This is an optimization exercise on Yosys and OpenROAD, whose aim is small area, not a production implementation. Function was checked by simulation only, so behaviour that the tests miss may differ from the original. Not every run is shown, and edits may drop behaviour that the tests do not exercise.

==> run_1/clocks.png <==
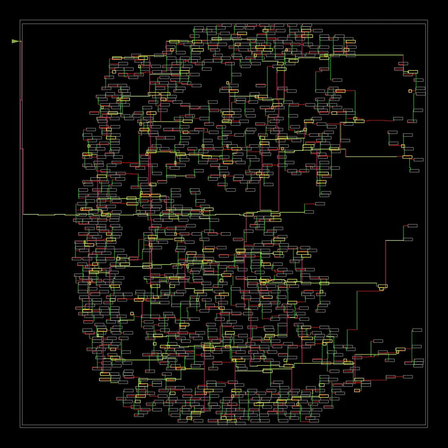
==> run_1/by_instance.png <==
Scale bar: 100 um.
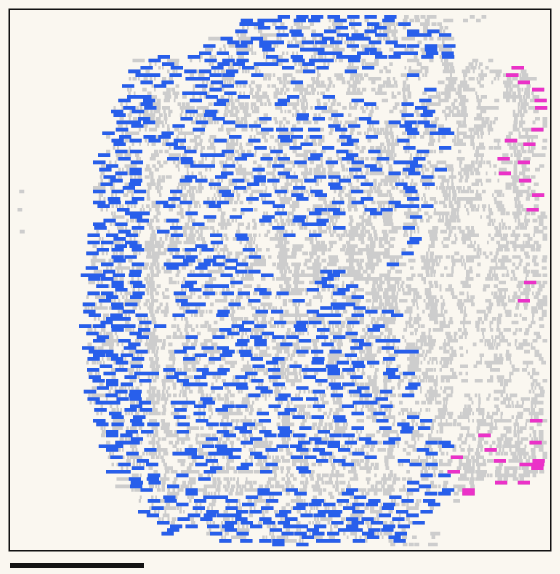
==> run_1/metal_density.png <==
The die is cut into 20 by 20 equal tiles; black is low, pale yellow is high, scaled to the fullest tile. Values are wire area over tile area, all layers added.
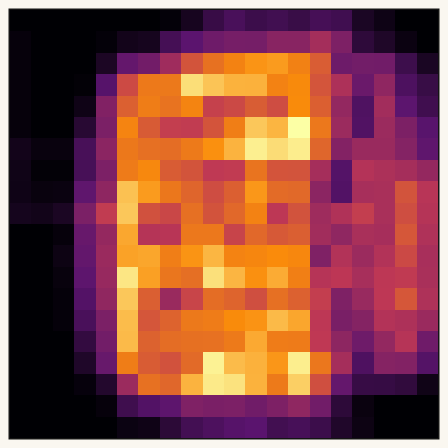
==> config.mk <==
export PLATFORM = sky130hd
export DESIGN_NAME = riscv_core
export DESIGN_NICKNAME = riscv_core
export VERILOG_FILES = /design/flow/design.v
export SDC_FILE = /design/flow/constraint.sdc
export NUM_CORES = 8
export LEC_CHECK = 0
export CAP_MARGIN = 20
export CORE_MARGIN = 2
export CORE_UTILIZATION = 35
export PLACE_DENSITY = 0.6
export SETUP_SLACK_MARGIN = 0.5
export SLEW_MARGIN = 20
==> constraint.sdc <==
create_clock -name core_clock -period 11.0 [get_ports {clk}]
set_input_delay 2.2000 -clock core_clock [delete_from_list [all_inputs] [get_ports {clk}]]
set_output_delay 2.2000 -clock core_clock [all_outputs]
set_load 0.01 [all_outputs]
==> design.v <==
module PC (
    input wire clk,              
    input wire rst,               
    input wire hold,              
    input wire [31:0] next_pc,    
    input wire pc_sel,            
    output reg [31:0] pc          
);
    always @(posedge clk or posedge rst) begin
        if (rst) begin
            pc <= 32'b0;                      
        end 
        else if (!hold) begin                 
            if (pc_sel)
                pc <= next_pc;                
            else if (pc == 32'hFFFFFFFC)      
                pc <= 32'b0;                  
            else
                pc <= pc + 4;                 
        end
    end
endmodule
`timescale 1ns/1ps
module decoder (
    input  wire [31:0] instr,
    output wire [6:0]  opcode,
    output wire [4:0]  rd,
    output wire [2:0]  funct3,
    output wire [4:0]  rs1,
    output wire [4:0]  rs2,
    output wire [6:0]  funct7
);
    assign opcode = instr[6:0];
    assign rd     = instr[11:7];
    assign funct3 = instr[14:12];
    assign rs1    = instr[19:15];
    assign rs2    = instr[24:20];
    assign funct7 = instr[31:25];
endmodule
`timescale 1ns / 1ps
module imgen (
    input  [31:0] instr,       
    output reg [31:0] imm_out  
);
    wire [6:0] opcode = instr[6:0];
    always @(*) begin
        case (opcode)
            7'b0000011,  
            7'b0010011,  
            7'b1100111:  
                imm_out = {{20{instr[31]}}, instr[31:20]};
            7'b0100011:  
                imm_out = {{20{instr[31]}}, instr[31:25], instr[11:7]};
            7'b1100011:  
                imm_out = {{19{instr[31]}}, instr[31], instr[7],
                           instr[30:25], instr[11:8], 1'b0};
            7'b0110111,  
            7'b0010111:  
                imm_out = {instr[31:12], 12'b0};
            7'b1101111:  
                imm_out = {{11{instr[31]}}, instr[31],
                           instr[19:12], instr[20], instr[30:21], 1'b0};
            default:
                imm_out = 32'b0;
        endcase
    end
endmodule
`timescale 1ns / 1ps
module control (
    input  [6:0] opcode,      
    output reg Branch,
    output reg MemRead,
    output reg MemtoReg,
    output reg [1:0] ALUOp,
    output reg MemWrite,
    output reg ALUSrc,
    output reg RegWrite
);
    always @(*) begin
        Branch   = 0;
        MemRead  = 0;
        MemtoReg = 0;
        ALUOp    = 2'b00;
        MemWrite = 0;
        ALUSrc   = 0;
        RegWrite = 0;
        case (opcode)
            7'b0110011: begin  
                RegWrite = 1;
                ALUSrc   = 0;
                ALUOp    = 2'b10;
            end
            7'b0010011: begin  
                RegWrite = 1;
                ALUSrc   = 1;
                ALUOp    = 2'b11;
            end
            7'b0000011: begin  
                RegWrite = 1;
                ALUSrc   = 1;
                MemRead  = 1;
                MemtoReg = 1;
                ALUOp    = 2'b00;
            end
            7'b0100011: begin  
                ALUSrc   = 1;
                MemWrite = 1;
                ALUOp    = 2'b00;
            end
            7'b1100011: begin  
                Branch   = 1;
                ALUOp    = 2'b01;
            end
            7'b1101111: begin  
                RegWrite = 1;
                Branch   = 1;
                ALUOp    = 2'b00;
            end
            7'b0110111: begin  
                RegWrite = 1;
                ALUSrc   = 1;
                ALUOp    = 2'b00;
            end
            default: begin
                Branch   = 0;
                MemRead  = 0;
                MemtoReg = 0;
                ALUOp    = 2'b00;
                MemWrite = 0;
                ALUSrc   = 0;
                RegWrite = 0;
            end
        endcase
    end
endmodule
`timescale 1ns / 1ps
module register (
    input wire clk,
    input wire rst,
    input wire RegWrite,            
    input wire [4:0] rs1,           
    input wire [4:0] rs2,           
    input wire [4:0] rd,            
    input wire [31:0] write_data,   
    output wire [31:0] rdata1,      
    output wire [31:0] rdata2       
);
    reg [31:0] registers [31:0];
    integer i;
    always @(posedge clk or posedge rst) begin
        if (rst) begin
            for (i = 0; i < 32; i = i + 1)
                registers[i] <= 32'b0;
        end
        else if (RegWrite && rd != 0) begin
            registers[rd] <= write_data;
        end
    end
    assign rdata1 = (rs1 == 0) ? 32'b0 : registers[rs1];
    assign rdata2 = (rs2 == 0) ? 32'b0 : registers[rs2];
endmodule
`timescale 1ns / 1ps
module ID_stage (
    input wire clk,
    input wire rst,
    input wire [31:0] instr,         
    input wire [31:0] write_data,    
    output wire [31:0] rdata1,       
    output wire [31:0] rdata2,       
    output wire [31:0] imm_out,      
    output wire RegWrite,            
    output wire MemRead,
    output wire MemWrite,
    output wire Branch,
    output wire MemtoReg,
    output wire ALUSrc,
    output wire [1:0] ALUOp,         
    output wire [6:0] opcode,
    output wire [2:0] funct3,
    output wire [6:0] funct7,
    output wire [4:0] rs1,
    output wire [4:0] rs2,
    output wire [4:0] rd
);
    wire [6:0] opcode_w;
    wire [2:0] funct3_w;
    wire [6:0] funct7_w;
    wire [4:0] rs1_w, rs2_w, rd_w;
    decoder dec_inst (
        .instr(instr),
        .opcode(opcode_w),
        .funct3(funct3_w),
        .funct7(funct7_w),
        .rs1(rs1_w),
        .rs2(rs2_w),
        .rd(rd_w)
    );
    imgen imm_inst (
        .instr(instr),
        .imm_out(imm_out)
    );
    control ctrl_inst (
        .opcode(opcode),
        .Branch(Branch),
        .MemRead(MemRead),
        .MemtoReg(MemtoReg),
        .ALUOp(ALUOp),
        .MemWrite(MemWrite),
        .ALUSrc(ALUSrc),
        .RegWrite(RegWrite)
    );
    register reg_inst (
            .clk(clk),
            .rst(rst),
            .RegWrite(RegWrite),
            .rs1(rs1_w),
            .rs2(rs2_w),
            .rd(rd_w),
            .write_data(write_data),
            .rdata1(rdata1),
            .rdata2(rdata2)
        );
    assign opcode = opcode_w;
    assign funct3 = funct3_w;
    assign funct7 = funct7_w;
    assign rs1 = rs1_w;
    assign rs2 = rs2_w;
    assign rd  = rd_w;
endmodule
`timescale 1ns / 1ps
module ALU_control (
    input wire [1:0] ALUOp,      
    input wire [2:0] funct3,     
    input wire [6:0] funct7,     
    output reg [3:0] alu_ctrl    
);
    always @(*) begin
        case (ALUOp)
            2'b00: alu_ctrl = 4'b0010;  
            2'b01: alu_ctrl = 4'b0110;  
            2'b10: begin                
                case (funct3)
                    3'b000: alu_ctrl = (funct7[5]) ? 4'b0110 : 4'b0010;  
                    3'b111: alu_ctrl = 4'b0000;  
                    3'b110: alu_ctrl = 4'b0001;  
                    3'b010: alu_ctrl = 4'b0111;  
                    default: alu_ctrl = 4'b1111;  
                endcase
            end
            2'b11: begin                
                case (funct3)
                    3'b000: alu_ctrl = 4'b0010;  
                    3'b111: alu_ctrl = 4'b0000;  
                    3'b110: alu_ctrl = 4'b0001;  
                    3'b010: alu_ctrl = 4'b0111;  
                    default: alu_ctrl = 4'b1111;  
                endcase
            end
            default: alu_ctrl = 4'b1111;
        endcase
    end
endmodule
`timescale 1ns / 1ps
module alu (
    input  wire [31:0] A,           
    input  wire [31:0] B,           
    input  wire [3:0]  ALU_Ctrl,    
    output reg  [31:0] ALU_Result,  
    output wire Zero                 
);
    always @(*) begin
        case (ALU_Ctrl)
            4'b0010: ALU_Result = A + B;       
            4'b0110: ALU_Result = A - B;       
            4'b0000: ALU_Result = A & B;       
            4'b0001: ALU_Result = A | B;       
            4'b0111: ALU_Result = (A < B) ? 32'b1 : 32'b0;  
            4'b0011: ALU_Result = A ^ B;       
            4'b0100: ALU_Result = A << B[4:0];  
            4'b0101: ALU_Result = A >> B[4:0];  
            default: ALU_Result = 32'b0;
        endcase
    end
    assign Zero = (ALU_Result == 32'b0) ? 1'b1 : 1'b0;
endmodule
`timescale 1ns / 1ps
module Branch_unit (
    input wire [31:0] PC,           
    input wire [31:0] imm,          
    input wire Branch,              
    input wire Zero,                
    output reg [31:0] PC_next,      
    output reg branch_taken         
);
always @(*) begin
    if (Branch && Zero) begin
        branch_taken = 1'b1;
        PC_next = PC + imm;         
    end
    else begin
        branch_taken = 1'b0;
        PC_next = PC + 4;           
    end
end
endmodule
`timescale 1ns / 1ps
module EX_stage (
    input  wire [31:0] pc_in,           
    input  wire [31:0] rdata1,          
    input  wire [31:0] rdata2,          
    input  wire [31:0] imm_out,         
    input  wire [6:0] funct7,           
    input  wire [2:0] funct3,           
    input  wire [1:0] ALUOp,            
    input  wire        ALUSrc,          
    input  wire        Branch,          
    output wire [31:0] ALU_result,      
    output wire        Zero,            
    output wire [31:0] PC_next,         
    output wire        branch_taken     
);
    wire [3:0] ALU_Ctrl;
    wire [31:0] ALU_input2;
    ALU_control alu_ctrl_inst (
        .ALUOp(ALUOp),
        .funct3(funct3),
        .funct7(funct7),
        .alu_ctrl(ALU_Ctrl)
    );
    assign ALU_input2 = (ALUSrc) ? imm_out : rdata2;
    alu alu_inst (
        .A(rdata1),
        .B(ALU_input2),
        .ALU_Ctrl(ALU_Ctrl),
        .ALU_Result(ALU_result),
        .Zero(Zero)
    );
    Branch_unit branch_inst (
        .PC(pc_in),
        .imm(imm_out),
        .Branch(Branch),
        .Zero(Zero),
        .PC_next(PC_next),
        .branch_taken(branch_taken)
    );
endmodule
`timescale 1ns / 1ps
module WB_stage (
    input  wire [31:0] read_data,      
    input  wire [31:0] ALU_result,     
    input  wire        MemtoReg,       
    output wire [31:0] write_data      
);
    assign write_data = (MemtoReg) ? read_data : ALU_result;
endmodule
module riscv_core (
    input  wire        clk,
    input  wire        rst,           
    output wire [31:0] imem_addr,     
    input  wire [31:0] imem_rdata,    
    output wire [31:0] dmem_addr,     
    output wire [31:0] dmem_wdata,    
    output wire        dmem_we,       
    output wire        dmem_re,       
    input  wire [31:0] dmem_rdata     
);
    wire [31:0] pc;
    wire [31:0] rdata1, rdata2, imm;
    wire        RegWrite, MemRead, MemWrite, Branch, MemtoReg, ALUSrc;
    wire [1:0]  ALUOp;
    wire [6:0]  opcode, funct7;
    wire [2:0]  funct3;
    wire [4:0]  rs1, rs2, rd;
    wire [31:0] alu_result, pc_next;
    wire        zero, branch_taken;
    wire [31:0] wb_data;
    wire is_jal = (opcode == 7'b1101111);
    wire is_lui = (opcode == 7'b0110111);
    PC pc_inst (
        .clk(clk),
        .rst(rst),
        .hold(1'b0),
        .next_pc(pc_next),
        .pc_sel(branch_taken),
        .pc(pc)
    );
    ID_stage id_inst (
        .clk(clk),
        .rst(rst),
        .instr(imem_rdata),
        .write_data(wb_data),
        .rdata1(rdata1),
        .rdata2(rdata2),
        .imm_out(imm),
        .RegWrite(RegWrite),
        .MemRead(MemRead),
        .MemWrite(MemWrite),
        .Branch(Branch),
        .MemtoReg(MemtoReg),
        .ALUSrc(ALUSrc),
        .ALUOp(ALUOp),
        .opcode(opcode),
        .funct3(funct3),
        .funct7(funct7),
        .rs1(rs1),
        .rs2(rs2),
        .rd(rd)
    );
    EX_stage ex_inst (
        .pc_in(pc),
        .rdata1(rdata1),
        .rdata2(rdata2),
        .imm_out(imm),
        .funct7(funct7),
        .funct3(funct3),
        .ALUOp(ALUOp),
        .ALUSrc(ALUSrc),
        .Branch(Branch),
        .ALU_result(alu_result),
        .Zero(zero),
        .PC_next(),
        .branch_taken()
    );
    Branch_unit br_inst (
        .PC(pc),
        .imm(imm),
        .Branch(Branch),
        .Zero(zero | is_jal),
        .PC_next(pc_next),
        .branch_taken(branch_taken)
    );
    wire [31:0] ex_result = is_jal ? (pc + 32'd4) :
                            is_lui ? imm : alu_result;
    WB_stage wb_inst (
        .read_data(MemRead ? dmem_rdata : 32'b0),
        .ALU_result(ex_result),
        .MemtoReg(MemtoReg),
        .write_data(wb_data)
    );
    assign imem_addr  = pc;
    assign dmem_addr  = alu_result;
    assign dmem_wdata = rdata2;
    assign dmem_we    = MemWrite;
    assign dmem_re    = MemRead;
endmodule
==> run.sh <==
#!/bin/bash
# synth_recipe.tcl (not shown) runs the flow's synth.tcl, then flattens the netlist and writes it again
# the make line also repeats each setting of config.mk as NAME=value (left out here)
make -C /OpenROAD-flow-scripts/flow DESIGN_CONFIG=/design/flow/config.mk WORK_HOME=/design/flow/orfs CLKGATE_MAP_FILE= SYNTH_SCRIPT=/design/flow/synth_recipe.tcl finish
==> impl_metrics.toml, run 1 <==
[setup_path]
r2r-end = "pc_inst.pc[13]$_DFF_PP0_"
critical_path.startpoint_type = "input port"
worst_path_max_delay_cell = "sky130_fd_sc_hd__clkdlybuf4s50_1"

[logic_synthesis]
synthMostInstantiatedCell = "sky130_fd_sc_hd__nand2_1"
synth.lib_cells_used.distinct = 89
synth-seq-cells = 1024
async_reset_ff_share_pct = 100
largest_family_of_logic_cells_by_synthesized_area = "compound AO/OA/AOI/OAI gates"
seq_area_frac_synth_pct = 45.9
synthAdderAreaFrac_pct = 3.02

[clock_network]
clkSlewWorstSetupHoldPaths_ps = 60
postCtsResizedCells = 15
post_cts.repair.setup_buffers = 17

[min_path]
min_delay_worst_endpoint = "id_inst.reg_inst.registers[1][21]$_DFFE_PP0P_"
hold_path_depth = 2
min_path_type = "flip-flop to flip-flop"

[grt]
grt_pass1_vias = 55198
number_of_antenna_violations_at_the_first_check_in_global_routing = 18

[sta]
fin_tns_setup_ps = 0
final-setup-viol-count = 0
timing_max_transition_violations_final = 0
worst_clock_skew_ps = 49.2

[route]
dr.max_layer_used = "met5"
drt.antenna.violating_nets = 0
drt_iter0_drcs = 9780

[floorplan]
die_x_um = 404
initial_core_util_pct = 35.2

[placement]
place.port_buffers = 163

[outcome]
run_status = "timing/DRC/antenna clean"
Notes on clocks.png above:
clock buffer count: 145
sequential cell count: 1024
clock network latency to the later pin of the worst-skew pair: 800 ps
CTS Sinks: 1024

Notes on by_instance.png above:
magenta -> pc_inst  # flops 32, where a column on the right
blue -> id_inst  # flops 992

Notes on metal_density.png above:
emptiest ninth of the die = top left
nearly empty tiles = 18%
mean over tiles = 0.36
densest ninth of the die = middle
tiles over half the peak = 38%
fullest tile = 0.91
Routed WL: 315000 um
total track usage: 37.7%
routed via count: 59423
detailed-route wire length per cell: 35.8 um

run 1: sequential cells by signal, indices dropped and copies added, names as in the netlist:
register and cells:
pc_inst.pc 32, id_inst.reg_inst.registers 992
run 1: metal layers:
layer | up-vias | GRT usage (%)
met5 | - | 0.684
met4 | 16 | 24.4
met3 | 1661 | 16.0
met2 | 5198 | 54.1
met1 | 28583 | 46.1
li1 | 23965 | -
run 1: worst max-delay path: cells and delay by family:
| kind | cells | cell delay [ps] |
|---|---|---|
| simple gates | 6 | 940 |
| compound gates | 11 | 2350 |
| buf+inv | 7 | 2250 |
| fa+ha+maj | 1 | 470 |
run 1: final cells by class:
type | instances | area [um2] | share of cell area, %
Antenna cell | 24 | 60.1 | 0.0898
Clock buffer | 145 | 3130 | 4.69
Clock inverter | 61 | 776 | 1.16
Inverter | 114 | 432 | 0.646
Multi-Input combinational cell | 4748 | 28700 | 42.9
Sequential cell | 1024 | 25600 | 38.3
Tap cell | 2072 | 2590 | 3.88
Timing Repair Buffer | 601 | 5560 | 8.32
==> run_1/logic_types.png <==
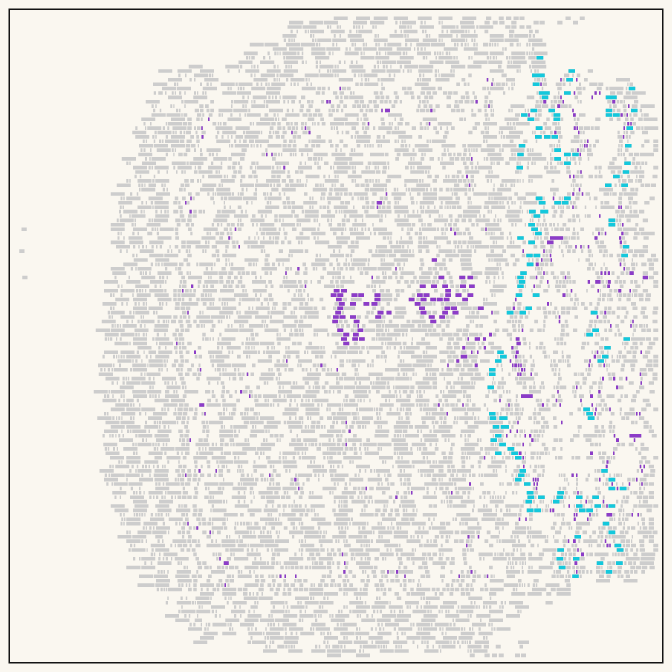

--- run 2 (changed files replaced; the others as in run 1) ---
removed: run.sh
==> design.v <==
module control (
    input  wire [31:0] ins,
    output wire        is_load,
    output wire        is_store,
    output wire        is_br,
    output wire        is_jal,
    output wire        reg_write,
    output wire        en1,         
    output wire        selR,        
    output wire        isI,
    output wire        isS,
    output wire        isIS,
    output wire        isU,
    output wire        isISU,
    output wire        sub,
    output wire        s_sum,
    output wire        s_or,
    output wire        s_ao,
    output wire        s_slt,
    output wire        s_ld
);
    wire [6:0] op = ins[6:0];
    wire [2:0] f3 = ins[14:12];
    wire is_op  = (op == 7'b0110011);
    wire is_opi = (op == 7'b0010011);
    wire is_lui = (op == 7'b0110111);
    wire is_alu = is_op | is_opi;
    assign is_load   = (op == 7'b0000011);
    assign is_store  = (op == 7'b0100011);
    assign is_br     = (op == 7'b1100011);
    assign is_jal    = (op == 7'b1101111);
    assign reg_write = is_alu | is_load | is_jal | is_lui;
    assign en1       = ~(is_jal | is_lui);
    assign selR  = is_op | is_br;
    assign isI   = is_opi | is_load;
    assign isS   = is_store;
    assign isIS  = isI | isS;
    assign isU   = is_lui;
    assign isISU = isIS | isU;
    assign sub   = is_br | (is_op & (f3 == 3'b000) & ins[30]) | (is_alu & (f3 == 3'b010));
    assign s_sum = (is_alu & (f3 == 3'b000)) | is_jal | is_lui;
    assign s_or  = is_alu & (f3 == 3'b110);
    assign s_ao  = is_alu & (f3[2:1] == 2'b11);
    assign s_slt = is_alu & (f3 == 3'b010);
    assign s_ld  = is_load;
endmodule
module rf_rbit #(
    parameter N = 31
) (
    input  wire [N-1:0] d,
    input  wire [N-1:0] s,
    output wire         y
);
    localparam NA = N / 3;           
    localparam NR = N - 3 * NA;      
    wire [NA+NR-1:0] t;              
    genvar k;
    generate
        for (k = 0; k < NA; k = k + 1) begin : a
            g_a222oi u (.a1(d[3*k]), .a2(s[3*k]), .b1(d[3*k+1]), .b2(s[3*k+1]),
                        .c1(d[3*k+2]), .c2(s[3*k+2]), .y(t[k]));
        end
        for (k = 0; k < NR; k = k + 1) begin : r
            g_nand2 u (.a(d[3*NA+k]), .b(s[3*NA+k]), .y(t[NA+k]));
        end
    endgenerate
    localparam NT = NA + NR;
    wire o0, o1, o2;
    g_nand4 n0 (.a(t[0]), .b(t[1]), .c(t[2]), .d(t[3]), .y(o0));
    g_nand4 n1 (.a(t[4]), .b(t[5]), .c(t[6]), .d(t[7]), .y(o1));
    generate
        if (NT == 12) begin : c12
            g_nand4 n2 (.a(t[8]), .b(t[9]), .c(t[10]), .d(t[11]), .y(o2));
        end else if (NT == 11) begin : c11
            g_nand3 n2 (.a(t[8]), .b(t[9]), .c(t[10]), .y(o2));
        end else begin : c10
            g_nand2 n2 (.a(t[8]), .b(t[9]), .y(o2));
        end
    endgenerate
    g_or3 o (.a(o0), .b(o1), .c(o2), .y(y));
endmodule
module rf_pre2 (
    input  wire [1:0] a,
    output wire [3:0] y
);
    assign y[0] = ~a[1] & ~a[0];
    assign y[1] = ~a[1] &  a[0];
    assign y[2] =  a[1] & ~a[0];
    assign y[3] =  a[1] &  a[0];
endmodule
module rf_pre3 (
    input  wire [2:0] a,
    output wire [7:0] y
);
    genvar k;
    generate
        for (k = 0; k < 8; k = k + 1) begin : g
            assign y[k] = (a == k);
        end
    endgenerate
endmodule
module rf_pre3e (
    input  wire [2:0] a,
    input  wire       en,
    output wire [7:0] y
);
    genvar k;
    generate
        for (k = 0; k < 8; k = k + 1) begin : g
            assign y[k] = en & (a == k);
        end
    endgenerate
endmodule
module rf_rdec #(
    parameter EN = 1     
) (
    input  wire [4:0]  rs,
    input  wire        en,
    input  wire [31:1] valid,
    output wire [31:1] sel,
    output wire [31:1] sel_b
);
    wire [3:0] lo;
    wire [7:0] hi;
    rf_pre2 p2 (.a(rs[1:0]), .y(lo));
    generate
        if (EN) begin : e
            rf_pre3e p3 (.a(rs[4:2]), .en(en), .y(hi));
        end else begin : n
            rf_pre3  p3 (.a(rs[4:2]), .y(hi));
        end
    endgenerate
    genvar i;
    generate
        for (i = 1; i < 32; i = i + 1) begin : g
            g_and3 u (.a(lo[i % 4]), .b(hi[i / 4]), .c(valid[i]), .y(sel[i]));
            g_and3 v (.a(lo[i % 4]), .b(hi[i / 4]), .c(valid[i]), .y(sel_b[i]));
        end
    endgenerate
endmodule
module rf_wdec (
    input  wire [4:0]  rd,
    input  wire        en,
    output wire [31:1] we,
    output wire [31:1] hold,
    output wire [31:1] we_b,
    output wire [31:1] hold_b
);
    wire [3:0] lo;
    wire [7:0] hi;
    rf_pre2  p2 (.a(rd[1:0]), .y(lo));
    rf_pre3e p3 (.a(rd[4:2]), .en(en), .y(hi));
    genvar i;
    generate
        for (i = 1; i < 32; i = i + 1) begin : g
            g_and2  a (.a(lo[i % 4]), .b(hi[i / 4]), .y(we[i]));
            g_nand2 n (.a(lo[i % 4]), .b(hi[i / 4]), .y(hold[i]));
            g_and2  c (.a(lo[i % 4]), .b(hi[i / 4]), .y(we_b[i]));
            g_nand2 m (.a(lo[i % 4]), .b(hi[i / 4]), .y(hold_b[i]));
        end
    endgenerate
endmodule
module g_inv   (input a, output y);                   assign y = ~a;                                  endmodule
module g_nand2 (input a, b, output y);                assign y = ~(a & b);                            endmodule
module g_nor2  (input a, b, output y);                assign y = ~(a | b);                            endmodule
module g_and2  (input a, b, output y);                assign y = a & b;                               endmodule
module g_or2   (input a, b, output y);                assign y = a | b;                               endmodule
module g_and3  (input a, b, c, output y);             assign y = a & b & c;                           endmodule
module g_or3   (input a, b, c, output y);             assign y = a | b | c;                           endmodule
module g_nand3 (input a, b, c, output y);             assign y = ~(a & b & c);                        endmodule
module g_nand4 (input a, b, c, d, output y);          assign y = ~(a & b & c & d);                    endmodule
module g_and4  (input a, b, c, d, output y);          assign y = a & b & c & d;                       endmodule
module g_or4   (input a, b, c, d, output y);          assign y = a | b | c | d;                       endmodule
module g_xor2  (input a, b, output y);                assign y = a ^ b;                               endmodule
module g_xnor2 (input a, b, output y);                assign y = ~(a ^ b);                            endmodule
module g_nand2b(input an, b, output y);               assign y = ~(~an & b);                          endmodule
module g_a21o  (input a1, a2, b1, output y);          assign y = (a1 & a2) | b1;                      endmodule
module g_a22o  (input a1, a2, b1, b2, output y);      assign y = (a1 & a2) | (b1 & b2);               endmodule
module g_a222oi(input a1, a2, b1, b2, c1, c2, output y);
    assign y = ~((a1 & a2) | (b1 & b2) | (c1 & c2));
endmodule
module g_ha    (input a, b, output s, output c);     assign s = a ^ b; assign c = a & b;            endmodule
module add_cla #(
    parameter N    = 32,
    parameter CIN  = 1,      
    parameter COUT = 1       
) (
    input  wire [N-1:0] a,
    input  wire [N-1:0] b,
    input  wire         ci,
    output wire [N-1:0] s,
    output wire [N-1:0] p,
    output wire [N-1:0] g,
    output wire         co
);
    localparam NB = (N + 3) / 4;
    wire [N:0] c;
    genvar i, k;
    generate
        for (i = 0; i < N; i = i + 1) begin : pg
            g_ha h (.a(a[i]), .b(b[i]), .s(p[i]), .c(g[i]));
        end
        if (CIN) begin : with_cin
            assign c[0] = ci;
            g_a21o c1 (.a1(p[0]), .a2(c[0]), .b1(g[0]), .y(c[1]));
            g_xor2 s0 (.a(p[0]), .b(c[0]), .y(s[0]));
        end else begin : no_cin
            assign c[0] = 1'b0;
            assign c[1] = g[0];
            assign s[0] = p[0];
        end
        for (i = 1; i < N; i = i + 1) begin : sx
            g_xor2 u (.a(p[i]), .b(c[i]), .y(s[i]));
        end
        for (k = 0; k < NB; k = k + 1) begin : blk
            localparam LO = 4 * k;
            localparam HI = (4 * k + 3 < N - 1) ? 4 * k + 3 : N - 1;
            for (i = LO + 1; i <= HI; i = i + 1) begin : rip
                if (i > 1) begin : r
                    g_a21o u (.a1(p[i-1]), .a2(c[i-1]), .b1(g[i-1]), .y(c[i]));
                end
            end
            if (k == 0 && NB > 1) begin : first
                g_a21o u (.a1(p[HI]), .a2(c[HI]), .b1(g[HI]), .y(c[HI+1]));
            end else if (k == NB - 1) begin : last
                if (COUT) begin : co_g
                    g_a21o u (.a1(p[HI]), .a2(c[HI]), .b1(g[HI]), .y(c[HI+1]));
                end else begin : co_n
                    assign c[HI+1] = 1'b0;
                end
            end else begin : mid
                wire G1, G2, G3, P;
                g_a21o x1 (.a1(p[LO+1]), .a2(g[LO]),   .b1(g[LO+1]), .y(G1));
                g_a21o x2 (.a1(p[LO+2]), .a2(G1),      .b1(g[LO+2]), .y(G2));
                g_a21o x3 (.a1(p[LO+3]), .a2(G2),      .b1(g[LO+3]), .y(G3));
                g_and4 pp (.a(p[LO]), .b(p[LO+1]), .c(p[LO+2]), .d(p[LO+3]), .y(P));
                g_a21o cc (.a1(P), .a2(c[LO]), .b1(G3), .y(c[HI+1]));
            end
        end
    endgenerate
    assign co = c[N];
endmodule
module alu (
    input  wire [31:0] A,           
    input  wire [31:0] r2,          
    input  wire [31:0] ins,
    input  wire [31:0] dmem_rdata,
    input  wire        selR,        
    input  wire        isI,         
    input  wire        isS,         
    input  wire        isIS,        
    input  wire        isU,         
    input  wire        isISU,       
    input  wire        is_jal,      
    input  wire        sub,
    input  wire        s_sum,
    input  wire        s_or,
    input  wire        s_ao,
    input  wire        s_slt,
    input  wire        s_ld,
    output wire [31:0] sum,
    output wire [31:0] wb,
    output wire [31:0] wb_b,        
    output wire        eq           
);
    wire [31:0] Bx;    
    genvar b;
    generate
        for (b = 0; b < 32; b = b + 1) begin : bs
            if (b < 5) begin : lo
                wire bn;
                g_a222oi m (.a1(r2[b]), .a2(selR), .b1(ins[20+b]), .b2(isI),
                            .c1(ins[7+b]), .c2(isS), .y(bn));
                if (b == 2) begin : four
                    wire bp;
                    g_nand2b j (.an(is_jal), .b(bn), .y(bp));
                    g_xor2   x (.a(bp), .b(sub), .y(Bx[b]));
                end else begin : n
                    g_xnor2  x (.a(bn), .b(sub), .y(Bx[b]));
                end
            end else if (b < 11) begin : mid
                wire bp;
                g_a22o  m (.a1(r2[b]), .a2(selR), .b1(ins[20+b]), .b2(isIS), .y(bp));
                g_xor2  x (.a(bp), .b(sub), .y(Bx[b]));
            end else if (b == 11) begin : b11
                wire bp;
                g_a22o  m (.a1(r2[b]), .a2(selR), .b1(ins[31]), .b2(isIS), .y(bp));
                g_xor2  x (.a(bp), .b(sub), .y(Bx[b]));
            end else if (b < 31) begin : up
                wire bn;
                g_a222oi m (.a1(r2[b]), .a2(selR), .b1(ins[31]), .b2(isIS),
                            .c1(ins[b]), .c2(isU), .y(bn));
                g_xnor2  x (.a(bn), .b(sub), .y(Bx[b]));
            end else begin : top
                wire bp;
                g_a22o  m (.a1(r2[b]), .a2(selR), .b1(ins[31]), .b2(isISU), .y(bp));
                g_xor2  x (.a(bp), .b(sub), .y(Bx[b]));
            end
        end
    endgenerate
    wire [31:0] p, g;
    wire        co;
    add_cla #(.N(32), .CIN(1), .COUT(1)) add (
        .a(A), .b(Bx), .ci(sub), .s(sum), .p(p), .g(g), .co(co)
    );
    wire [7:0] ne;
    wire [1:0] ne2;
    genvar k;
    generate
        for (k = 0; k < 8; k = k + 1) begin : e
            g_nand4 u (.a(p[4*k]), .b(p[4*k+1]), .c(p[4*k+2]), .d(p[4*k+3]), .y(ne[k]));
        end
    endgenerate
    g_or4 e0 (.a(ne[0]), .b(ne[1]), .c(ne[2]), .d(ne[3]), .y(ne2[0]));
    g_or4 e1 (.a(ne[4]), .b(ne[5]), .c(ne[6]), .d(ne[7]), .y(ne2[1]));
    g_nor2 e2 (.a(ne2[0]), .b(ne2[1]), .y(eq));
    generate
        for (b = 0; b < 32; b = b + 1) begin : w
            wire y1, y2;
            g_a222oi r (.a1(sum[b]), .a2(s_sum), .b1(p[b]), .b2(s_or), .c1(g[b]), .c2(s_ao), .y(y1));
            g_nand2  l (.a(dmem_rdata[b]), .b(s_ld), .y(y2));
            if (b == 0) begin : slt
                wire y3;
                g_nand2b t (.an(co), .b(s_slt), .y(y3));    
                g_nand3  o (.a(y1), .b(y2), .c(y3), .y(wb[b]));
                g_nand3  c (.a(y1), .b(y2), .c(y3), .y(wb_b[b]));
            end else begin : n
                g_nand2  o (.a(y1), .b(y2), .y(wb[b]));
                g_nand2  c (.a(y1), .b(y2), .y(wb_b[b]));
            end
        end
    endgenerate
endmodule
module pcu (
    input  wire [31:1] pc,
    input  wire [31:0] ins,
    input  wire        is_br,
    input  wire        is_jal,
    input  wire        eq,
    output wire [31:1] npc
);
    wire bt, taken, ntaken;
    g_and2 t0 (.a(is_br), .b(eq), .y(bt));           
    g_or2  t1 (.a(bt), .b(is_jal), .y(taken));
    g_inv  t2 (.a(taken), .y(ntaken));
    wire [31:1] off;
    genvar b;
    generate
        for (b = 1; b < 32; b = b + 1) begin : o
            if (b < 5) begin : lo           
                if (b == 2) begin : four
                    wire x;
                    g_a22o m (.a1(bt), .a2(ins[7+b]), .b1(is_jal), .b2(ins[20+b]), .y(x));
                    g_or2  f (.a(x), .b(ntaken), .y(off[b]));
                end else begin : n
                    g_a22o m (.a1(bt), .a2(ins[7+b]), .b1(is_jal), .b2(ins[20+b]), .y(off[b]));
                end
            end else if (b < 11) begin : mid    
                g_and2 m (.a(taken), .b(ins[20+b]), .y(off[b]));
            end else if (b == 11) begin : b11    
                g_a22o m (.a1(bt), .a2(ins[7]), .b1(is_jal), .b2(ins[20]), .y(off[b]));
            end else if (b < 20) begin : j       
                g_a22o m (.a1(bt), .a2(ins[31]), .b1(is_jal), .b2(ins[b]), .y(off[b]));
            end else begin : sgn                 
                g_and2 m (.a(taken), .b(ins[31]), .y(off[b]));
            end
        end
    endgenerate
    wire [30:0] s, p, g;
    wire        co;
    add_cla #(.N(31), .CIN(0), .COUT(0)) add (
        .a(pc), .b(off), .ci(1'b0), .s(s), .p(p), .g(g), .co(co)
    );
    assign npc = s;
endmodule
module riscv_core (
    input  wire        clk,
    input  wire        rst,           
    output wire [31:0] imem_addr,     
    input  wire [31:0] imem_rdata,    
    output wire [31:0] dmem_addr,     
    output wire [31:0] dmem_wdata,    
    output wire        dmem_we,       
    output wire        dmem_re,       
    input  wire [31:0] dmem_rdata     
);
    wire [31:0] ins = imem_rdata;
    reg  [31:1] pc_q;         
    reg  [31:1] valid;
    wire [31:1] npc;
    wire [31:0] wb, wb_b;
    wire [31:1] we, hold, we_b, hold_b, valid_n;
    wire [31:0] q [1:31];
    genvar i, b;
    generate
        for (i = 1; i < 32; i = i + 1) begin : r
            reg  [31:0] x;
            wire [31:0] xn;
            for (b = 0; b < 32; b = b + 1) begin : w
                if (b < 16) begin : a
                    g_a22o u (.a1(wb[b]),   .a2(we[i]),   .b1(x[b]), .b2(hold[i]),   .y(xn[b]));
                end else begin : c
                    g_a22o u (.a1(wb_b[b]), .a2(we_b[i]), .b1(x[b]), .b2(hold_b[i]), .y(xn[b]));
                end
            end
            always @(posedge clk)
                x <= xn;
            assign q[i] = x;
            g_or2 v (.a(valid[i]), .b(we[i]), .y(valid_n[i]));
        end
    endgenerate
    always @(posedge clk or posedge rst)
        if (rst)
            valid <= 31'b0;
        else
            valid <= valid_n;
    always @(posedge clk or posedge rst)
        if (rst)
            pc_q <= 31'b0;
        else
            pc_q <= npc;
    wire is_load, is_store, is_br, is_jal, reg_write, en1;
    wire selR, isI, isS, isIS, isU, isISU, sub, s_sum, s_or, s_ao, s_slt, s_ld;
    control ctl (
        .ins(ins), .is_load(is_load), .is_store(is_store), .is_br(is_br), .is_jal(is_jal),
        .reg_write(reg_write), .en1(en1), .selR(selR), .isI(isI), .isS(isS), .isIS(isIS),
        .isU(isU), .isISU(isISU), .sub(sub), .s_sum(s_sum), .s_or(s_or), .s_ao(s_ao),
        .s_slt(s_slt), .s_ld(s_ld)
    );
    wire [31:1] sel1, sel2, sel1_b, sel2_b;
    rf_rdec d1 (.rs(ins[19:15]), .en(en1),  .valid(valid), .sel(sel1), .sel_b(sel1_b));
    rf_rdec #(.EN(0)) d2 (.rs(ins[24:20]), .en(1'b0), .valid(valid), .sel(sel2), .sel_b(sel2_b));
    rf_wdec dw (.rd(ins[11:7]), .en(reg_write), .we(we), .hold(hold), .we_b(we_b), .hold_b(hold_b));
    wire [31:0] pc = {pc_q, 1'b0};
    wire [31:0] A, r2;
    generate
        for (b = 0; b < 32; b = b + 1) begin : rp
            wire [30:0] col;
            for (i = 1; i < 32; i = i + 1) begin : c
                assign col[i-1] = q[i][b];
            end
            wire [31:1] s1 = (b < 16) ? sel1 : sel1_b;
            wire [31:1] s2 = (b < 16) ? sel2 : sel2_b;
            if (b == 0) begin : b0       
                rf_rbit #(.N(31)) p1 (.d(col), .s(s1), .y(A[b]));
            end else begin : bn
                rf_rbit #(.N(32)) p1 (.d({pc[b], col}), .s({is_jal, s1}), .y(A[b]));
            end
            rf_rbit #(.N(31)) p2 (.d(col), .s(s2), .y(r2[b]));
        end
    endgenerate
    wire eq;
    alu ex (
        .A(A), .r2(r2), .ins(ins), .dmem_rdata(dmem_rdata),
        .selR(selR), .isI(isI), .isS(isS), .isIS(isIS), .isU(isU), .isISU(isISU),
        .is_jal(is_jal), .sub(sub), .s_sum(s_sum), .s_or(s_or), .s_ao(s_ao),
        .s_slt(s_slt), .s_ld(s_ld), .sum(dmem_addr), .wb(wb), .wb_b(wb_b), .eq(eq)
    );
    pcu nx (.pc(pc_q), .ins(ins), .is_br(is_br), .is_jal(is_jal), .eq(eq), .npc(npc));
    assign imem_addr  = pc;
    assign dmem_wdata = r2;
    assign dmem_we    = is_store;
    assign dmem_re    = is_load;
endmodule
==> flow/run.sh <==
#!/bin/bash
# Layout flow: the standard synthesis and layout (standard.sh), with
# these changes to how the layout is made:
#   - the port buffers are the smallest buffer cell (sky130 buf_1)
#     instead of the flow's default pick;
#   - clock tree: sinks clustered by 25 within 70 um, and no dummy
#     loads added to the clock tree;
#   - after global routing, gates with timing slack to spare are sized
#     down (ORFS RECOVER_POWER).
# Each step's full output goes to its own log file here; ORFS writes
# its per-stage logs under orfs/logs/.
set -euo pipefail

bash standard.sh synth > synth.log 2>&1

bash standard.sh \
    "BUFFER_PORTS_ARGS=-buffer_cell sky130_fd_sc_hd__buf_1" \
    "CTS_ARGS=-sink_clustering_enable -repair_clock_nets -dont_use_dummy_load -sink_clustering_size 25 -sink_clustering_max_diameter 70" \
    "RECOVER_POWER=100" \
    finish > layout.log 2>&1
==> standard.sh <==
#!/bin/bash
# synth_recipe.tcl (not shown) runs the flow's synth.tcl, then flattens the netlist and writes it again
# the make line also repeats each setting of config.mk as NAME=value (left out here)
make -C /OpenROAD-flow-scripts/flow DESIGN_CONFIG=/design/flow/config.mk WORK_HOME=/design/flow/orfs CLKGATE_MAP_FILE= SYNTH_SCRIPT=/design/flow/synth_recipe.tcl "${@:-finish}"
==> config.mk <==
export PLATFORM = sky130hd
export DESIGN_NAME = riscv_core
export DESIGN_NICKNAME = riscv_core
export VERILOG_FILES = /design/flow/design.v
export SDC_FILE = /design/flow/constraint.sdc
export NUM_CORES = 8
export LEC_CHECK = 0
export CAP_MARGIN = 20
export CORE_MARGIN = 2
export CORE_UTILIZATION = 55
export PLACE_DENSITY = 0.6
export SETUP_SLACK_MARGIN = 0.2
export SLEW_MARGIN = 20
export SYNTH_HIERARCHICAL = 1
export SYNTH_MINIMUM_KEEP_SIZE = 0
==> run_2/logic_types.png <==
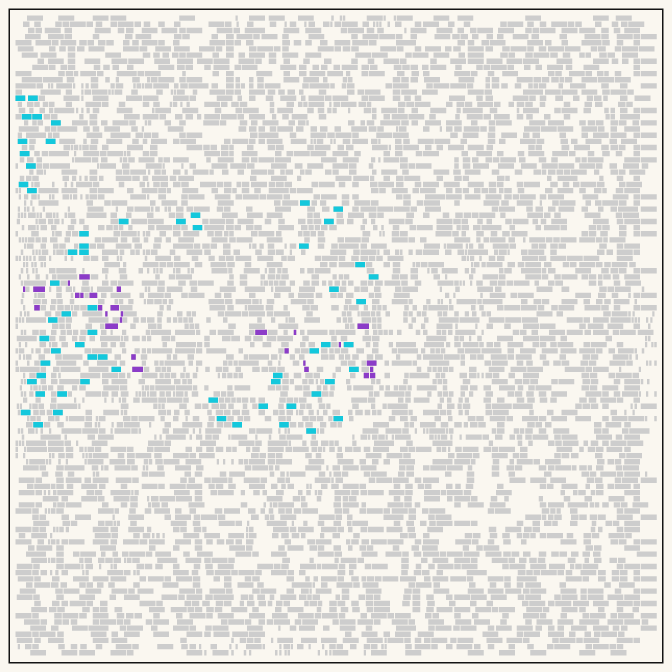
cyan -> adder and majority cells  # cells 63, most used ha_1
purple -> NOR gates  # cells 28, most used nor2_1
fraction of area in multi-input gates: 47.2%
commonest non-fill, non-tap cell in the layout: sky130_fd_sc_hd__a22o_1
Final Non-Filler Cells: 5257

==> run_2/clocks.png <==
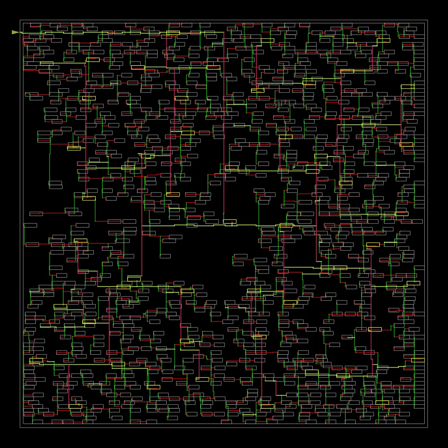
clock network latency to the later pin of the worst-skew pair: 680 ps
Worst Clk Skew: 65.0 ps
clock buffer count: 54

==> run 2 against run 1 <==
Compared with the run above: now fails the layout checks on capacitance limit, slew limit; area after synthesis decreased by 21%; hold slack got worse by 2.3 ps; first-iteration DRC count increased by 23%; die area decreased by 49%; clock-buffer cell count decreased by 91; utilization increased by 18 points; synthesized cell count decreased by 41%; largest cell class unchanged; final cell count decreased by 40%; sequential share of layout area increased by 5.8 points.
==> impl_metrics.toml, run 2 <==
[outcome]
run_status = "failed layout checks"
layout.failed_checks = "capacitance limit, slew limit"

[floorplan]
design.die.area_mm2 = 0.0828
core_region_area_mm2 = 0.0802
initial_core_util_pct = 55.3
die_x_um = 288

[finish]
design.final.nets = 4323
largest_reg_flops = 992
layout_top_registers = "r.x: 992 flops, pc_q: 31 flops, valid: 31 flops"
final_cell_mix = "sky130_fd_sc_hd__a22o_1, sky130_fd_sc_hd__dfxtp_1, sky130_fd_sc_hd__a222oi_1, sky130_fd_sc_hd__nand2_1, sky130_fd_sc_hd__nand4_1"
post-route-cell-area_mm2 = 0.0486
multi_input_combinational_cell_area_mm2 = 0.0229
seq_area_mm2 = 0.0214
share_of_the_core_filled_with_cells_pct = 60.6
registers.top_by_ff_count = "r.x"

[route]
drt_iter0_drcs = 12026
drt.antenna.violating_nets = 0
dr.max_layer_used = "met5"
routed_wl_um = 205000
detail_route.wl_per_cell_um = 39.1
vias = 44819
wl_met3_um = 36500

[grt]
grt_use_met3_pct = 21.0
grt_pass1_vias = 40266
number_of_antenna_violations_at_the_first_check_in_global_routing = 16
routing_usage_on_met2_pct = 66.6
global_route.peak_usage_layer = "met2"
global_route.usage.met1_pct = 62.0
gr-usage-all-layers_pct = 47.0

[clock_network]
clkSlewWorstSetupHoldPaths_ps = 80
cts-buffers-inserted = 54
cts_sinks = 1054

[sta]
postLayoutSetupSlackWorst_ps = 160
final-setup-viol-count = 0
timing.max_slew.rel_slack_pct = -157
fin_tns_setup_ps = 0
timing_max_transition_violations_final = 949

[flow_run]
max_cap_violations = 30

[setup_path]
critical_path.top_delay_family = "compound AO/OA/AOI/OAI gates"
worst_path_max_delay_cell = "sky130_fd_sc_hd__a222oi_1"
cp_num_buf_inv = 2
critical_path.startpoint_type = "input port"
worst_path_most_repeated_cell = "sky130_fd_sc_hd__a21o_1"

[min_path]
min_path_type = "flip-flop to flip-flop"

[logic_synthesis]
post_synth_inst_count = 3840
synthesis.nets = 3969

[placement]
place.port_buffers = 162
run 2: repair_timing:
item	CTS	global route
setup buffers	0	3
gates resized for setup	0	6
endpoints found under the setup margin	0	3
run 2: cell type report:
| type | count | area share (%) |
|---|---|---|
| sequential | 1054 | 44.1 |
| clock buffer | 54 | 2.78 |
| tap | 1060 | 2.73 |
| multi-input combinational | 2777 | 47.2 |
| inverter | 3 | 0.0232 |
| antenna | 5 | 0.0258 |
| timing repair buffer | 304 | 3.16 |
run 2: final timing paths:
kind | from | end | slack [ps] | depth (start not counted)
worst max-delay path | imem_rdata[20] | dmem_addr[31] | 160 | 21
worst min-delay path | r[28].x[21]$_DFF_P_ | r[28].x[21]$_DFF_P_ | 510 | 1
worst max register to register | valid[19]$_DFF_PP0_ | pc_q[28]$_DFF_PP0_ | 2390 | 28
worst min register to register | r[28].x[21]$_DFF_P_ | r[28].x[21]$_DFF_P_ | 510 | 1
max in group asynchronous | rst | valid[27]$_DFF_PP0_ | 5780 | 3
min in group asynchronous | rst | pc_q[8]$_DFF_PP0_ | 3010 | 3
==> run_2/io_placement.png <==
Scale bar: 100 um. Pins as bars across the die edge, other pins in grey.
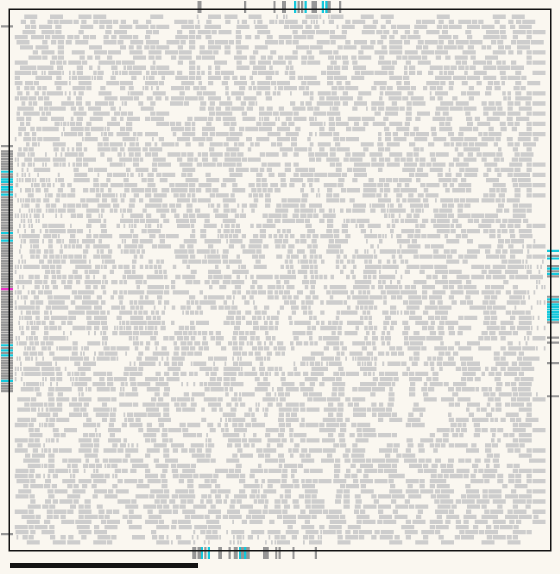

## Run 3: what changed since run 2
--- a/flow/run.sh
+++ b/flow/run.sh
@@ -5,8 +5,6 @@
 #     instead of the flow's default pick;
 #   - clock tree: sinks clustered by 25 within 70 um, and no dummy
 #     loads added to the clock tree;
-#   - after global routing, gates with timing slack to spare are sized
-#     down (ORFS RECOVER_POWER).
 # Each step's full output goes to its own log file here; ORFS writes
 # its per-stage logs under orfs/logs/.
 set -euo pipefail
@@ -16,5 +14,4 @@
 bash standard.sh \
     "BUFFER_PORTS_ARGS=-buffer_cell sky130_fd_sc_hd__buf_1" \
     "CTS_ARGS=-sink_clustering_enable -repair_clock_nets -dont_use_dummy_load -sink_clustering_size 25 -sink_clustering_max_diameter 70" \
-    "RECOVER_POWER=100" \
     finish > layout.log 2>&1
==> run_3/io_placement.png <==
Scale bar: 100 um. Pins as bars across the die edge, other pins in grey.
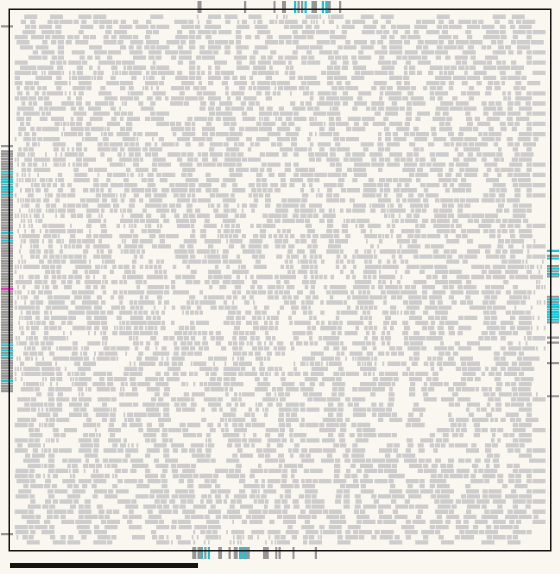
magenta -> dmem_we  # pins 1, direction output, edge left
cyan -> dmem_addr  # pins 32, direction output, edge 12 left, 12 right, 4 bottom, 4 top

==> run 3 against run 2 <==
Compared with the run above: the run now finishes clean; synthesized cell count is the same; first-iteration DRC count grew 0.96%; maximum frequency grew 0.47%; worst setup slack improved by 50 ps; die area is the same; clock-buffer cell count unchanged; critical path type unchanged; critical endpoint unchanged; largest cell class unchanged.
==> impl_metrics.toml, run 3 <==
[outcome]
run_status = "timing/DRC/antenna clean"

[finish]
design.final.nets = 4323
post-route-cell-area_mm2 = 0.0487
largest_reg_flops = 992
layout_top_registers = "r.x: 992 flops, pc_q: 31 flops, valid: 31 flops"
commonest_non_fill_non_tap_cell_in_the_layout = "sky130_fd_sc_hd__a22o_1"
finalNonFillerCells = 5260

[route]
dr.max_layer_used = "met5"
routed_wl_um = 205000

[logic_synthesis]
post_synth_inst_count = 3840
synthesis.nets = 3969

[clock_network]
cts-buffers-inserted = 54
clkSlewWorstSetupHoldPaths_ps = 70

[grt]
grt_use_met3_pct = 21.0
global_route.peak_usage_layer = "met2"
routing_usage_on_met2_pct = 66.6
gr-usage-all-layers_pct = 47.0
number_of_antenna_violations_at_the_first_check_in_global_routing = 16
global_route.usage.met1_pct = 62.0

[sta]
timing.max_slew.rel_slack_pct = 22.6
timing_max_transition_violations_final = 0
final-setup-viol-count = 0

[setup_path]
worst_path_max_delay_cell = "sky130_fd_sc_hd__a222oi_1"
worst_path_most_repeated_cell = "sky130_fd_sc_hd__a21o_1"

[min_path]
min_path_type = "flip-flop to flip-flop"

[floorplan]
initial_core_util_pct = 55.3

[flow_run]
max_cap_violations = 0
==> run_3/clocks.png <==
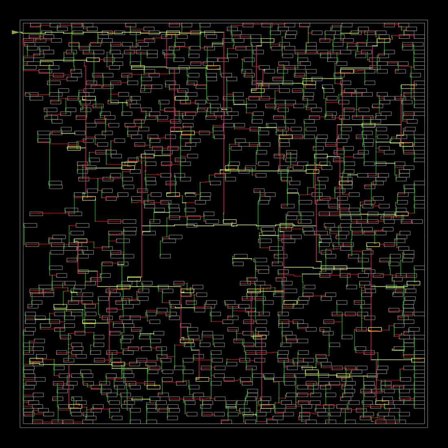
CTS Sinks: 1054
Worst Clk Skew: 70.3 ps
sequential cell count: 1054

==> run 3: path summary, 6_finish.rpt <==
kind                                          start                   to  slack (ps)  depth (start not counted)
worst min register to register  r[19].x[10]$_DFF_P_  r[19].x[10]$_DFF_P_         500                          1
worst max-delay path                 imem_rdata[21]        dmem_addr[31]         210                         21
min in group asynchronous                       rst    pc_q[8]$_DFF_PP0_        1780                          3
worst min-delay path            r[19].x[10]$_DFF_P_  r[19].x[10]$_DFF_P_         500                          1
worst max register to register  valid[19]$_DFF_PP0_   pc_q[28]$_DFF_PP0_        2580                         28
max in group asynchronous                       rst  valid[27]$_DFF_PP0_        8580                          3
==> run 3: critical path: cells and delay by family <==
family          cells  cell delay (ps)
xor+xnor            2              450
compound gates     11             2960
fa+ha+maj           1              340
buf+inv             2              370
simple gates        5             2230
==> run 3: repair_timing <==
item,4_1_cts,5_1_grt
resized for setup,0,6
hold endpoints to repair,0,0
buffers inserted,0,3
setup endpoints to repair,0,3
==> run 3: cell type report <==
type                            instances  area, um2
Fill cell                            6758      31400
Sequential cell                      1054      21400
Inverter                                3       11.3
Antenna cell                            8       20.0
Tap cell                             1060       1330
Clock buffer                           54       1350
Timing Repair Buffer                  304       1680
Multi-Input combinational cell       2777      22900
==> run_3/metal_density.png <==
The die is cut into 29 by 29 equal tiles; black is low, pale yellow is high, scaled to the fullest tile. Values are wire area over tile area, all layers added.
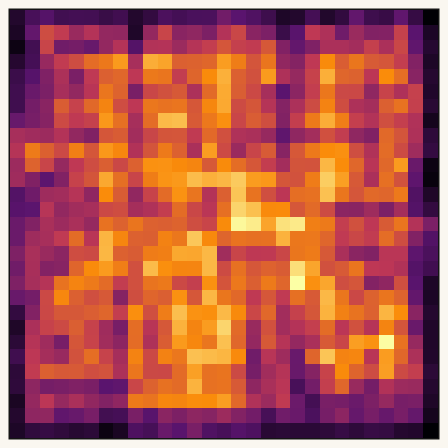

## Run 4: what changed since run 3
--- a/design.v
+++ b/design.v
@@ -397,10 +397,11 @@
             reg  [31:0] x;
             wire [31:0] xn;
             for (b = 0; b < 32; b = b + 1) begin : w
+                wire wd = (i < 16) ? wb[b] : wb_b[b];
                 if (b < 16) begin : a
-                    g_a22o u (.a1(wb[b]),   .a2(we[i]),   .b1(x[b]), .b2(hold[i]),   .y(xn[b]));
+                    g_a22o u (.a1(wd), .a2(we[i]),   .b1(x[b]), .b2(hold[i]),   .y(xn[b]));
                 end else begin : c
-                    g_a22o u (.a1(wb_b[b]), .a2(we_b[i]), .b1(x[b]), .b2(hold_b[i]), .y(xn[b]));
+                    g_a22o u (.a1(wd), .a2(we_b[i]), .b1(x[b]), .b2(hold_b[i]), .y(xn[b]));
                 end
             end
             always @(posedge clk)
==> run_4/metal_density.png <==
The die is cut into 29 by 29 equal tiles; black is low, pale yellow is high, scaled to the fullest tile. Values are wire area over tile area, all layers added.
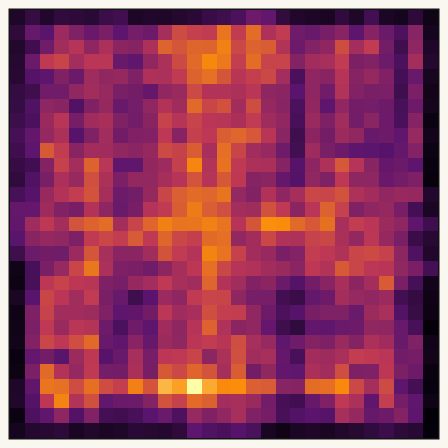
detailed-route wire length per cell: 34.1 um
Routed WL: 180000 um
routed via count: 42518
total track usage: 41.2%

==> run_4/io_placement.png <==
Scale bar: 100 um. Pins as bars across the die edge, other pins in grey.
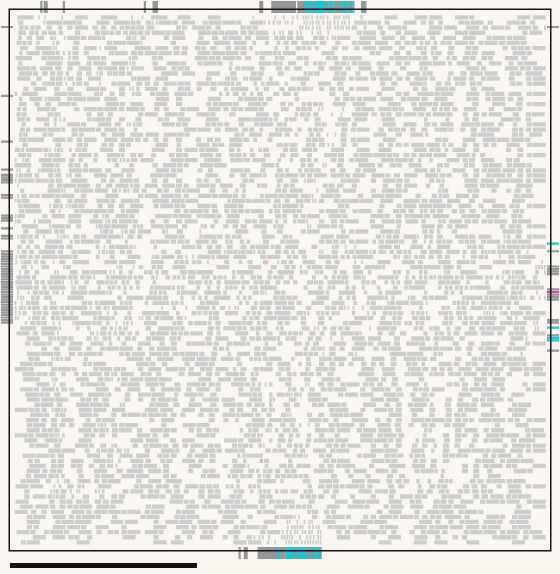
die width: 288 um
# port buffers: 162

==> run 4 against run 3 <==
Compared with the run above: critical endpoint unchanged; clock skew fell by 8.0 ps; non-clock buffer count fell by 2; final cell count rose by 0.51%; critical path depth rose by 1; design area rose by 0.18%; global-route usage fell by 5.7 points; largest cell class unchanged.
==> impl_metrics.toml, run 4 <==
[finish]
design.final.nets = 4353
post-route-cell-area_mm2 = 0.0488
commonest_non_fill_non_tap_cell_in_the_layout = "sky130_fd_sc_hd__a22o_1"
seq_area_mm2 = 0.0214
final_cell_mix = "sky130_fd_sc_hd__a22o_1, sky130_fd_sc_hd__dfxtp_1, sky130_fd_sc_hd__a222oi_1, sky130_fd_sc_hd__nand2_1, sky130_fd_sc_hd__nand4_1"
fill_cells = 6748
largest_reg_flops = 992
multi_input_combinational_cell_area_mm2 = 0.0230
area_growth_pct = 9.84

[grt]
global_route.peak_usage_layer = "met2"
number_of_antenna_violations_at_the_first_check_in_global_routing = 11
global_route.usage.met1_pct = 57.4
grt_use_met3_pct = 13.3
routing_usage_on_met2_pct = 59.4

[logic_synthesis]
post_synth_inst_count = 3872
synthesis.nets = 4001

[route]
drt_iter0_drcs = 9018
dr.max_layer_used = "met5"

[outcome]
run_status = "timing/DRC/antenna clean"

[setup_path]
critical_path.top_delay_family = "compound AO/OA/AOI/OAI gates"
cp_num_buf_inv = 2

[sta]
timing_max_transition_violations_final = 0
worst_clock_skew_ps = 62.3
final-setup-viol-count = 0

[floorplan]
ioPinCount = 164
initial_core_util_pct = 55.3
core_region_area_mm2 = 0.0803

[clock_network]
cts-buffers-inserted = 54
clkSlewWorstSetupHoldPaths_ps = 90
cts_sinks = 1054

[min_path]
min_path_type = "flip-flop to flip-flop"

[flow_run]
max_cap_violations = 0
run 4: what timing repair did:
| item | CTS | global route |
|---|---|---|
| hold endpoints to repair | 0 | 0 |
| pin swaps | 0 | 2 |
| gates resized for setup | 1 | 4 |
| setup endpoints to repair | 1 | 4 |
| buffers inserted | 0 | 2 |
run 4: worst paths after layout:
path                                           from                  end  slack [ps]  cells after the start
worst max register to register   valid[1]$_DFF_PP0_   pc_q[31]$_DFF_PP0_        3000                     28
worst min-delay path            r[19].x[26]$_DFF_P_  r[19].x[26]$_DFF_P_         510                      1
worst min register to register  r[19].x[26]$_DFF_P_  r[19].x[26]$_DFF_P_         510                      1
min in group asynchronous                       rst    pc_q[7]$_DFF_PP0_        1790                      3
max in group asynchronous                       rst   valid[1]$_DFF_PP0_        8560                      3
worst max-delay path                 imem_rdata[16]        dmem_addr[31]         350                     22
run 4: layout make-up:
class / count / share of cell area (%)
antenna: 5 / 0.0256
clock buffer: 54 / 2.77
inverter: 3 / 0.0231
multi-input combinational: 2809 / 47.2
sequential: 1054 / 43.9
tap: 1060 / 2.72
timing repair buffer: 302 / 3.41
==> run_4/clocks.png <==
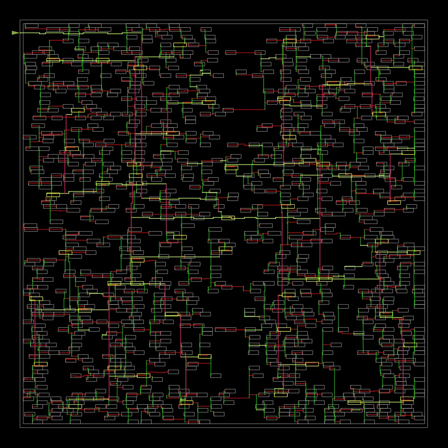

## Run 5: what changed since run 4
--- a/config.mk
+++ b/config.mk
@@ -8,8 +8,9 @@
 export CAP_MARGIN = 20
 export CORE_MARGIN = 2
 export CORE_UTILIZATION = 55
+export GPL_TIMING_DRIVEN = 0
 export PLACE_DENSITY = 0.6
-export SETUP_SLACK_MARGIN = 0.2
+export SETUP_SLACK_MARGIN = 0.6
 export SLEW_MARGIN = 20
 export SYNTH_HIERARCHICAL = 1
 export SYNTH_MINIMUM_KEEP_SIZE = 0
==> run_5/clocks.png <==
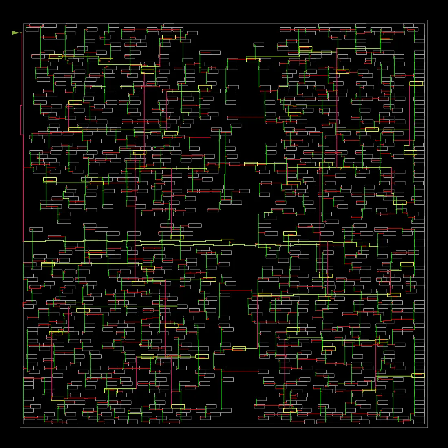
Worst Clk Skew: 50.6 ps
clock buffer count: 55
clock network latency to the later pin of the worst-skew pair: 670 ps
CTS Buf Count: 55

==> run_5/flops_by_reg.png <==
Scale bar: 100 um.
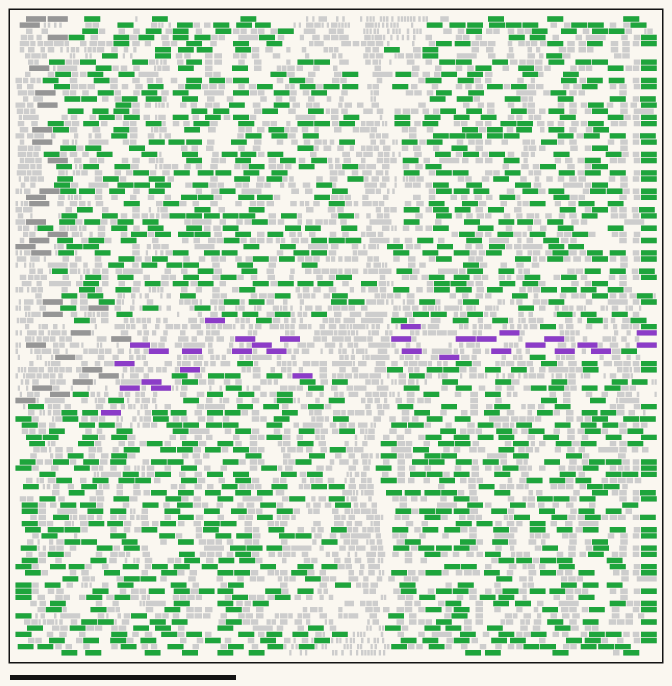
purple -> valid  # flops 31, where a horizontal strip, middle
green -> r.x  # flops 992, where spread over the die
not coloured = 31

==> run 5 against run 4 <==
Compared with the run above: critical path depth grew 2; sequential share of layout area grew 0.14 points; hold slack lost 3.8 ps; maximum frequency grew 1.7%; register-to-register slack lost 400 ps; design area shrank 0.33%; synthesized cell count is the same; utilization shrank 0.20 points.
==> impl_metrics.toml, run 5 <==
[outcome]
run_status = "timing/DRC/antenna clean"

[placement]
place.port_buffers = 160

[floorplan]
core_region_area_mm2 = 0.0803
initial_core_util_pct = 55.3
ioPinCount = 164
die_x_um = 288

[finish]
design.final.nets = 4268
area_growth_pct = 9.48
largest_reg_flops = 992
fill_cells = 6744
seq_area_mm2 = 0.0214
commonest_non_fill_non_tap_cell_in_the_layout = "sky130_fd_sc_hd__a22o_1"
post-route-cell-area_mm2 = 0.0486

[route]
routed_via_density = 7.90
routed_wl_um = 169000
drt_iter0_drcs = 7974
vias = 41110

[clock_network]
clkSlewWorstSetupHoldPaths_ps = 50
cts_tree = "yes"

[grt]
number_of_antenna_violations_at_the_first_check_in_global_routing = 23
gr-usage-all-layers_pct = 38.5

[sta]
timing_max_transition_violations_final = 0
final-setup-viol-count = 0

[setup_path]
critical_path.top_delay_family = "compound AO/OA/AOI/OAI gates"
r2r_slack_ps = 2600
crit_end = "dmem_addr[31]"
beginning_of_the_critical_path = "imem_rdata[24]"
cp_num_buf_inv = 2
r2r-end = "pc_q[31]$_DFF_PP0_"
cp_num_cells = 24

[logic_synthesis]
synthesis.nets = 4001
post_synth_inst_count = 3872

[min_path]
hp-start = "r[16].x[18]$_DFF_P_"
hold_path_depth = 1
min_path_type = "flip-flop to flip-flop"

[flow_run]
max_cap_violations = 0
-- run 5: what timing repair did --
action,in CTS,in global routing
setup buffers,22,11
gates cloned,2,0
endpoints found under the setup margin,35,16
endpoints found under the hold margin,0,0
pin swaps,27,24
gates resized for setup,91,26
-- run 5: layer usage --
layer	wire (um)	share of wire (%)	vias up	track usage (%)
met5	312	0.18	-	2.16
met4	5460	3.2	12	11.7
met3	22900	14	264	11.6
met2	70400	42	2700	55.7
met1	70100	41	20232	54.9
li1	-	-	17902	-
-- run 5: area by class of cell --
| class | count | area share, % |
|---|---|---|
| diodes | 7 | 0.0360 |
| inverters | 3 | 0.0283 |
| well taps | 1060 | 2.73 |
| multi-input cells | 2811 | 47.9 |
| flip-flops and latches | 1054 | 44.0 |
| repair buffers | 208 | 2.37 |
| plain buffers | 6 | 0.0952 |
| clock buffers | 55 | 2.83 |
==> run_5/metal_density.png <==
The die is cut into 29 by 29 equal tiles; black is low, pale yellow is high, scaled to the fullest tile. Values are wire area over tile area, all layers added.
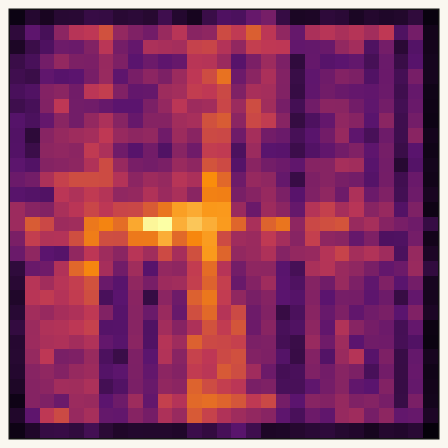

## Run 6: what changed since run 5
--- a/config.mk
+++ b/config.mk
@@ -7,9 +7,9 @@
 export LEC_CHECK = 0
 export CAP_MARGIN = 20
 export CORE_MARGIN = 2
-export CORE_UTILIZATION = 55
+export CORE_UTILIZATION = 58
 export GPL_TIMING_DRIVEN = 0
-export PLACE_DENSITY = 0.6
+export PLACE_DENSITY = 0.65
 export SETUP_SLACK_MARGIN = 0.6
 export SLEW_MARGIN = 20
 export SYNTH_HIERARCHICAL = 1
==> run_6/metal_density.png <==
The die is cut into 28 by 28 equal tiles; black is low, pale yellow is high, scaled to the fullest tile. Values are wire area over tile area, all layers added.
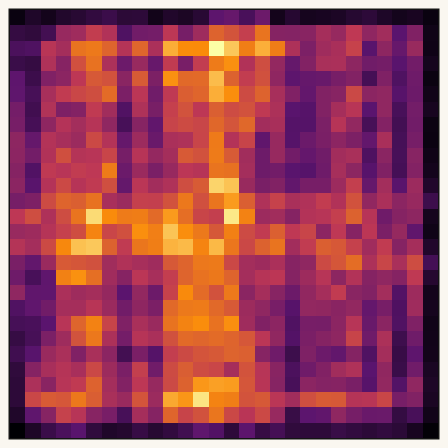
densest ninth of the die = middle
mean over tiles = 0.37
fullest tile = 0.90
nearly empty tiles = 0.30%
tiles over half the peak = 32%

==> run 6 against run 5 <==
Compared with the run above: utilization grew 3.7 points; non-clock buffer count grew 10; global-route usage grew 1.8 points; hold slack gained 0.84 ps; sequential cell count is the same; die area shrank 5.1%; routed wire length shrank 1.2%; clock skew grew 6.8 ps; highest routed layer unchanged; design area grew 0.35%; critical path depth is the same.
==> impl_metrics.toml, run 6 <==
[outcome]
run_status = "timing/DRC/antenna clean"

[route]
drt_iter0_drcs = 8815
vias = 41438
routed_via_density = 8.00

[finish]
design.final.nets = 4277
area_growth_pct = 9.86
post-route-cell-area_mm2 = 0.0488
largest_reg_flops = 992
commonest_non_fill_non_tap_cell_in_the_layout = "sky130_fd_sc_hd__a22o_1"
fill_cells = 6232

[floorplan]
core_region_area_mm2 = 0.0759
die_x_um = 281

[setup_path]
r2r-end = "pc_q[31]$_DFF_PP0_"
cp_num_buf_inv = 3
critical_path.top_delay_family = "compound AO/OA/AOI/OAI gates"

[logic_synthesis]
post_synth_inst_count = 3872
synthesis.nets = 4001

[sta]
worst_clock_skew_ps = 57.4
timing_max_transition_violations_final = 0
final-setup-viol-count = 0

[min_path]
hp-start = "r[14].x[6]$_DFF_P_"
hold_path_depth = 1
min_path_type = "flip-flop to flip-flop"

[clock_network]
clkSlewWorstSetupHoldPaths_ps = 70
cts-buffers-inserted = 55
cts_tree = "yes"
clkLatencyLatePin_ps = 670

[placement]
place.port_buffers = 160

[grt]
gr-usage-all-layers_pct = 40.3
number_of_antenna_violations_at_the_first_check_in_global_routing = 18
==> run_6/flops_by_reg.png <==
Scale bar: 100 um.
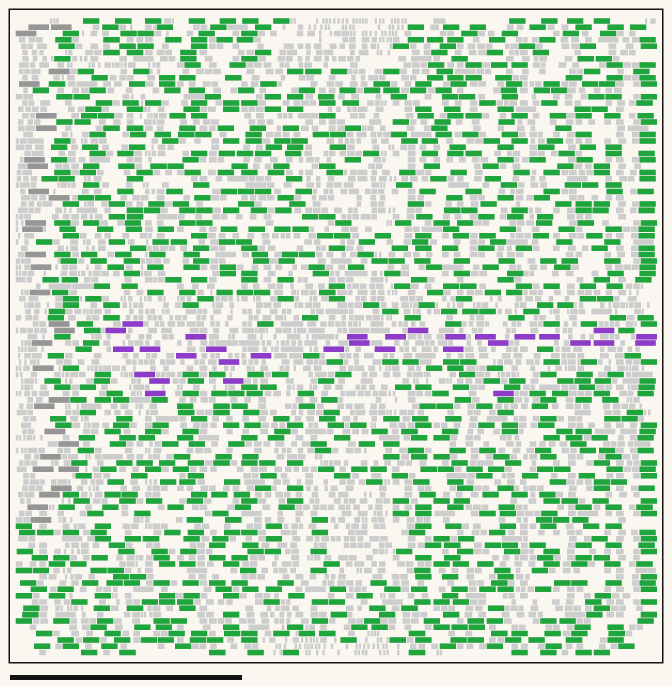
purple -> valid  # flops 31, where a horizontal strip, middle
green -> r.x  # flops 992, where spread over the die
Seq/total area: 43.9%
share of the core filled with cells: 64.3%
FF/Latch Area: 0.0214 mm2

run 6: cell type report:
type                    instances  area share, %
plain buffers                   6         0.0948
well taps                    1030           2.64
flip-flops and latches       1054           43.9
repair buffers                218           2.72
inverters                       3         0.0282
diodes                          6         0.0308
multi-input cells            2810           47.8
clock buffers                  55           2.82
run 6: worst max path at each step:
stage	startpoint	end	slack (ps)	cells past startpoint
6_report	imem_rdata[21]	dmem_addr[31]	500	24
5_1_grt	imem_rdata[21]	dmem_addr[31]	560	24
4_1_cts	imem_rdata[20]	dmem_addr[31]	600	24
3_5_place_dp	imem_rdata[21]	dmem_addr[31]	-990	24
3_3_place_gp	imem_rdata[1]	pc_q[31]$_DFF_PP0_	-1540	26
2_1_floorplan	imem_rdata[12]	dmem_addr[31]	1520	19
run 6: timing repair:
action,4_1_cts,5_1_grt
gates cloned,1,0
buffers inserted,14,28
pin swaps,19,29
setup endpoints to repair,36,16
gates resized for setup,114,32
run 6: routing by layer:
metal / track usage (%) / part of all wire (%) / vias to the layer above
met3: 12.9 / 15 / 324
met5: 0 / 0.067 / -
met4: 10.6 / 3.0 / 16
li1: - / - / 17912
met2: 59.3 / 42 / 3070
met1: 56.7 / 40 / 20116
==> run_6/clocks.png <==
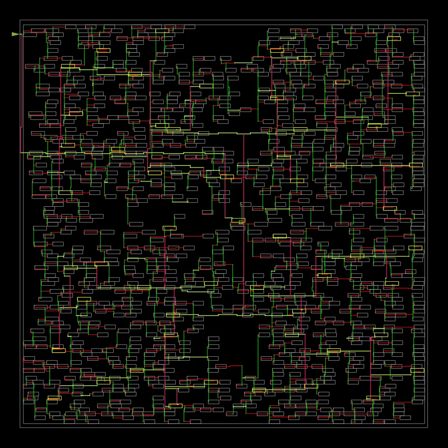

## Run 7: what changed since run 6
==> flow/run.sh (replaced) <==
#!/bin/bash
# Layout flow: the standard synthesis and layout (standard.sh), with
# these changes to how the layout is made:
#   - the port buffers are a small buffer cell (sky130 buf_2)
#     instead of the flow's default pick;
#   - clock tree: sinks clustered by 25 within 70 um, and no dummy
#     loads added to the clock tree;
# Each step's full output goes to its own log file here; ORFS writes
# its per-stage logs under orfs/logs/.
set -euo pipefail

bash standard.sh synth > synth.log 2>&1

bash standard.sh \
    "BUFFER_PORTS_ARGS=-buffer_cell sky130_fd_sc_hd__buf_2" \
    "CTS_ARGS=-sink_clustering_enable -repair_clock_nets -dont_use_dummy_load -sink_clustering_size 25 -sink_clustering_max_diameter 70" \
    finish > layout.log 2>&1
--- a/config.mk
+++ b/config.mk
@@ -7,10 +7,10 @@
 export LEC_CHECK = 0
 export CAP_MARGIN = 20
 export CORE_MARGIN = 2
-export CORE_UTILIZATION = 58
+export CORE_UTILIZATION = 55
 export GPL_TIMING_DRIVEN = 0
-export PLACE_DENSITY = 0.65
-export SETUP_SLACK_MARGIN = 0.6
+export PLACE_DENSITY = 0.6
+export SETUP_SLACK_MARGIN = 0.4
 export SLEW_MARGIN = 20
 export SYNTH_HIERARCHICAL = 1
 export SYNTH_MINIMUM_KEEP_SIZE = 0
==> run_7/clocks.png <==
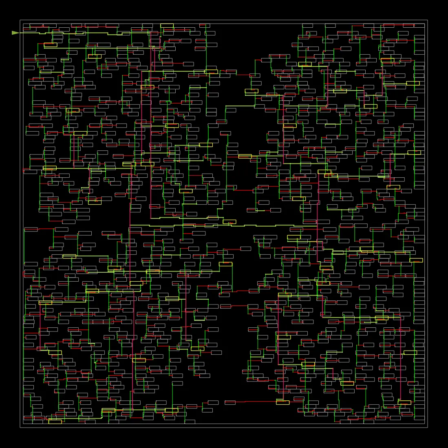
Worst Clk Skew: 63.9 ps

==> run_7/logic_types.png <==
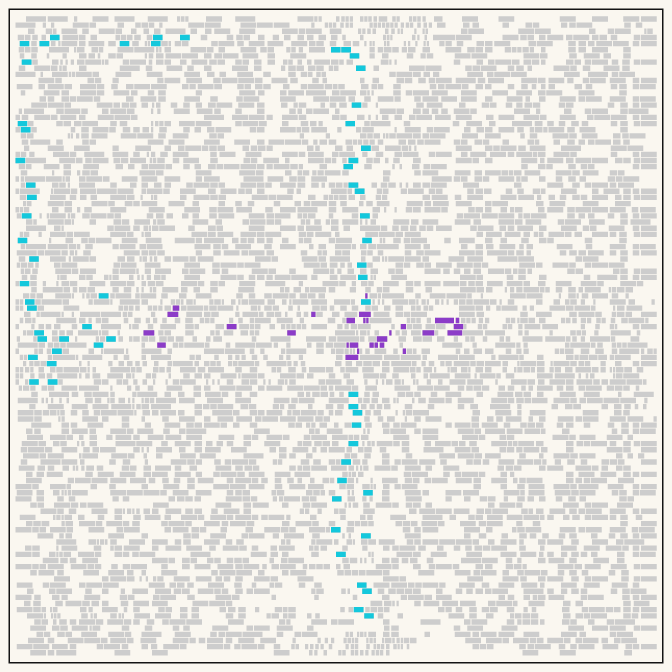
cyan -> adder and majority cells  # cells 63, most used ha_1
purple -> NOR gates  # cells 28, most used nor2_1

==> run 7 against run 6 <==
Compared with the run above: still clean on timing, DRC and antenna; routed wire length rose by 2.0%; sequential share of layout area is essentially flat; via count decreased by 0.26%; non-clock buffer count decreased by 9; design area hardly changed; global-route usage down 1.8 points; clock-buffer cell count is the same; sequential cell count stayed put; first-iteration DRC count is 6.0% lower; area after synthesis unchanged.
==> impl_metrics.toml, run 7 <==
[clock_network]
clkLatencyLatePin_ps = 670
clkSlewWorstSetupHoldPaths_ps = 70
postCtsResizedCells = 38
cts-buffers-inserted = 55
post_cts.repair.setup_buffers = 5
cts_tree = "yes"

[finish]
design.final.nets = 4268
largest_reg_flops = 992
commonest_non_fill_non_tap_cell_in_the_layout = "sky130_fd_sc_hd__a22o_1"
seq_area_mm2 = 0.0214
area_growth_pct = 9.83
post-route-cell-area_mm2 = 0.0488
insertedDiodeCount = 0
share_of_the_core_filled_with_cells_pct = 60.8
fill_cells = 6654

[min_path]
min_path_type = "flip-flop to flip-flop"

[grt]
grt_pass1_vias = 36941
number_of_antenna_violations_at_the_first_check_in_global_routing = 17
gr-usage-all-layers_pct = 38.5

[route]
routed_via_density = 7.95
drt.antenna.violating_nets = 0
first_pass_iters = 14
drt_iter0_drcs = 8284
drc_errors = 0
vias = 41331

[floorplan]
die_x_um = 288
core_region_area_mm2 = 0.0803
initial_core_util_pct = 55.3

[sta]
worst_hold_slack_ps = 502
final-setup-viol-count = 0
timing_max_transition_violations_final = 0
fmaxAchievable_ghz = 0.0936

[setup_path]
required_ps = 8800
critical_path.top_delay_family = "compound AO/OA/AOI/OAI gates"
ordered_list_of_cells_on_the_worst_path = "buf_2 -> and3_1 -> o211ai_1 -> buf_4 -> and4b_2 -> and3_1 -> a222oi_1 -> nand4_1 -> or3_1 -> ha_1 -> a21o_1 -> a21o_1 -> a21o_1 -> a21o_1 -> a21o_4 -> a21o_4 -> a21o_4 -> a21o_4 -> a21o_1 -> a21o_1 -> a21o_1 -> buf_4 -> xor2_1 -> buf_2"
cp_num_buf_inv = 4
crit_arrival_ps = 8490

[logic_synthesis]
synthesis.nets = 4001
post_synth_inst_count = 3872

[outcome]
run_status = "timing/DRC/antenna clean"

[placement]
place.port_buffers = 160
## run 7: routing by layer
metal,routed length (um),track usage [%],part of all wire (%),vias up
li1,-,-,-,17892
met1,70300,55.7,41,20368
met2,70500,54.7,41,2802
met3,24100,11.6,14,255
met4,5510,12.0,3.2,14
met5,106,0.284,0.062,-
## run 7: final timing paths
check                           cells past startpoint                   to           startpoint  slack [ps]
worst min-delay path                                1  r[16].x[19]$_DFF_P_  r[16].x[19]$_DFF_P_         500
worst max register to register                     28   pc_q[31]$_DFF_PP0_   valid[4]$_DFF_PP0_        2310
min in group asynchronous                           2   pc_q[27]$_DFF_PP0_                  rst        1500
worst min register to register                      1  r[16].x[19]$_DFF_P_  r[16].x[19]$_DFF_P_         500
max in group asynchronous                           3   valid[5]$_DFF_PP0_                  rst        8900
worst max-delay path                               24        dmem_addr[29]        imem_rdata[1]         310
## run 7: layout make-up
type	count	share of cell area [%]
Multi-Input combinational cell	2810	47.7
Sequential cell	1054	43.9
Clock buffer	55	2.82
Timing Repair Buffer	209	2.80
Tap cell	1060	2.72
Buffer	6	0.0949
Inverter	3	0.0282
==> run_7/io_placement.png <==
Scale bar: 100 um. Pins as bars across the die edge, other pins in grey.
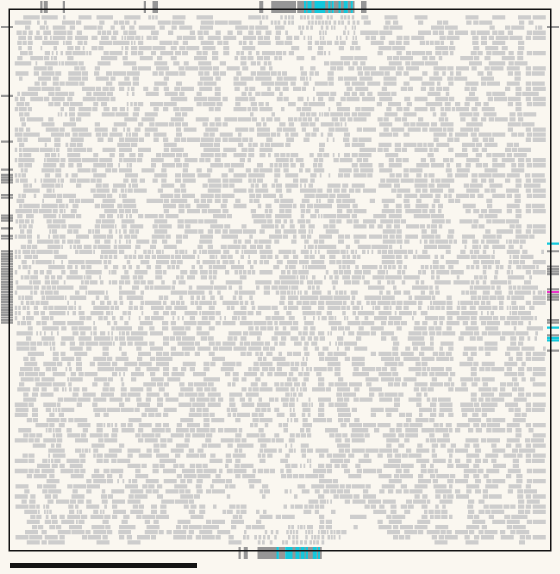

## Run 8: what changed since run 7
==> flow/run.sh (replaced) <==
#!/bin/bash
# Layout flow: the standard synthesis and layout (standard.sh), with
# these changes to how the layout is made:
#   - the port buffers are the smallest buffer cell (sky130 buf_1)
#     instead of the flow's default pick;
#   - clock tree: sinks clustered by 30 within 75 um, and no dummy
#     loads added to the clock tree;
# Each step's full output goes to its own log file here; ORFS writes
# its per-stage logs under orfs/logs/.
set -euo pipefail

bash standard.sh synth > synth.log 2>&1

bash standard.sh \
    "BUFFER_PORTS_ARGS=-buffer_cell sky130_fd_sc_hd__buf_1" \
    "CTS_ARGS=-sink_clustering_enable -repair_clock_nets -dont_use_dummy_load -sink_clustering_size 30 -sink_clustering_max_diameter 75" \
    finish > layout.log 2>&1
--- a/config.mk
+++ b/config.mk
@@ -10,7 +10,7 @@
 export CORE_UTILIZATION = 55
 export GPL_TIMING_DRIVEN = 0
 export PLACE_DENSITY = 0.6
-export SETUP_SLACK_MARGIN = 0.4
+export SETUP_SLACK_MARGIN = 0.6
 export SLEW_MARGIN = 20
 export SYNTH_HIERARCHICAL = 1
 export SYNTH_MINIMUM_KEEP_SIZE = 0
==> run_8/io_placement.png <==
Scale bar: 100 um. Pins as bars across the die edge, other pins in grey.
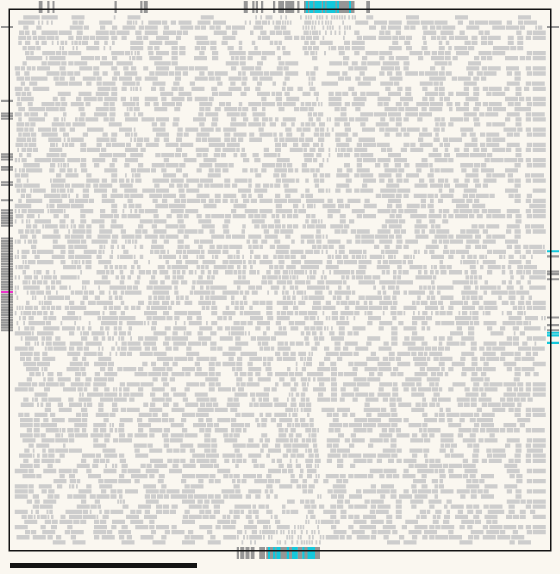
magenta -> dmem_we  # pins 1, direction output, edge left
cyan -> dmem_addr  # pins 32, direction output, edge 15 top, 13 bottom, 4 right
all pins by edge = 57 left, 54 top, 41 bottom, 12 right

==> run 8 against run 7 <==
Compared with the run above: non-clock buffer count increased by 1; die area unchanged; clock-buffer cell count fell by 5; still clean.
==> impl_metrics.toml, run 8 <==
[clock_network]
post_cts.repair.setup_buffers = 22
clkSlewWorstSetupHoldPaths_ps = 60
cts_tree = "yes"
postCtsResizedCells = 90
cts-buffers-inserted = 50
clkLatencyLatePin_ps = 680

[route]
dr.max_layer_used = "met5"
metal2_wl_um = 70600
drc_errors = 0
first_pass_iters = 14
routedLengthMet1_um = 69400
routed_via_density = 7.91
vias = 41135
drt.antenna.violating_nets = 0
wl_met3_um = 23400

[logic_synthesis]
post_synth_inst_count = 3872
synthesis.nets = 4001

[finish]
fill_cells = 6772
area_growth_pct = 9.19
commonest_non_fill_non_tap_cell_in_the_layout = "sky130_fd_sc_hd__a22o_1"

[sta]
final-setup-viol-count = 0
fmaxAchievable_ghz = 0.0955

[outcome]
run_status = "timing/DRC/antenna clean"

[min_path]
min_delay_worst_endpoint = "r[16].x[22]$_DFF_P_"
hp-start = "r[16].x[22]$_DFF_P_"

[setup_path]
r2r_slack_ps = 2650
r2r-end = "pc_q[31]$_DFF_PP0_"
ordered_list_of_cells_on_the_worst_path = "buf_6 -> and2_4 -> and3_4 -> a222oi_1 -> nand4_1 -> or3_4 -> a222oi_1 -> xnor2_1 -> ha_1 -> a21o_1 -> a21o_1 -> a21o_1 -> a21o_1 -> a21o_1 -> a21o_4 -> a21o_4 -> a21o_1 -> a21o_1 -> a21o_1 -> a21o_1 -> a21o_1 -> a21o_1 -> xor2_4 -> buf_6"
crit_arrival_ps = 8270
cp_num_buf_inv = 2
crit_end = "dmem_addr[31]"
critical_path.top_delay_family = "compound AO/OA/AOI/OAI gates"
r2r_cells = 28

[floorplan]
initial_core_util_pct = 55.3
die_x_um = 288
core_region_area_mm2 = 0.0803
==> run_8/metal_density.png <==
The die is cut into 29 by 29 equal tiles; black is low, pale yellow is high, scaled to the fullest tile. Values are wire area over tile area, all layers added.
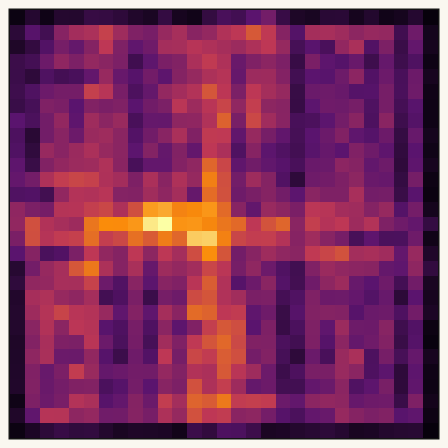
total track usage: 38.4%
Routed WL: 169000 um
detailed-route wire length per cell: 32.5 um

-- run 8: final cells by class --
cell class	count	area (um2)	area share, %
Inverter	3	13.8	0.0284
Antenna cell	6	15.0	0.0310
Multi-Input combinational cell	2811	23300	48.0
Sequential cell	1054	21400	44.1
Timing Repair Buffer	210	1170	2.41
Tap cell	1060	1330	2.73
Buffer	6	46.3	0.0954
Clock buffer	50	1250	2.58
-- run 8: layer usage --
metal / GRT usage, % / vias up
met5: 2.16 / -
met4: 11.7 / 16
met3: 11.6 / 254
met2: 55.8 / 2699
met1: 54.5 / 20281
li1: - / 17885
-- run 8: through the flow --
stage                     TNS [ps]  instances  area (um2)  util, %  setup slack, ps
after floorplan                  0       3872       44400        -             1520
after global placement      -16390       5092       46400     57.7            -1080
after detailed placement     -9730       5107       46700     58.1             -938
after CTS                        0       5181       48300     60.2              525
after global routing             0       5195       48500     60.4              579
final                            0       5200       48500     60.4              530
==> run_8/clocks.png <==
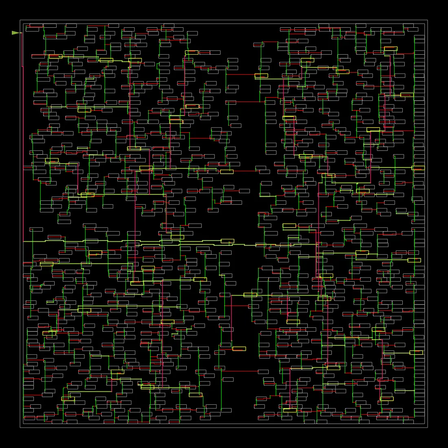

## Run 9: what changed since run 8
==> flow/run.sh (replaced) <==
#!/bin/bash
# Layout flow: the standard synthesis and layout (standard.sh), with
# these changes to how the layout is made:
#   - the port buffers are small buffer cells instead of the flow's
#     default pick: buf_2 on inputs, buf_1 on outputs (flow/out_buffers.tcl);
#   - clock tree: sinks clustered by 30 within 75 um, and no dummy
#     loads added to the clock tree;
# Each step's full output goes to its own log file here; ORFS writes
# its per-stage logs under orfs/logs/.
set -euo pipefail

bash standard.sh synth > synth.log 2>&1

bash standard.sh \
    "BUFFER_PORTS_ARGS=-inputs -buffer_cell sky130_fd_sc_hd__buf_2" \
    "PRE_GLOBAL_PLACE_TCL=$PWD/flow/out_buffers.tcl" \
    "CTS_ARGS=-sink_clustering_enable -repair_clock_nets -dont_use_dummy_load -sink_clustering_size 30 -sink_clustering_max_diameter 75" \
    finish > layout.log 2>&1
==> flow/out_buffers.tcl (new file) <==
# Run by ORFS before global placement (PRE_GLOBAL_PLACE_TCL): buffer the
# output ports with sky130 buf_1 (the input ports get buf_2 through
# BUFFER_PORTS_ARGS in run.sh).
buffer_ports -outputs -buffer_cell sky130_fd_sc_hd__buf_1
--- a/config.mk
+++ b/config.mk
@@ -10,7 +10,7 @@
 export CORE_UTILIZATION = 55
 export GPL_TIMING_DRIVEN = 0
 export PLACE_DENSITY = 0.6
-export SETUP_SLACK_MARGIN = 0.6
+export SETUP_SLACK_MARGIN = 0.4
 export SLEW_MARGIN = 20
 export SYNTH_HIERARCHICAL = 1
 export SYNTH_MINIMUM_KEEP_SIZE = 0
==> run_9/clocks.png <==
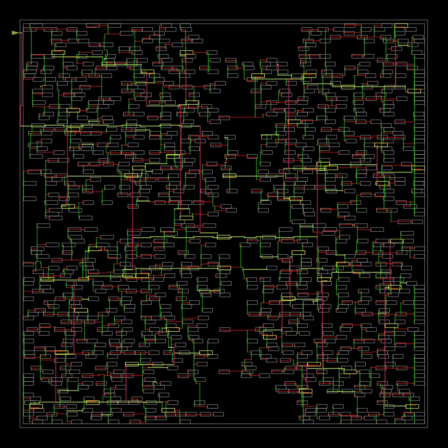
CTS Buf Count: 51
Worst Clk Skew: 82.4 ps
clock buffer count: 51

==> run_9/flops_by_reg.png <==
Scale bar: 100 um.
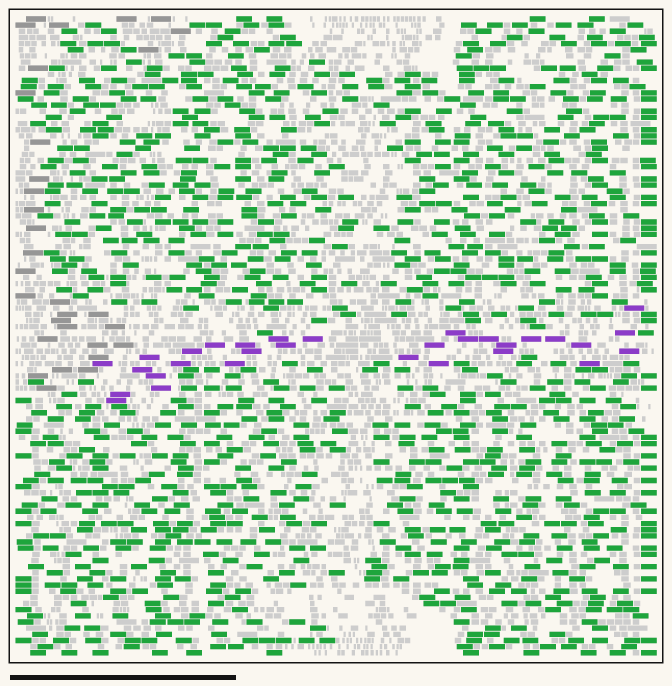
purple -> valid  # flops 31, where a horizontal strip, middle
green -> r.x  # flops 992, where spread over the die
not coloured = 31
share of the core filled with cells: 60.2%
Seq/total area: 44.3%

==> run 9 against run 8 <==
Compared with the run above: still clean; sequential cell count is the same; hold slack gained 5.7 ps; synthesized cell count is the same; global-route usage grew 0.39 points; maximum frequency shrank 3.0%.
==> impl_metrics.toml, run 9 <==
[grt]
grt_use_met3_pct = 12.0
global_route.usage.met1_pct = 55.4
gr-usage-all-layers_pct = 38.8

[route]
first_pass_iters = 14
routedLengthMet1_um = 70200
detail_route.wl_per_cell_um = 32.9
metal2_wl_um = 70300
routed_via_density = 7.97
drc_errors = 0
dr.max_layer_used = "met5"
vias = 41211

[finish]
multi_input_combinational_cell_area_mm2 = 0.0232
area_growth_pct = 8.73
multi_input_combinational = 2810
seq_area_mm2 = 0.0214
buffers = 190
numSequentialCells = 1054
largest_cell_class = "multi-input gates"

[floorplan]
die_x_um = 288
tap_cells = 1060

[clock_network]
postCtsResizedCells = 44
clkSlewWorstSetupHoldPaths_ps = 50

[outcome]
run_status = "timing/DRC/antenna clean"

[min_path]
hp-start = "r[27].x[9]$_DFF_P_"

[placement]
pre_cts_slack_ps = -375

[setup_path]
r2r-end = "pc_q[31]$_DFF_PP0_"

[logic_synthesis]
synthesis.nets = 4001
run 9: worst max-delay path: stages:
cell,delay (ps)
sky130_fd_sc_hd__buf_4,190
sky130_fd_sc_hd__and2b_4,260
sky130_fd_sc_hd__buf_4,170
sky130_fd_sc_hd__and3_2,360
sky130_fd_sc_hd__a222oi_1,480
sky130_fd_sc_hd__nand3_1,310
sky130_fd_sc_hd__or3_1,540
sky130_fd_sc_hd__a222oi_1,430
sky130_fd_sc_hd__xnor2_1,230
sky130_fd_sc_hd__ha_1,340
sky130_fd_sc_hd__a21o_1,220
sky130_fd_sc_hd__a21o_1,200
sky130_fd_sc_hd__a21o_1,210
sky130_fd_sc_hd__a21o_1,240
sky130_fd_sc_hd__a21o_4,260
sky130_fd_sc_hd__a21o_4,240
sky130_fd_sc_hd__a21o_1,220
sky130_fd_sc_hd__a21o_1,240
sky130_fd_sc_hd__a21o_1,220
sky130_fd_sc_hd__a21o_1,180
sky130_fd_sc_hd__a21o_1,200
sky130_fd_sc_hd__a21o_1,230
sky130_fd_sc_hd__xor2_4,240
sky130_fd_sc_hd__buf_2,180
==> run_9/io_placement.png <==
Scale bar: 100 um. Pins as bars across the die edge, other pins in grey.
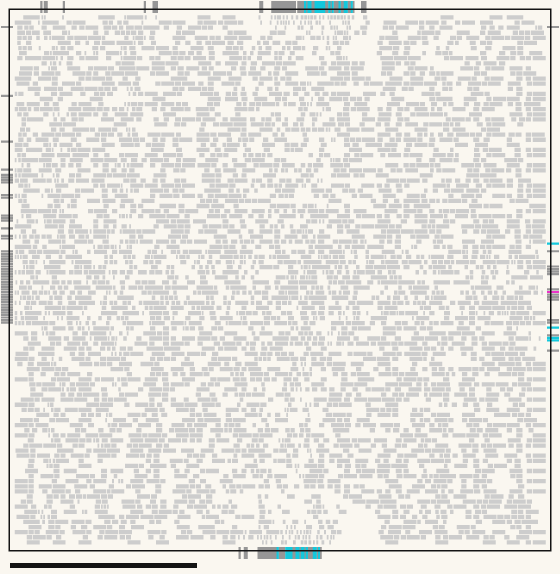

## Run 10: what changed since run 9
--- a/config.mk
+++ b/config.mk
@@ -10,7 +10,7 @@
 export CORE_UTILIZATION = 55
 export GPL_TIMING_DRIVEN = 0
 export PLACE_DENSITY = 0.6
-export SETUP_SLACK_MARGIN = 0.4
+export SETUP_SLACK_MARGIN = 0.6
 export SLEW_MARGIN = 20
 export SYNTH_HIERARCHICAL = 1
 export SYNTH_MINIMUM_KEEP_SIZE = 0
==> run_10/io_placement.png <==
Scale bar: 100 um. Pins as bars across the die edge, other pins in grey.
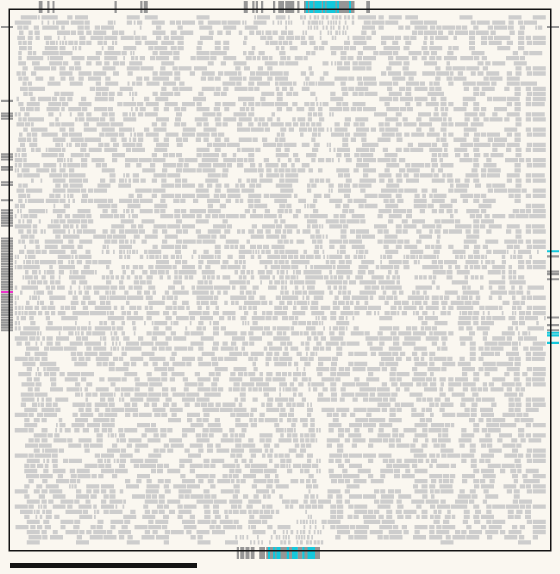
magenta -> dmem_we  # pins 1, direction output, edge left
cyan -> dmem_addr  # pins 32, direction output, edge 15 top, 13 bottom, 4 right
all pins by edge = 57 left, 54 top, 41 bottom, 12 right

==> run 10 against run 9 <==
Compared with the run above: non-clock buffer count is 41 higher; critical endpoint unchanged; synthesized cell count stayed put; global-route usage is 0.29 points lower; routed wire length hardly changed; area after synthesis stayed put; still clean on timing, DRC and antenna; final cell count is 0.85% higher; utilization is 0.63 points higher; die area stayed put; first-iteration DRC count is 5.1% higher; via count is 0.11% lower.
==> impl_metrics.toml, run 10 <==
[floorplan]
tap_cells = 1060

[route]
routedLengthMet1_um = 69400
drc_errors = 0
metal2_wl_um = 70600
first_pass_iters = 13
dr.max_layer_used = "met5"

[clock_network]
cts_sinks = 1054
clkSlewWorstSetupHoldPaths_ps = 50
cts-buffers-inserted = 51

[finish]
area_growth_pct = 9.88
numSequentialCells = 1054
share_of_the_core_filled_with_cells_pct = 60.8
multi_input_combinational_cell_area_mm2 = 0.0234
num-clock-buffers = 51
seq_total_area_pct = 43.9
multi_input_combinational = 2811
seq_area_mm2 = 0.0214

[placement]
pre_cts_slack_ps = -375

[min_path]
hp-start = "r[14].x[20]$_DFF_P_"

[grt]
global_route.usage.met1_pct = 53.9
grt_use_met3_pct = 13.4

[setup_path]
ordered_list_of_cells_on_the_worst_path = "buf_2 -> nor2b_2 -> and3_1 -> a222oi_1 -> nand3_1 -> or3_1 -> ha_1 -> a21o_1 -> a21o_1 -> a21o_1 -> a21o_1 -> a21o_1 -> a21o_4 -> a21o_4 -> a21o_1 -> a21o_1 -> a21o_1 -> a21o_1 -> a21o_1 -> a21o_1 -> xor2_4 -> buf_6"
worst_path_max_delay_cell = "sky130_fd_sc_hd__nor2b_2"
r2r-end = "pc_q[31]$_DFF_PP0_"

[logic_synthesis]
synthesis.nets = 4001

[outcome]
run_status = "timing/DRC/antenna clean"
==> run_10/metal_density.png <==
The die is cut into 29 by 29 equal tiles; black is low, pale yellow is high, scaled to the fullest tile. Values are wire area over tile area, all layers added.
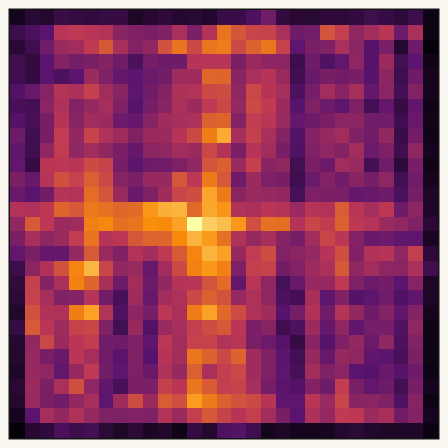
densest ninth of the die = middle
tiles over half the peak = 21%
fullest tile = 0.95
routed via count: 41164
total track usage: 38.5%
detailed-route wire length per cell: 32.6 um
Routed WL: 170000 um

-- run 10: repair_timing --
| action | 4_1_cts | 5_1_grt |
|---|---|---|
| hold buffers | 0 | 0 |
| cloned | 2 | 1 |
| setup buffers | 32 | 18 |
| resized for setup | 70 | 53 |
| setup endpoints to repair | 14 | 14 |
| pin swaps | 30 | 37 |
-- run 10: how the worst max path moves through the flow --
stage                              start                 end  slack (ps)  depth (start not counted)
after floorplan           imem_rdata[12]       dmem_addr[31]        1520                         19
after global placement     imem_rdata[2]  pc_q[31]$_DFF_PP0_       -1270                         26
after detailed placement  imem_rdata[24]       dmem_addr[31]        -380                         24
after CTS                 imem_rdata[22]       dmem_addr[31]         550                         24
after global routing      imem_rdata[21]       dmem_addr[31]         600                         24
final                     imem_rdata[16]       dmem_addr[31]         570                         22
-- run 10: critical path, delay by kind of cell --
| kind | cells | cell delay [ps] |
|---|---|---|
| compound gates | 14 | 2840 |
| simple gates | 4 | 2280 |
| buf+inv | 2 | 410 |
| xor+xnor | 1 | 260 |
| fa+ha+maj | 1 | 240 |
==> run_10/logic_types.png <==
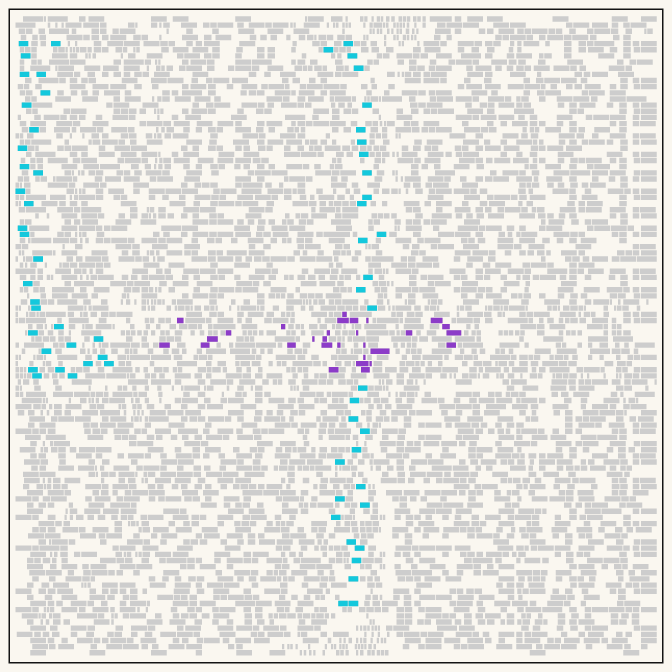

## Run 11: what changed since run 10
--- a/config.mk
+++ b/config.mk
@@ -10,7 +10,7 @@
 export CORE_UTILIZATION = 55
 export GPL_TIMING_DRIVEN = 0
 export PLACE_DENSITY = 0.6
-export SETUP_SLACK_MARGIN = 0.6
+export SETUP_SLACK_MARGIN = 0.2
 export SLEW_MARGIN = 20
 export SYNTH_HIERARCHICAL = 1
 export SYNTH_MINIMUM_KEEP_SIZE = 0
==> run_11/logic_types.png <==
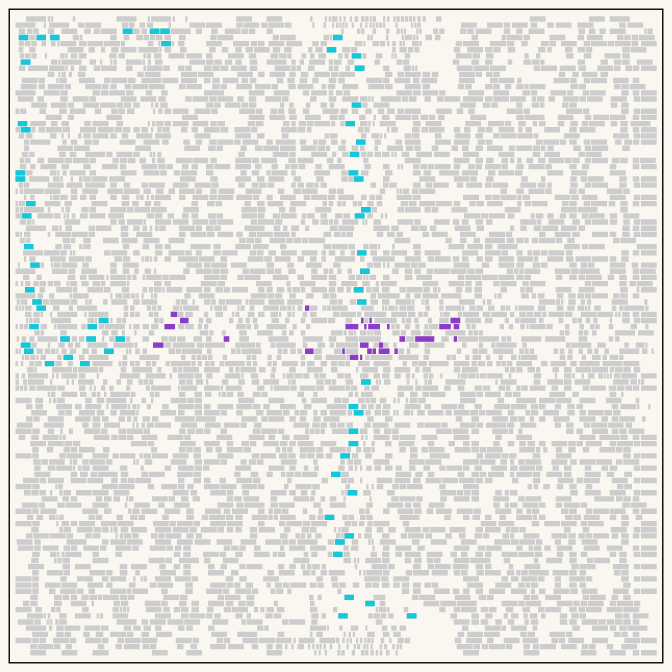
purple -> NOR gates  # cells 28, most used nor2_1
cyan -> adder and majority cells  # cells 63, most used ha_1

==> run 11 against run 10 <==
Compared with the run above: still clean on timing, DRC and antenna; hold slack worse by 1.2 ps; sequential share of layout area is 0.53 points higher; via count is 0.27% higher; area after synthesis stayed put; routed wire length hardly changed; critical path depth is 1 higher; final cell count is 0.92% lower.
==> impl_metrics.toml, run 11 <==
[outcome]
run_status = "timing/DRC/antenna clean"

[logic_synthesis]
synthesis.nets = 4001

[setup_path]
critical_path_peak_fanout = 16
rr_startpoint = "valid[1]$_DFF_PP0_"
worst_path_max_delay_cell = "sky130_fd_sc_hd__or3_4"
r2r-end = "pc_q[31]$_DFF_PP0_"

[finish]
share_of_the_core_filled_with_cells_pct = 60.1
multi_input_combinational_cell_area_mm2 = 0.0232
buf_share_pct = 2.13
area_growth_pct = 8.56
largest_cell_class = "multi-input gates"
seq_total_area_pct = 44.4
multi_input_combinational = 2809
numSequentialCells = 1054

[clock_network]
post_cts.repair.setup_buffers = 3
clkSlewWorstSetupHoldPaths_ps = 70
cts_hold_buf = 0
cts-buffers-inserted = 51

[floorplan]
tap_cells = 1060

[grt]
gr-usage-all-layers_pct = 38.8

[route]
first_pass_iters = 11
detail_route.wl_per_cell_um = 32.9
==> run_11/clocks.png <==
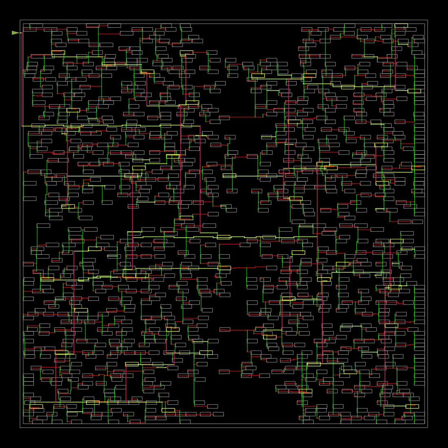
Worst Clk Skew: 83.6 ps

-- run 11: how the worst max path moves through the flow --
stage / startpoint / to / slack, ps / cells after the start
2_1_floorplan: imem_rdata[12] / dmem_addr[31] / 480 / 19
3_3_place_gp: imem_rdata[12] / pc_q[31]$_DFF_PP0_ / -1930 / 26
3_5_place_dp: imem_rdata[21] / dmem_addr[31] / -380 / 24
4_1_cts: imem_rdata[21] / dmem_addr[31] / 220 / 24
5_1_grt: imem_rdata[22] / dmem_addr[31] / 200 / 24
6_report: imem_rdata[24] / dmem_addr[30] / 140 / 23
-- run 11: metrics by stage --
step | TNS [ps] | hold WS [ps] | setup WS (ps)
after floorplan | 0 | 464 | 485
after global placement | -153510 | 477 | -1930
after detailed placement | -1330 | 478 | -375
after CTS | 0 | 502 | 219
after global routing | 0 | 515 | 201
final | 0 | 502 | 143
-- run 11: layer usage --
metal	vias to the layer above	wire length (um)	track usage [%]	share of wire, %
met3	280	24000	11.9	14
met5	-	208	0.682	0.12
met4	22	5980	12.4	3.5
met1	20303	69900	55.4	41
li1	17813	-	-	-
met2	2856	70000	55.7	41
==> run_11/metal_density.png <==
The die is cut into 29 by 29 equal tiles; black is low, pale yellow is high, scaled to the fullest tile. Values are wire area over tile area, all layers added.
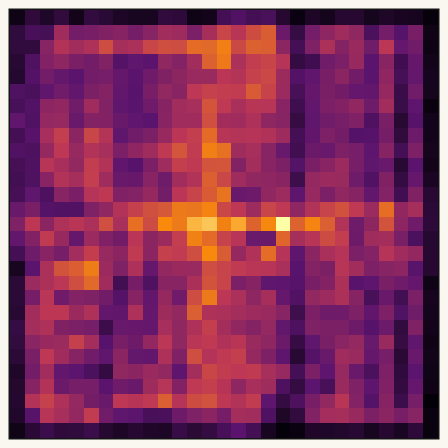

## Run 12: what changed since run 11
--- a/config.mk
+++ b/config.mk
@@ -10,7 +10,7 @@
 export CORE_UTILIZATION = 55
 export GPL_TIMING_DRIVEN = 0
 export PLACE_DENSITY = 0.6
-export SETUP_SLACK_MARGIN = 0.2
+export SETUP_SLACK_MARGIN = 0.3
 export SLEW_MARGIN = 20
 export SYNTH_HIERARCHICAL = 1
 export SYNTH_MINIMUM_KEEP_SIZE = 0
==> run_12/metal_density.png <==
The die is cut into 29 by 29 equal tiles; black is low, pale yellow is high, scaled to the fullest tile. Values are wire area over tile area, all layers added.
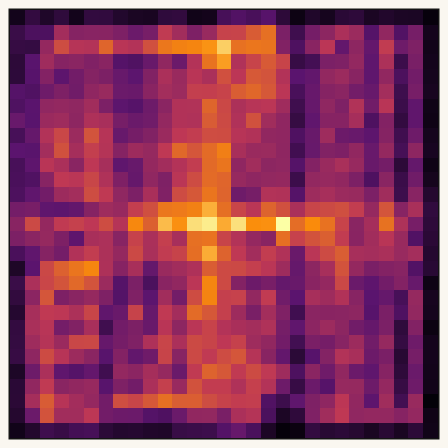
detailed-route wire length per cell: 32.9 um
routed via count: 41184
total track usage: 38.8%
Routed WL: 170000 um

==> run_12/flops_by_reg.png <==
Scale bar: 100 um.
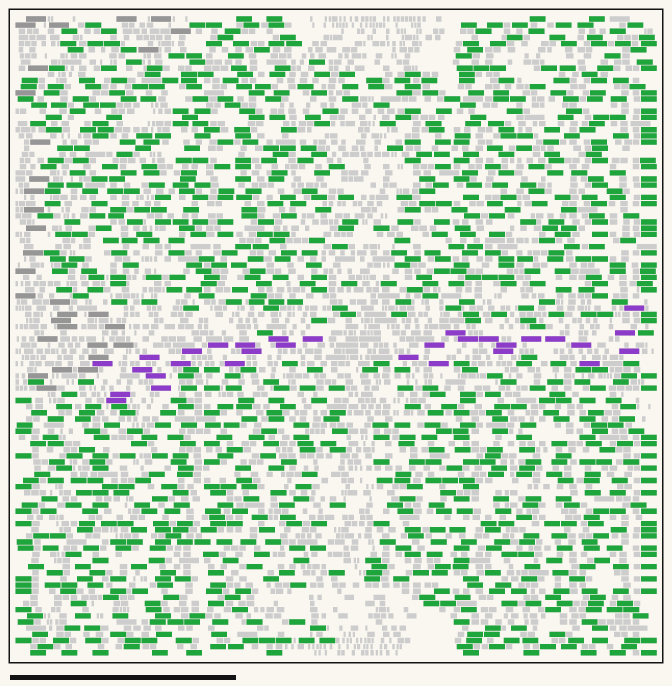
Seq/total area: 44.3%
share of the core filled with cells: 60.1%

==> run 12 against run 11 <==
Compared with the run above: die area did not move; largest cell class unchanged; critical path depth rose by 1; synthesized cell count did not move; worst setup slack improved by 2.5 ps; still clean on timing, DRC and antenna; design area rose by 0.11%; first-iteration DRC count rose by 2.4%; register-to-register slack improved by 350 ps; utilization rose by 0.067 points; clock skew rose by 1.6 ps; final cell count barely moved.
==> impl_metrics.toml, run 12 <==
[grt]
wire_length_of_the_first_global_routing_pass_um = 247000
grt_start_max_net_pins = 48

[setup_path]
r2r-end = "pc_q[31]$_DFF_PP0_"
beginning_of_the_critical_path = "imem_rdata[22]"
cp_num_cells = 24
required_ps = 8800
rr_startpoint = "valid[28]$_DFF_PP0_"
crit_end = "dmem_addr[31]"
worst_path_max_delay_cell = "sky130_fd_sc_hd__or3_1"
cp_num_buf_inv = 3
critical_path.startpoint_type = "input port"
critical_path_peak_fanout = 11
r2r_cells = 27

[finish]
layout_top_registers = "r.x: 992 flops, pc_q: 31 flops, valid: 31 flops"
post-route-cell-area_mm2 = 0.0483
area_growth_pct = 8.68

[sta]
worst_hold_slack_ps = 503
fmaxAchievable_ghz = 0.0921
period_needed_ps = 10850
worst_clock_skew_ps = 85.2
final-setup-viol-count = 0
setup_repair_after_global_routing_missed_its_margin = "true"
postLayoutSetupSlackWorst_ps = 146

[route]
drt_iter0_drcs = 7914
drt.antenna.violating_nets = 0
first_pass_iters = 14
drc_errors = 0

[logic_synthesis]
synthesis.nets = 4001

[clock_network]
clk_path_buf_depth = 3
clkSlewWorstSetupHoldPaths_ps = 70
cts-root-buf = "sky130_fd_sc_hd__clkbuf_16"
cts_hold_buf = 0
cts-buffers-inserted = 51

[placement]
pre_cts_slack_ps = -375
placed_cell_area_mm2 = 0.0468
gp_congestion = 0.999

[floorplan]
core_region_area_mm2 = 0.0803

[outcome]
run_status = "timing/DRC/antenna clean"
## run 12: final cells by class
type	count	area, um2
inverters	3	13.8
fillers	6631	32000
plain buffers	6	46.3
clock buffers	51	1280
diodes	1	2.50
flip-flops and latches	1054	21400
multi-input cells	2809	23200
repair buffers	183	1010
well taps	1060	1330
## run 12: metrics by stage
| step | std cells | TNS [ps] | util (%) |
|---|---|---|---|
| finish | 5167 | 0 | 60.1 |
| global route | 5166 | 0 | 60.1 |
| CTS | 5161 | 0 | 60.0 |
| detailed placement | 5107 | -1330 | 58.2 |
| global placement | 5092 | -153510 | 57.8 |
| floorplan | 3872 | 0 | - |
## run 12: layer usage
layer	vias up	track usage (%)	share of wire, %
li1	17833	-	-
met4	14	12.3	3.5
met1	20272	55.5	41
met3	289	11.9	14
met2	2776	55.7	41
met5	-	0.682	0.084
## run 12: timing repair
item,4_1_cts,5_1_grt
setup endpoints to repair,8,6
buffers inserted,3,5
pin swaps,8,13
resized for setup,40,16
==> run_12/clocks.png <==
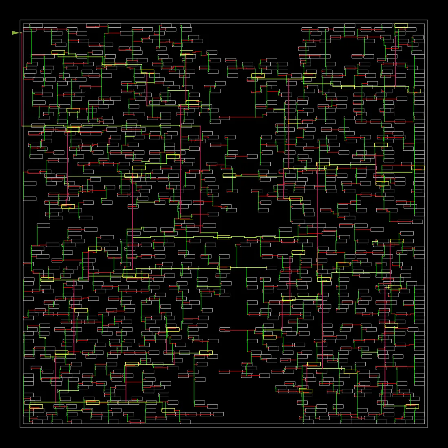

## Run 13: what changed since run 12
--- a/design.v
+++ b/design.v
@@ -117,8 +117,7 @@
     input  wire [4:0]  rs,
     input  wire        en,
     input  wire [31:1] valid,
-    output wire [31:1] sel,
-    output wire [31:1] sel_b
+    output wire [31:1] sel
 );
     wire [3:0] lo;
     wire [7:0] hi;
@@ -134,7 +133,6 @@
     generate
         for (i = 1; i < 32; i = i + 1) begin : g
             g_and3 u (.a(lo[i % 4]), .b(hi[i / 4]), .c(valid[i]), .y(sel[i]));
-            g_and3 v (.a(lo[i % 4]), .b(hi[i / 4]), .c(valid[i]), .y(sel_b[i]));
         end
     endgenerate
 endmodule
@@ -142,9 +140,7 @@
     input  wire [4:0]  rd,
     input  wire        en,
     output wire [31:1] we,
-    output wire [31:1] hold,
-    output wire [31:1] we_b,
-    output wire [31:1] hold_b
+    output wire [31:1] hold
 );
     wire [3:0] lo;
     wire [7:0] hi;
@@ -155,8 +151,6 @@
         for (i = 1; i < 32; i = i + 1) begin : g
             g_and2  a (.a(lo[i % 4]), .b(hi[i / 4]), .y(we[i]));
             g_nand2 n (.a(lo[i % 4]), .b(hi[i / 4]), .y(hold[i]));
-            g_and2  c (.a(lo[i % 4]), .b(hi[i / 4]), .y(we_b[i]));
-            g_nand2 m (.a(lo[i % 4]), .b(hi[i / 4]), .y(hold_b[i]));
         end
     endgenerate
 endmodule
@@ -260,7 +254,6 @@
     input  wire        s_ld,
     output wire [31:0] sum,
     output wire [31:0] wb,
-    output wire [31:0] wb_b,        
     output wire        eq           
 );
     wire [31:0] Bx;    
@@ -323,10 +316,8 @@
                 wire y3;
                 g_nand2b t (.an(co), .b(s_slt), .y(y3));    
                 g_nand3  o (.a(y1), .b(y2), .c(y3), .y(wb[b]));
-                g_nand3  c (.a(y1), .b(y2), .c(y3), .y(wb_b[b]));
             end else begin : n
                 g_nand2  o (.a(y1), .b(y2), .y(wb[b]));
-                g_nand2  c (.a(y1), .b(y2), .y(wb_b[b]));
             end
         end
     endgenerate
@@ -388,8 +379,8 @@
     reg  [31:1] pc_q;         
     reg  [31:1] valid;
     wire [31:1] npc;
-    wire [31:0] wb, wb_b;
-    wire [31:1] we, hold, we_b, hold_b, valid_n;
+    wire [31:0] wb;
+    wire [31:1] we, hold, valid_n;
     wire [31:0] q [1:31];
     genvar i, b;
     generate
@@ -397,12 +388,7 @@
             reg  [31:0] x;
             wire [31:0] xn;
             for (b = 0; b < 32; b = b + 1) begin : w
-                wire wd = (i < 16) ? wb[b] : wb_b[b];
-                if (b < 16) begin : a
-                    g_a22o u (.a1(wd), .a2(we[i]),   .b1(x[b]), .b2(hold[i]),   .y(xn[b]));
-                end else begin : c
-                    g_a22o u (.a1(wd), .a2(we_b[i]), .b1(x[b]), .b2(hold_b[i]), .y(xn[b]));
-                end
+                g_a22o u (.a1(wb[b]), .a2(we[i]), .b1(x[b]), .b2(hold[i]), .y(xn[b]));
             end
             always @(posedge clk)
                 x <= xn;
@@ -428,10 +414,10 @@
         .isU(isU), .isISU(isISU), .sub(sub), .s_sum(s_sum), .s_or(s_or), .s_ao(s_ao),
         .s_slt(s_slt), .s_ld(s_ld)
     );
-    wire [31:1] sel1, sel2, sel1_b, sel2_b;
-    rf_rdec d1 (.rs(ins[19:15]), .en(en1),  .valid(valid), .sel(sel1), .sel_b(sel1_b));
-    rf_rdec #(.EN(0)) d2 (.rs(ins[24:20]), .en(1'b0), .valid(valid), .sel(sel2), .sel_b(sel2_b));
-    rf_wdec dw (.rd(ins[11:7]), .en(reg_write), .we(we), .hold(hold), .we_b(we_b), .hold_b(hold_b));
+    wire [31:1] sel1, sel2;
+    rf_rdec d1 (.rs(ins[19:15]), .en(en1),  .valid(valid), .sel(sel1));
+    rf_rdec #(.EN(0)) d2 (.rs(ins[24:20]), .en(1'b0), .valid(valid), .sel(sel2));
+    rf_wdec dw (.rd(ins[11:7]), .en(reg_write), .we(we), .hold(hold));
     wire [31:0] pc = {pc_q, 1'b0};
     wire [31:0] A, r2;
     generate
@@ -440,14 +426,12 @@
             for (i = 1; i < 32; i = i + 1) begin : c
                 assign col[i-1] = q[i][b];
             end
-            wire [31:1] s1 = (b < 16) ? sel1 : sel1_b;
-            wire [31:1] s2 = (b < 16) ? sel2 : sel2_b;
             if (b == 0) begin : b0       
-                rf_rbit #(.N(31)) p1 (.d(col), .s(s1), .y(A[b]));
+                rf_rbit #(.N(31)) p1 (.d(col), .s(sel1), .y(A[b]));
             end else begin : bn
-                rf_rbit #(.N(32)) p1 (.d({pc[b], col}), .s({is_jal, s1}), .y(A[b]));
+                rf_rbit #(.N(32)) p1 (.d({pc[b], col}), .s({is_jal, sel1}), .y(A[b]));
             end
-            rf_rbit #(.N(31)) p2 (.d(col), .s(s2), .y(r2[b]));
+            rf_rbit #(.N(31)) p2 (.d(col), .s(sel2), .y(r2[b]));
         end
     endgenerate
     wire eq;
@@ -455,7 +439,7 @@
         .A(A), .r2(r2), .ins(ins), .dmem_rdata(dmem_rdata),
         .selR(selR), .isI(isI), .isS(isS), .isIS(isIS), .isU(isU), .isISU(isISU),
         .is_jal(is_jal), .sub(sub), .s_sum(s_sum), .s_or(s_or), .s_ao(s_ao),
-        .s_slt(s_slt), .s_ld(s_ld), .sum(dmem_addr), .wb(wb), .wb_b(wb_b), .eq(eq)
+        .s_slt(s_slt), .s_ld(s_ld), .sum(dmem_addr), .wb(wb), .eq(eq)
     );
     pcu nx (.pc(pc_q), .ins(ins), .is_br(is_br), .is_jal(is_jal), .eq(eq), .npc(npc));
     assign imem_addr  = pc;
==> flow/run.sh (replaced) <==
#!/bin/bash
# Layout flow: the standard synthesis and layout (standard.sh), with
# these changes to how the layout is made:
#   - the port buffers are the smallest buffer cell (sky130 buf_1)
#     instead of the flow's default pick;
#   - clock tree: sinks clustered by 25 within 70 um, and no dummy
#     loads added to the clock tree;

# Each step's full output goes to its own log file here; ORFS writes
# its per-stage logs under orfs/logs/.
set -euo pipefail

bash standard.sh synth > synth.log 2>&1

bash standard.sh \
    "BUFFER_PORTS_ARGS=-buffer_cell sky130_fd_sc_hd__buf_1" \
    "CTS_ARGS=-sink_clustering_enable -repair_clock_nets -dont_use_dummy_load -sink_clustering_size 25 -sink_clustering_max_diameter 70" \
    finish > layout.log 2>&1
--- a/config.mk
+++ b/config.mk
@@ -8,9 +8,8 @@
 export CAP_MARGIN = 20
 export CORE_MARGIN = 2
 export CORE_UTILIZATION = 55
-export GPL_TIMING_DRIVEN = 0
 export PLACE_DENSITY = 0.6
-export SETUP_SLACK_MARGIN = 0.3
+export SETUP_SLACK_MARGIN = 0.2
 export SLEW_MARGIN = 20
 export SYNTH_HIERARCHICAL = 1
 export SYNTH_MINIMUM_KEEP_SIZE = 0
removed: flow/out_buffers.tcl
==> run_13/clocks.png <==
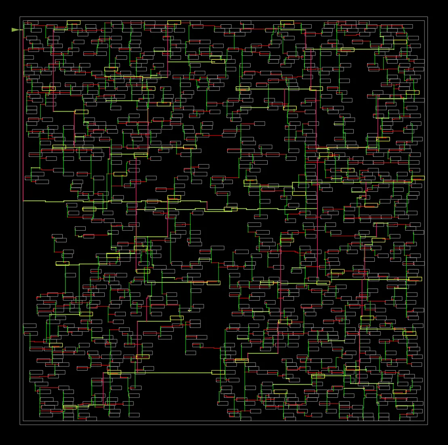
clock network latency to the later pin of the worst-skew pair: 680 ps
Worst Clk Skew: 59.5 ps

==> run 13 against run 12 <==
Compared with the run above: routed wire length increased by 29%; non-clock buffer count increased by 204; design area increased by 0.93%; register-to-register slack improved by 330 ps; die area decreased by 1.8%; first-iteration DRC count increased by 86%; sequential cell count unchanged.
==> impl_metrics.toml, run 13 <==
[finish]
largest_cell_class = "multi-input gates"
multi_input_combinational = 2653
area_growth_pct = 11.8
seq_area_mm2 = 0.0214
clock_cell_area_share_pct = 2.82
num-clock-buffers = 55
share_of_the_core_filled_with_cells_pct = 61.9
fill_cells = 6382

[clock_network]
cts-root-buf = "sky130_fd_sc_hd__clkbuf_16"
clkSlewWorstSetupHoldPaths_ps = 80
clk_path_buf_depth = 3
cts-buffers-inserted = 55
cts_hold_buf = 0

[grt]
wire_length_of_the_first_global_routing_pass_um = 308000
gr-usage-all-layers_pct = 50.9

[route]
first_pass_iters = 22
vias = 46491
dr.max_layer_used = "met5"
drt_iter0_drcs = 14717
routed_wl_um = 219000
drc_errors = 0
routedLengthMet1_um = 73800

[sta]
fin_tns_setup_ps = 0
worst_hold_slack_ps = 485

[outcome]
run_status = "timing/DRC/antenna clean"

[setup_path]
critical_path.startpoint_type = "input port"
critical_path_peak_fanout = 18

[placement]
instance_count_after_placement_with_tap_cells_included = 5153

[logic_synthesis]
synthesis.nets = 3845
==> run_13/logic_types.png <==
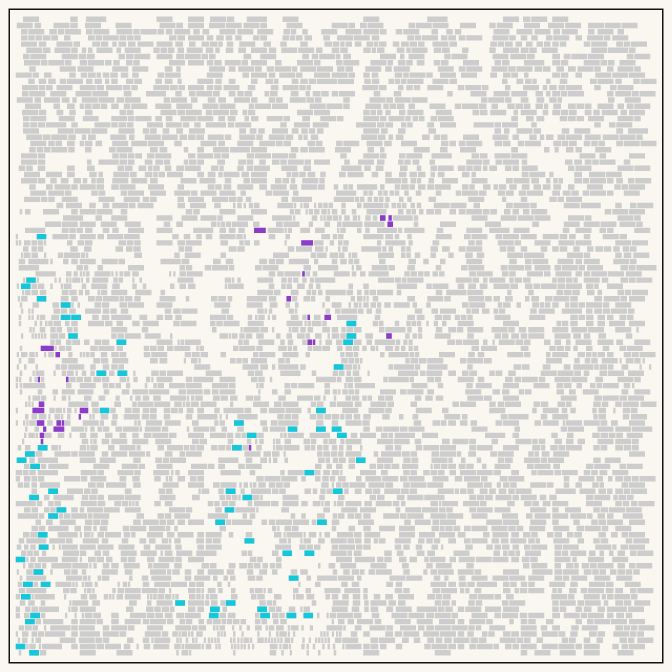
cyan -> adder and majority cells  # cells 63, most used ha_1
purple -> NOR gates  # cells 28, most used nor2_1
Final Non-Filler Cells: 5219
fraction of area in multi-input gates: 45.6%

-- run 13: timing repair --
action | CTS | global route
endpoints found under the setup margin | 0 | 1
gates resized for setup | 0 | 5
setup buffers | 0 | 0
-- run 13: routing by layer --
metal | vias to the layer above | GRT usage (%)
li1 | 17699 | -
met1 | 22367 | 63.6
met2 | 5227 | 68.9
met3 | 1184 | 23.9
met4 | 14 | 35.2
met5 | - | 0.233
-- run 13: worst max-delay path by stage --
stage | endpoint | cells past startpoint
after floorplan | dmem_addr[31] | 19
after global placement | dmem_addr[31] | 25
after detailed placement | dmem_addr[31] | 24
after CTS | dmem_addr[31] | 24
after global routing | dmem_addr[31] | 25
final | dmem_addr[31] | 23
-- run 13: worst reg2reg max path: cells and delay by family, from the launching register on --
| kind | cells | cell delay [ps] |
|---|---|---|
| flops | 1 | 420 |
| xor+xnor | 2 | 280 |
| simple gates | 9 | 3290 |
| fa+ha+maj | 2 | 710 |
| buf+inv | 2 | 420 |
| compound gates | 13 | 3060 |

==> gallery <==
Register map, names as in the netlist.
Scale bar: 100 um.
panel A
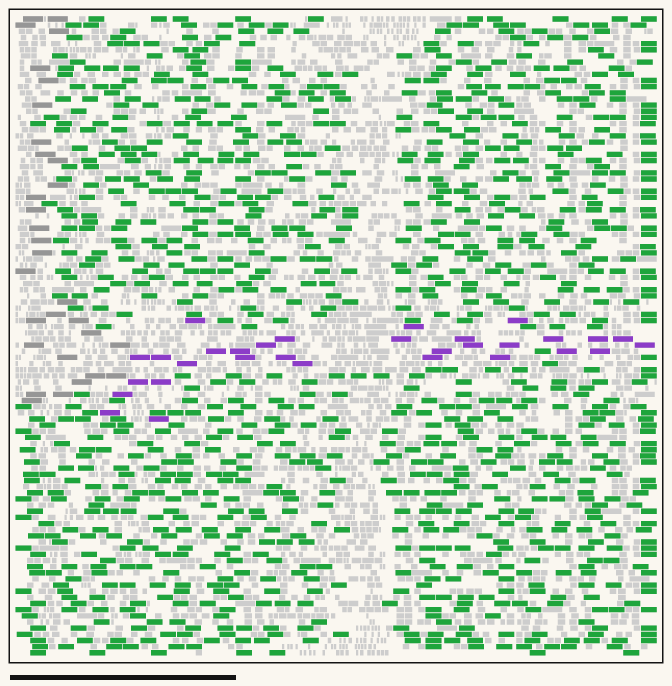
panel B
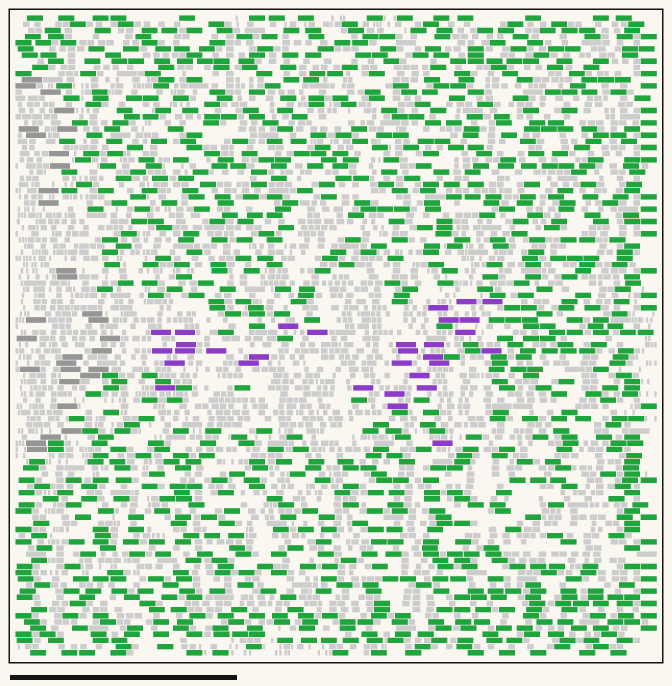
panel C
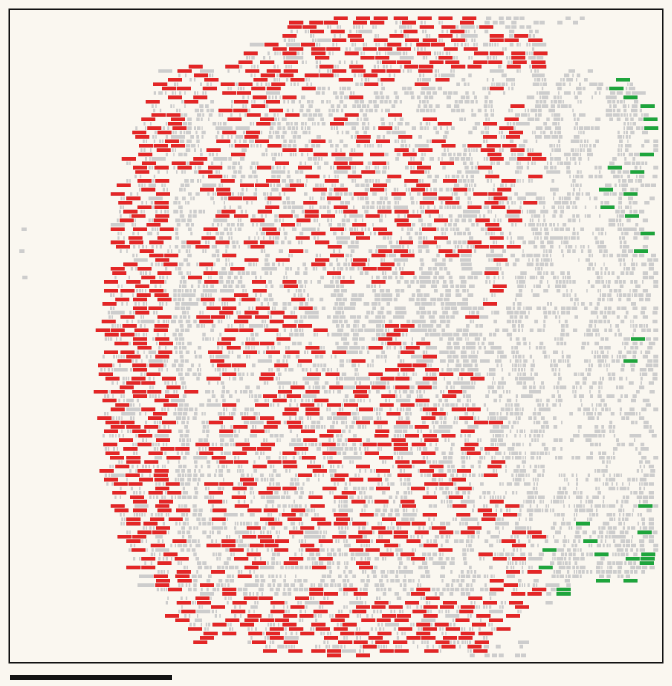
panel D
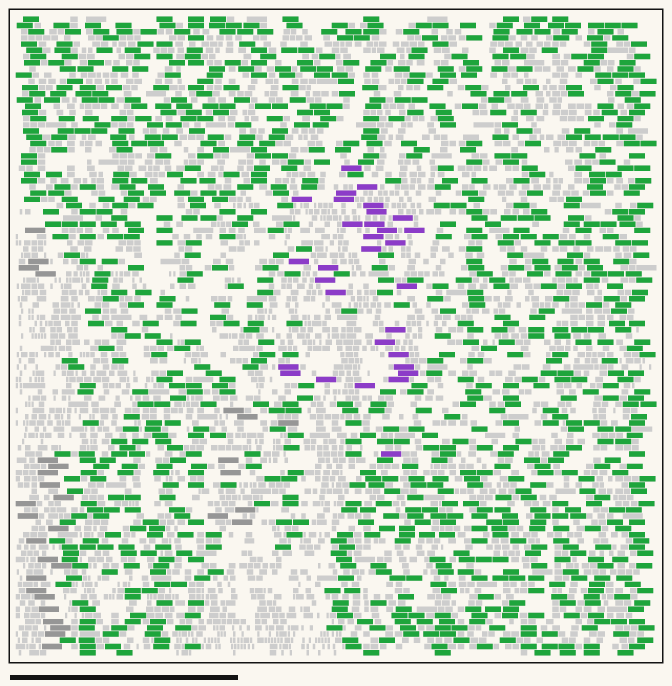
The one with the most cells is panel C.
The one with the largest die is panel C.
Panel A is run 10.
Panel C is run 1.
Panel B is run 3.
Panel D is run 13.

Key to panel B:
green -> r.x  # flops 992, where spread over the die
purple -> valid  # flops 31
not coloured = 31


==> screenshots <==
Gate-type map.
Plate I
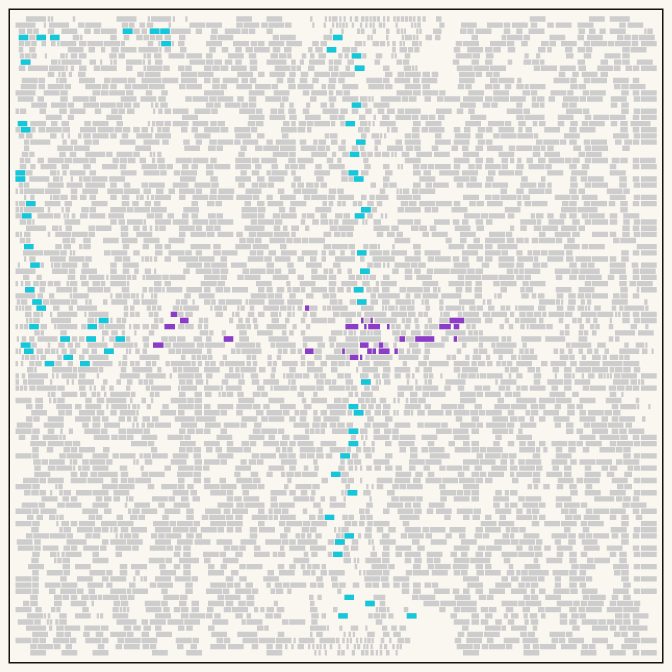
Plate II
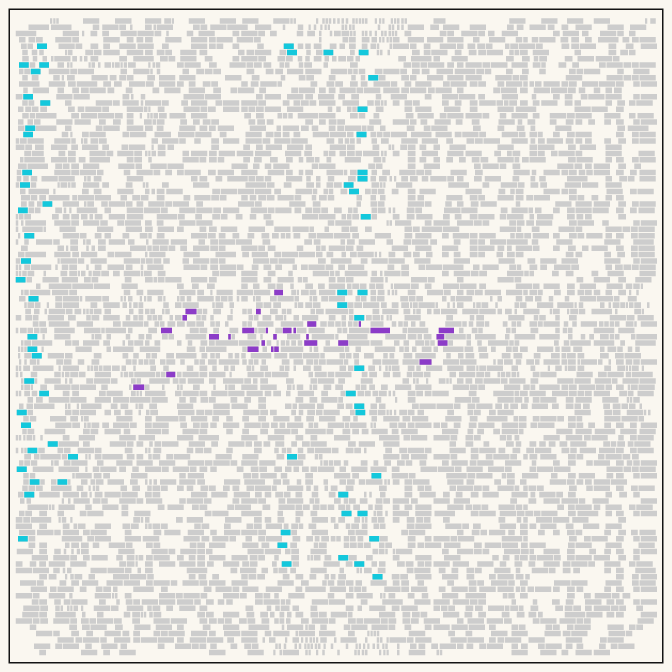
- run 9 = Plate I
- run 6 = Plate II

Key to Plate II:
cyan -> adder and majority cells  # cells 63, most used ha_1
purple -> NOR gates  # cells 28, most used nor2_1

-- static timing again, ports no longer ideal --
In the flow no input, the clock included, has a driving cell. The finished layouts below were timed again as built, in two steps. Step 1 (the two cells are an assumption about what drives the block):
set clk [get_ports {clk}]
set_driving_cell -lib_cell sky130_fd_sc_hd__clkbuf_16 $clk
set_driving_cell -lib_cell sky130_fd_sc_hd__buf_2 [delete_from_list [all_inputs] $clk]
Step 2 times the ports against the registers' clock, not the clock port: input delays grow and output delays shrink by t, the midpoint of the rising clock arrivals with the driver on. Slacks: ideal / step 1 / step 2; pairs: ideal / step 1.
run	t, ns	slack for setup (ns)	worst setup path at the end	slew at the worst register clock pin (ns)	pins driven straight from the clock port
run 1	0.855	0.546 / 0.460 / 0.460	input to output	0.08 / 0.08	1
run 2	0.722	0.160 / 0.134 / -0.144	input to register	0.11 / 0.11	1
run 3	0.721	0.210 / 0.167 / 0.021	input to register	0.11 / 0.11	1
run 4	0.720	0.345 / 0.260 / 0.260	input to output	0.10 / 0.10	1
run 5	0.716	0.518 / 0.401 / 0.217	input to register	0.10 / 0.10	1
run 6	0.709	0.503 / 0.455 / 0.184	input to register	0.10 / 0.10	1
run 7	0.716	0.314 / 0.244 / -0.006	input to register	0.10 / 0.10	1
run 8	0.705	0.530 / 0.455 / 0.196	input to register	0.12 / 0.12	1
run 9	0.700	0.203 / 0.168 / -0.095	input to register	0.11 / 0.11	1
run 10	0.700	0.574 / 0.413 / 0.138	input to register	0.12 / 0.12	1
run 11	0.700	0.143 / 0.116 / -0.341	input to register	0.12 / 0.12	1
run 12	0.703	0.146 / 0.123 / -0.138	input to register	0.11 / 0.11	1
run 13	0.726	0.316 / 0.294 / 0.176	input to register	0.11 / 0.11	1
The setup slack of run 11, which loses most, moves by -0.027 ns with the drivers and by -0.484 ns with both steps.
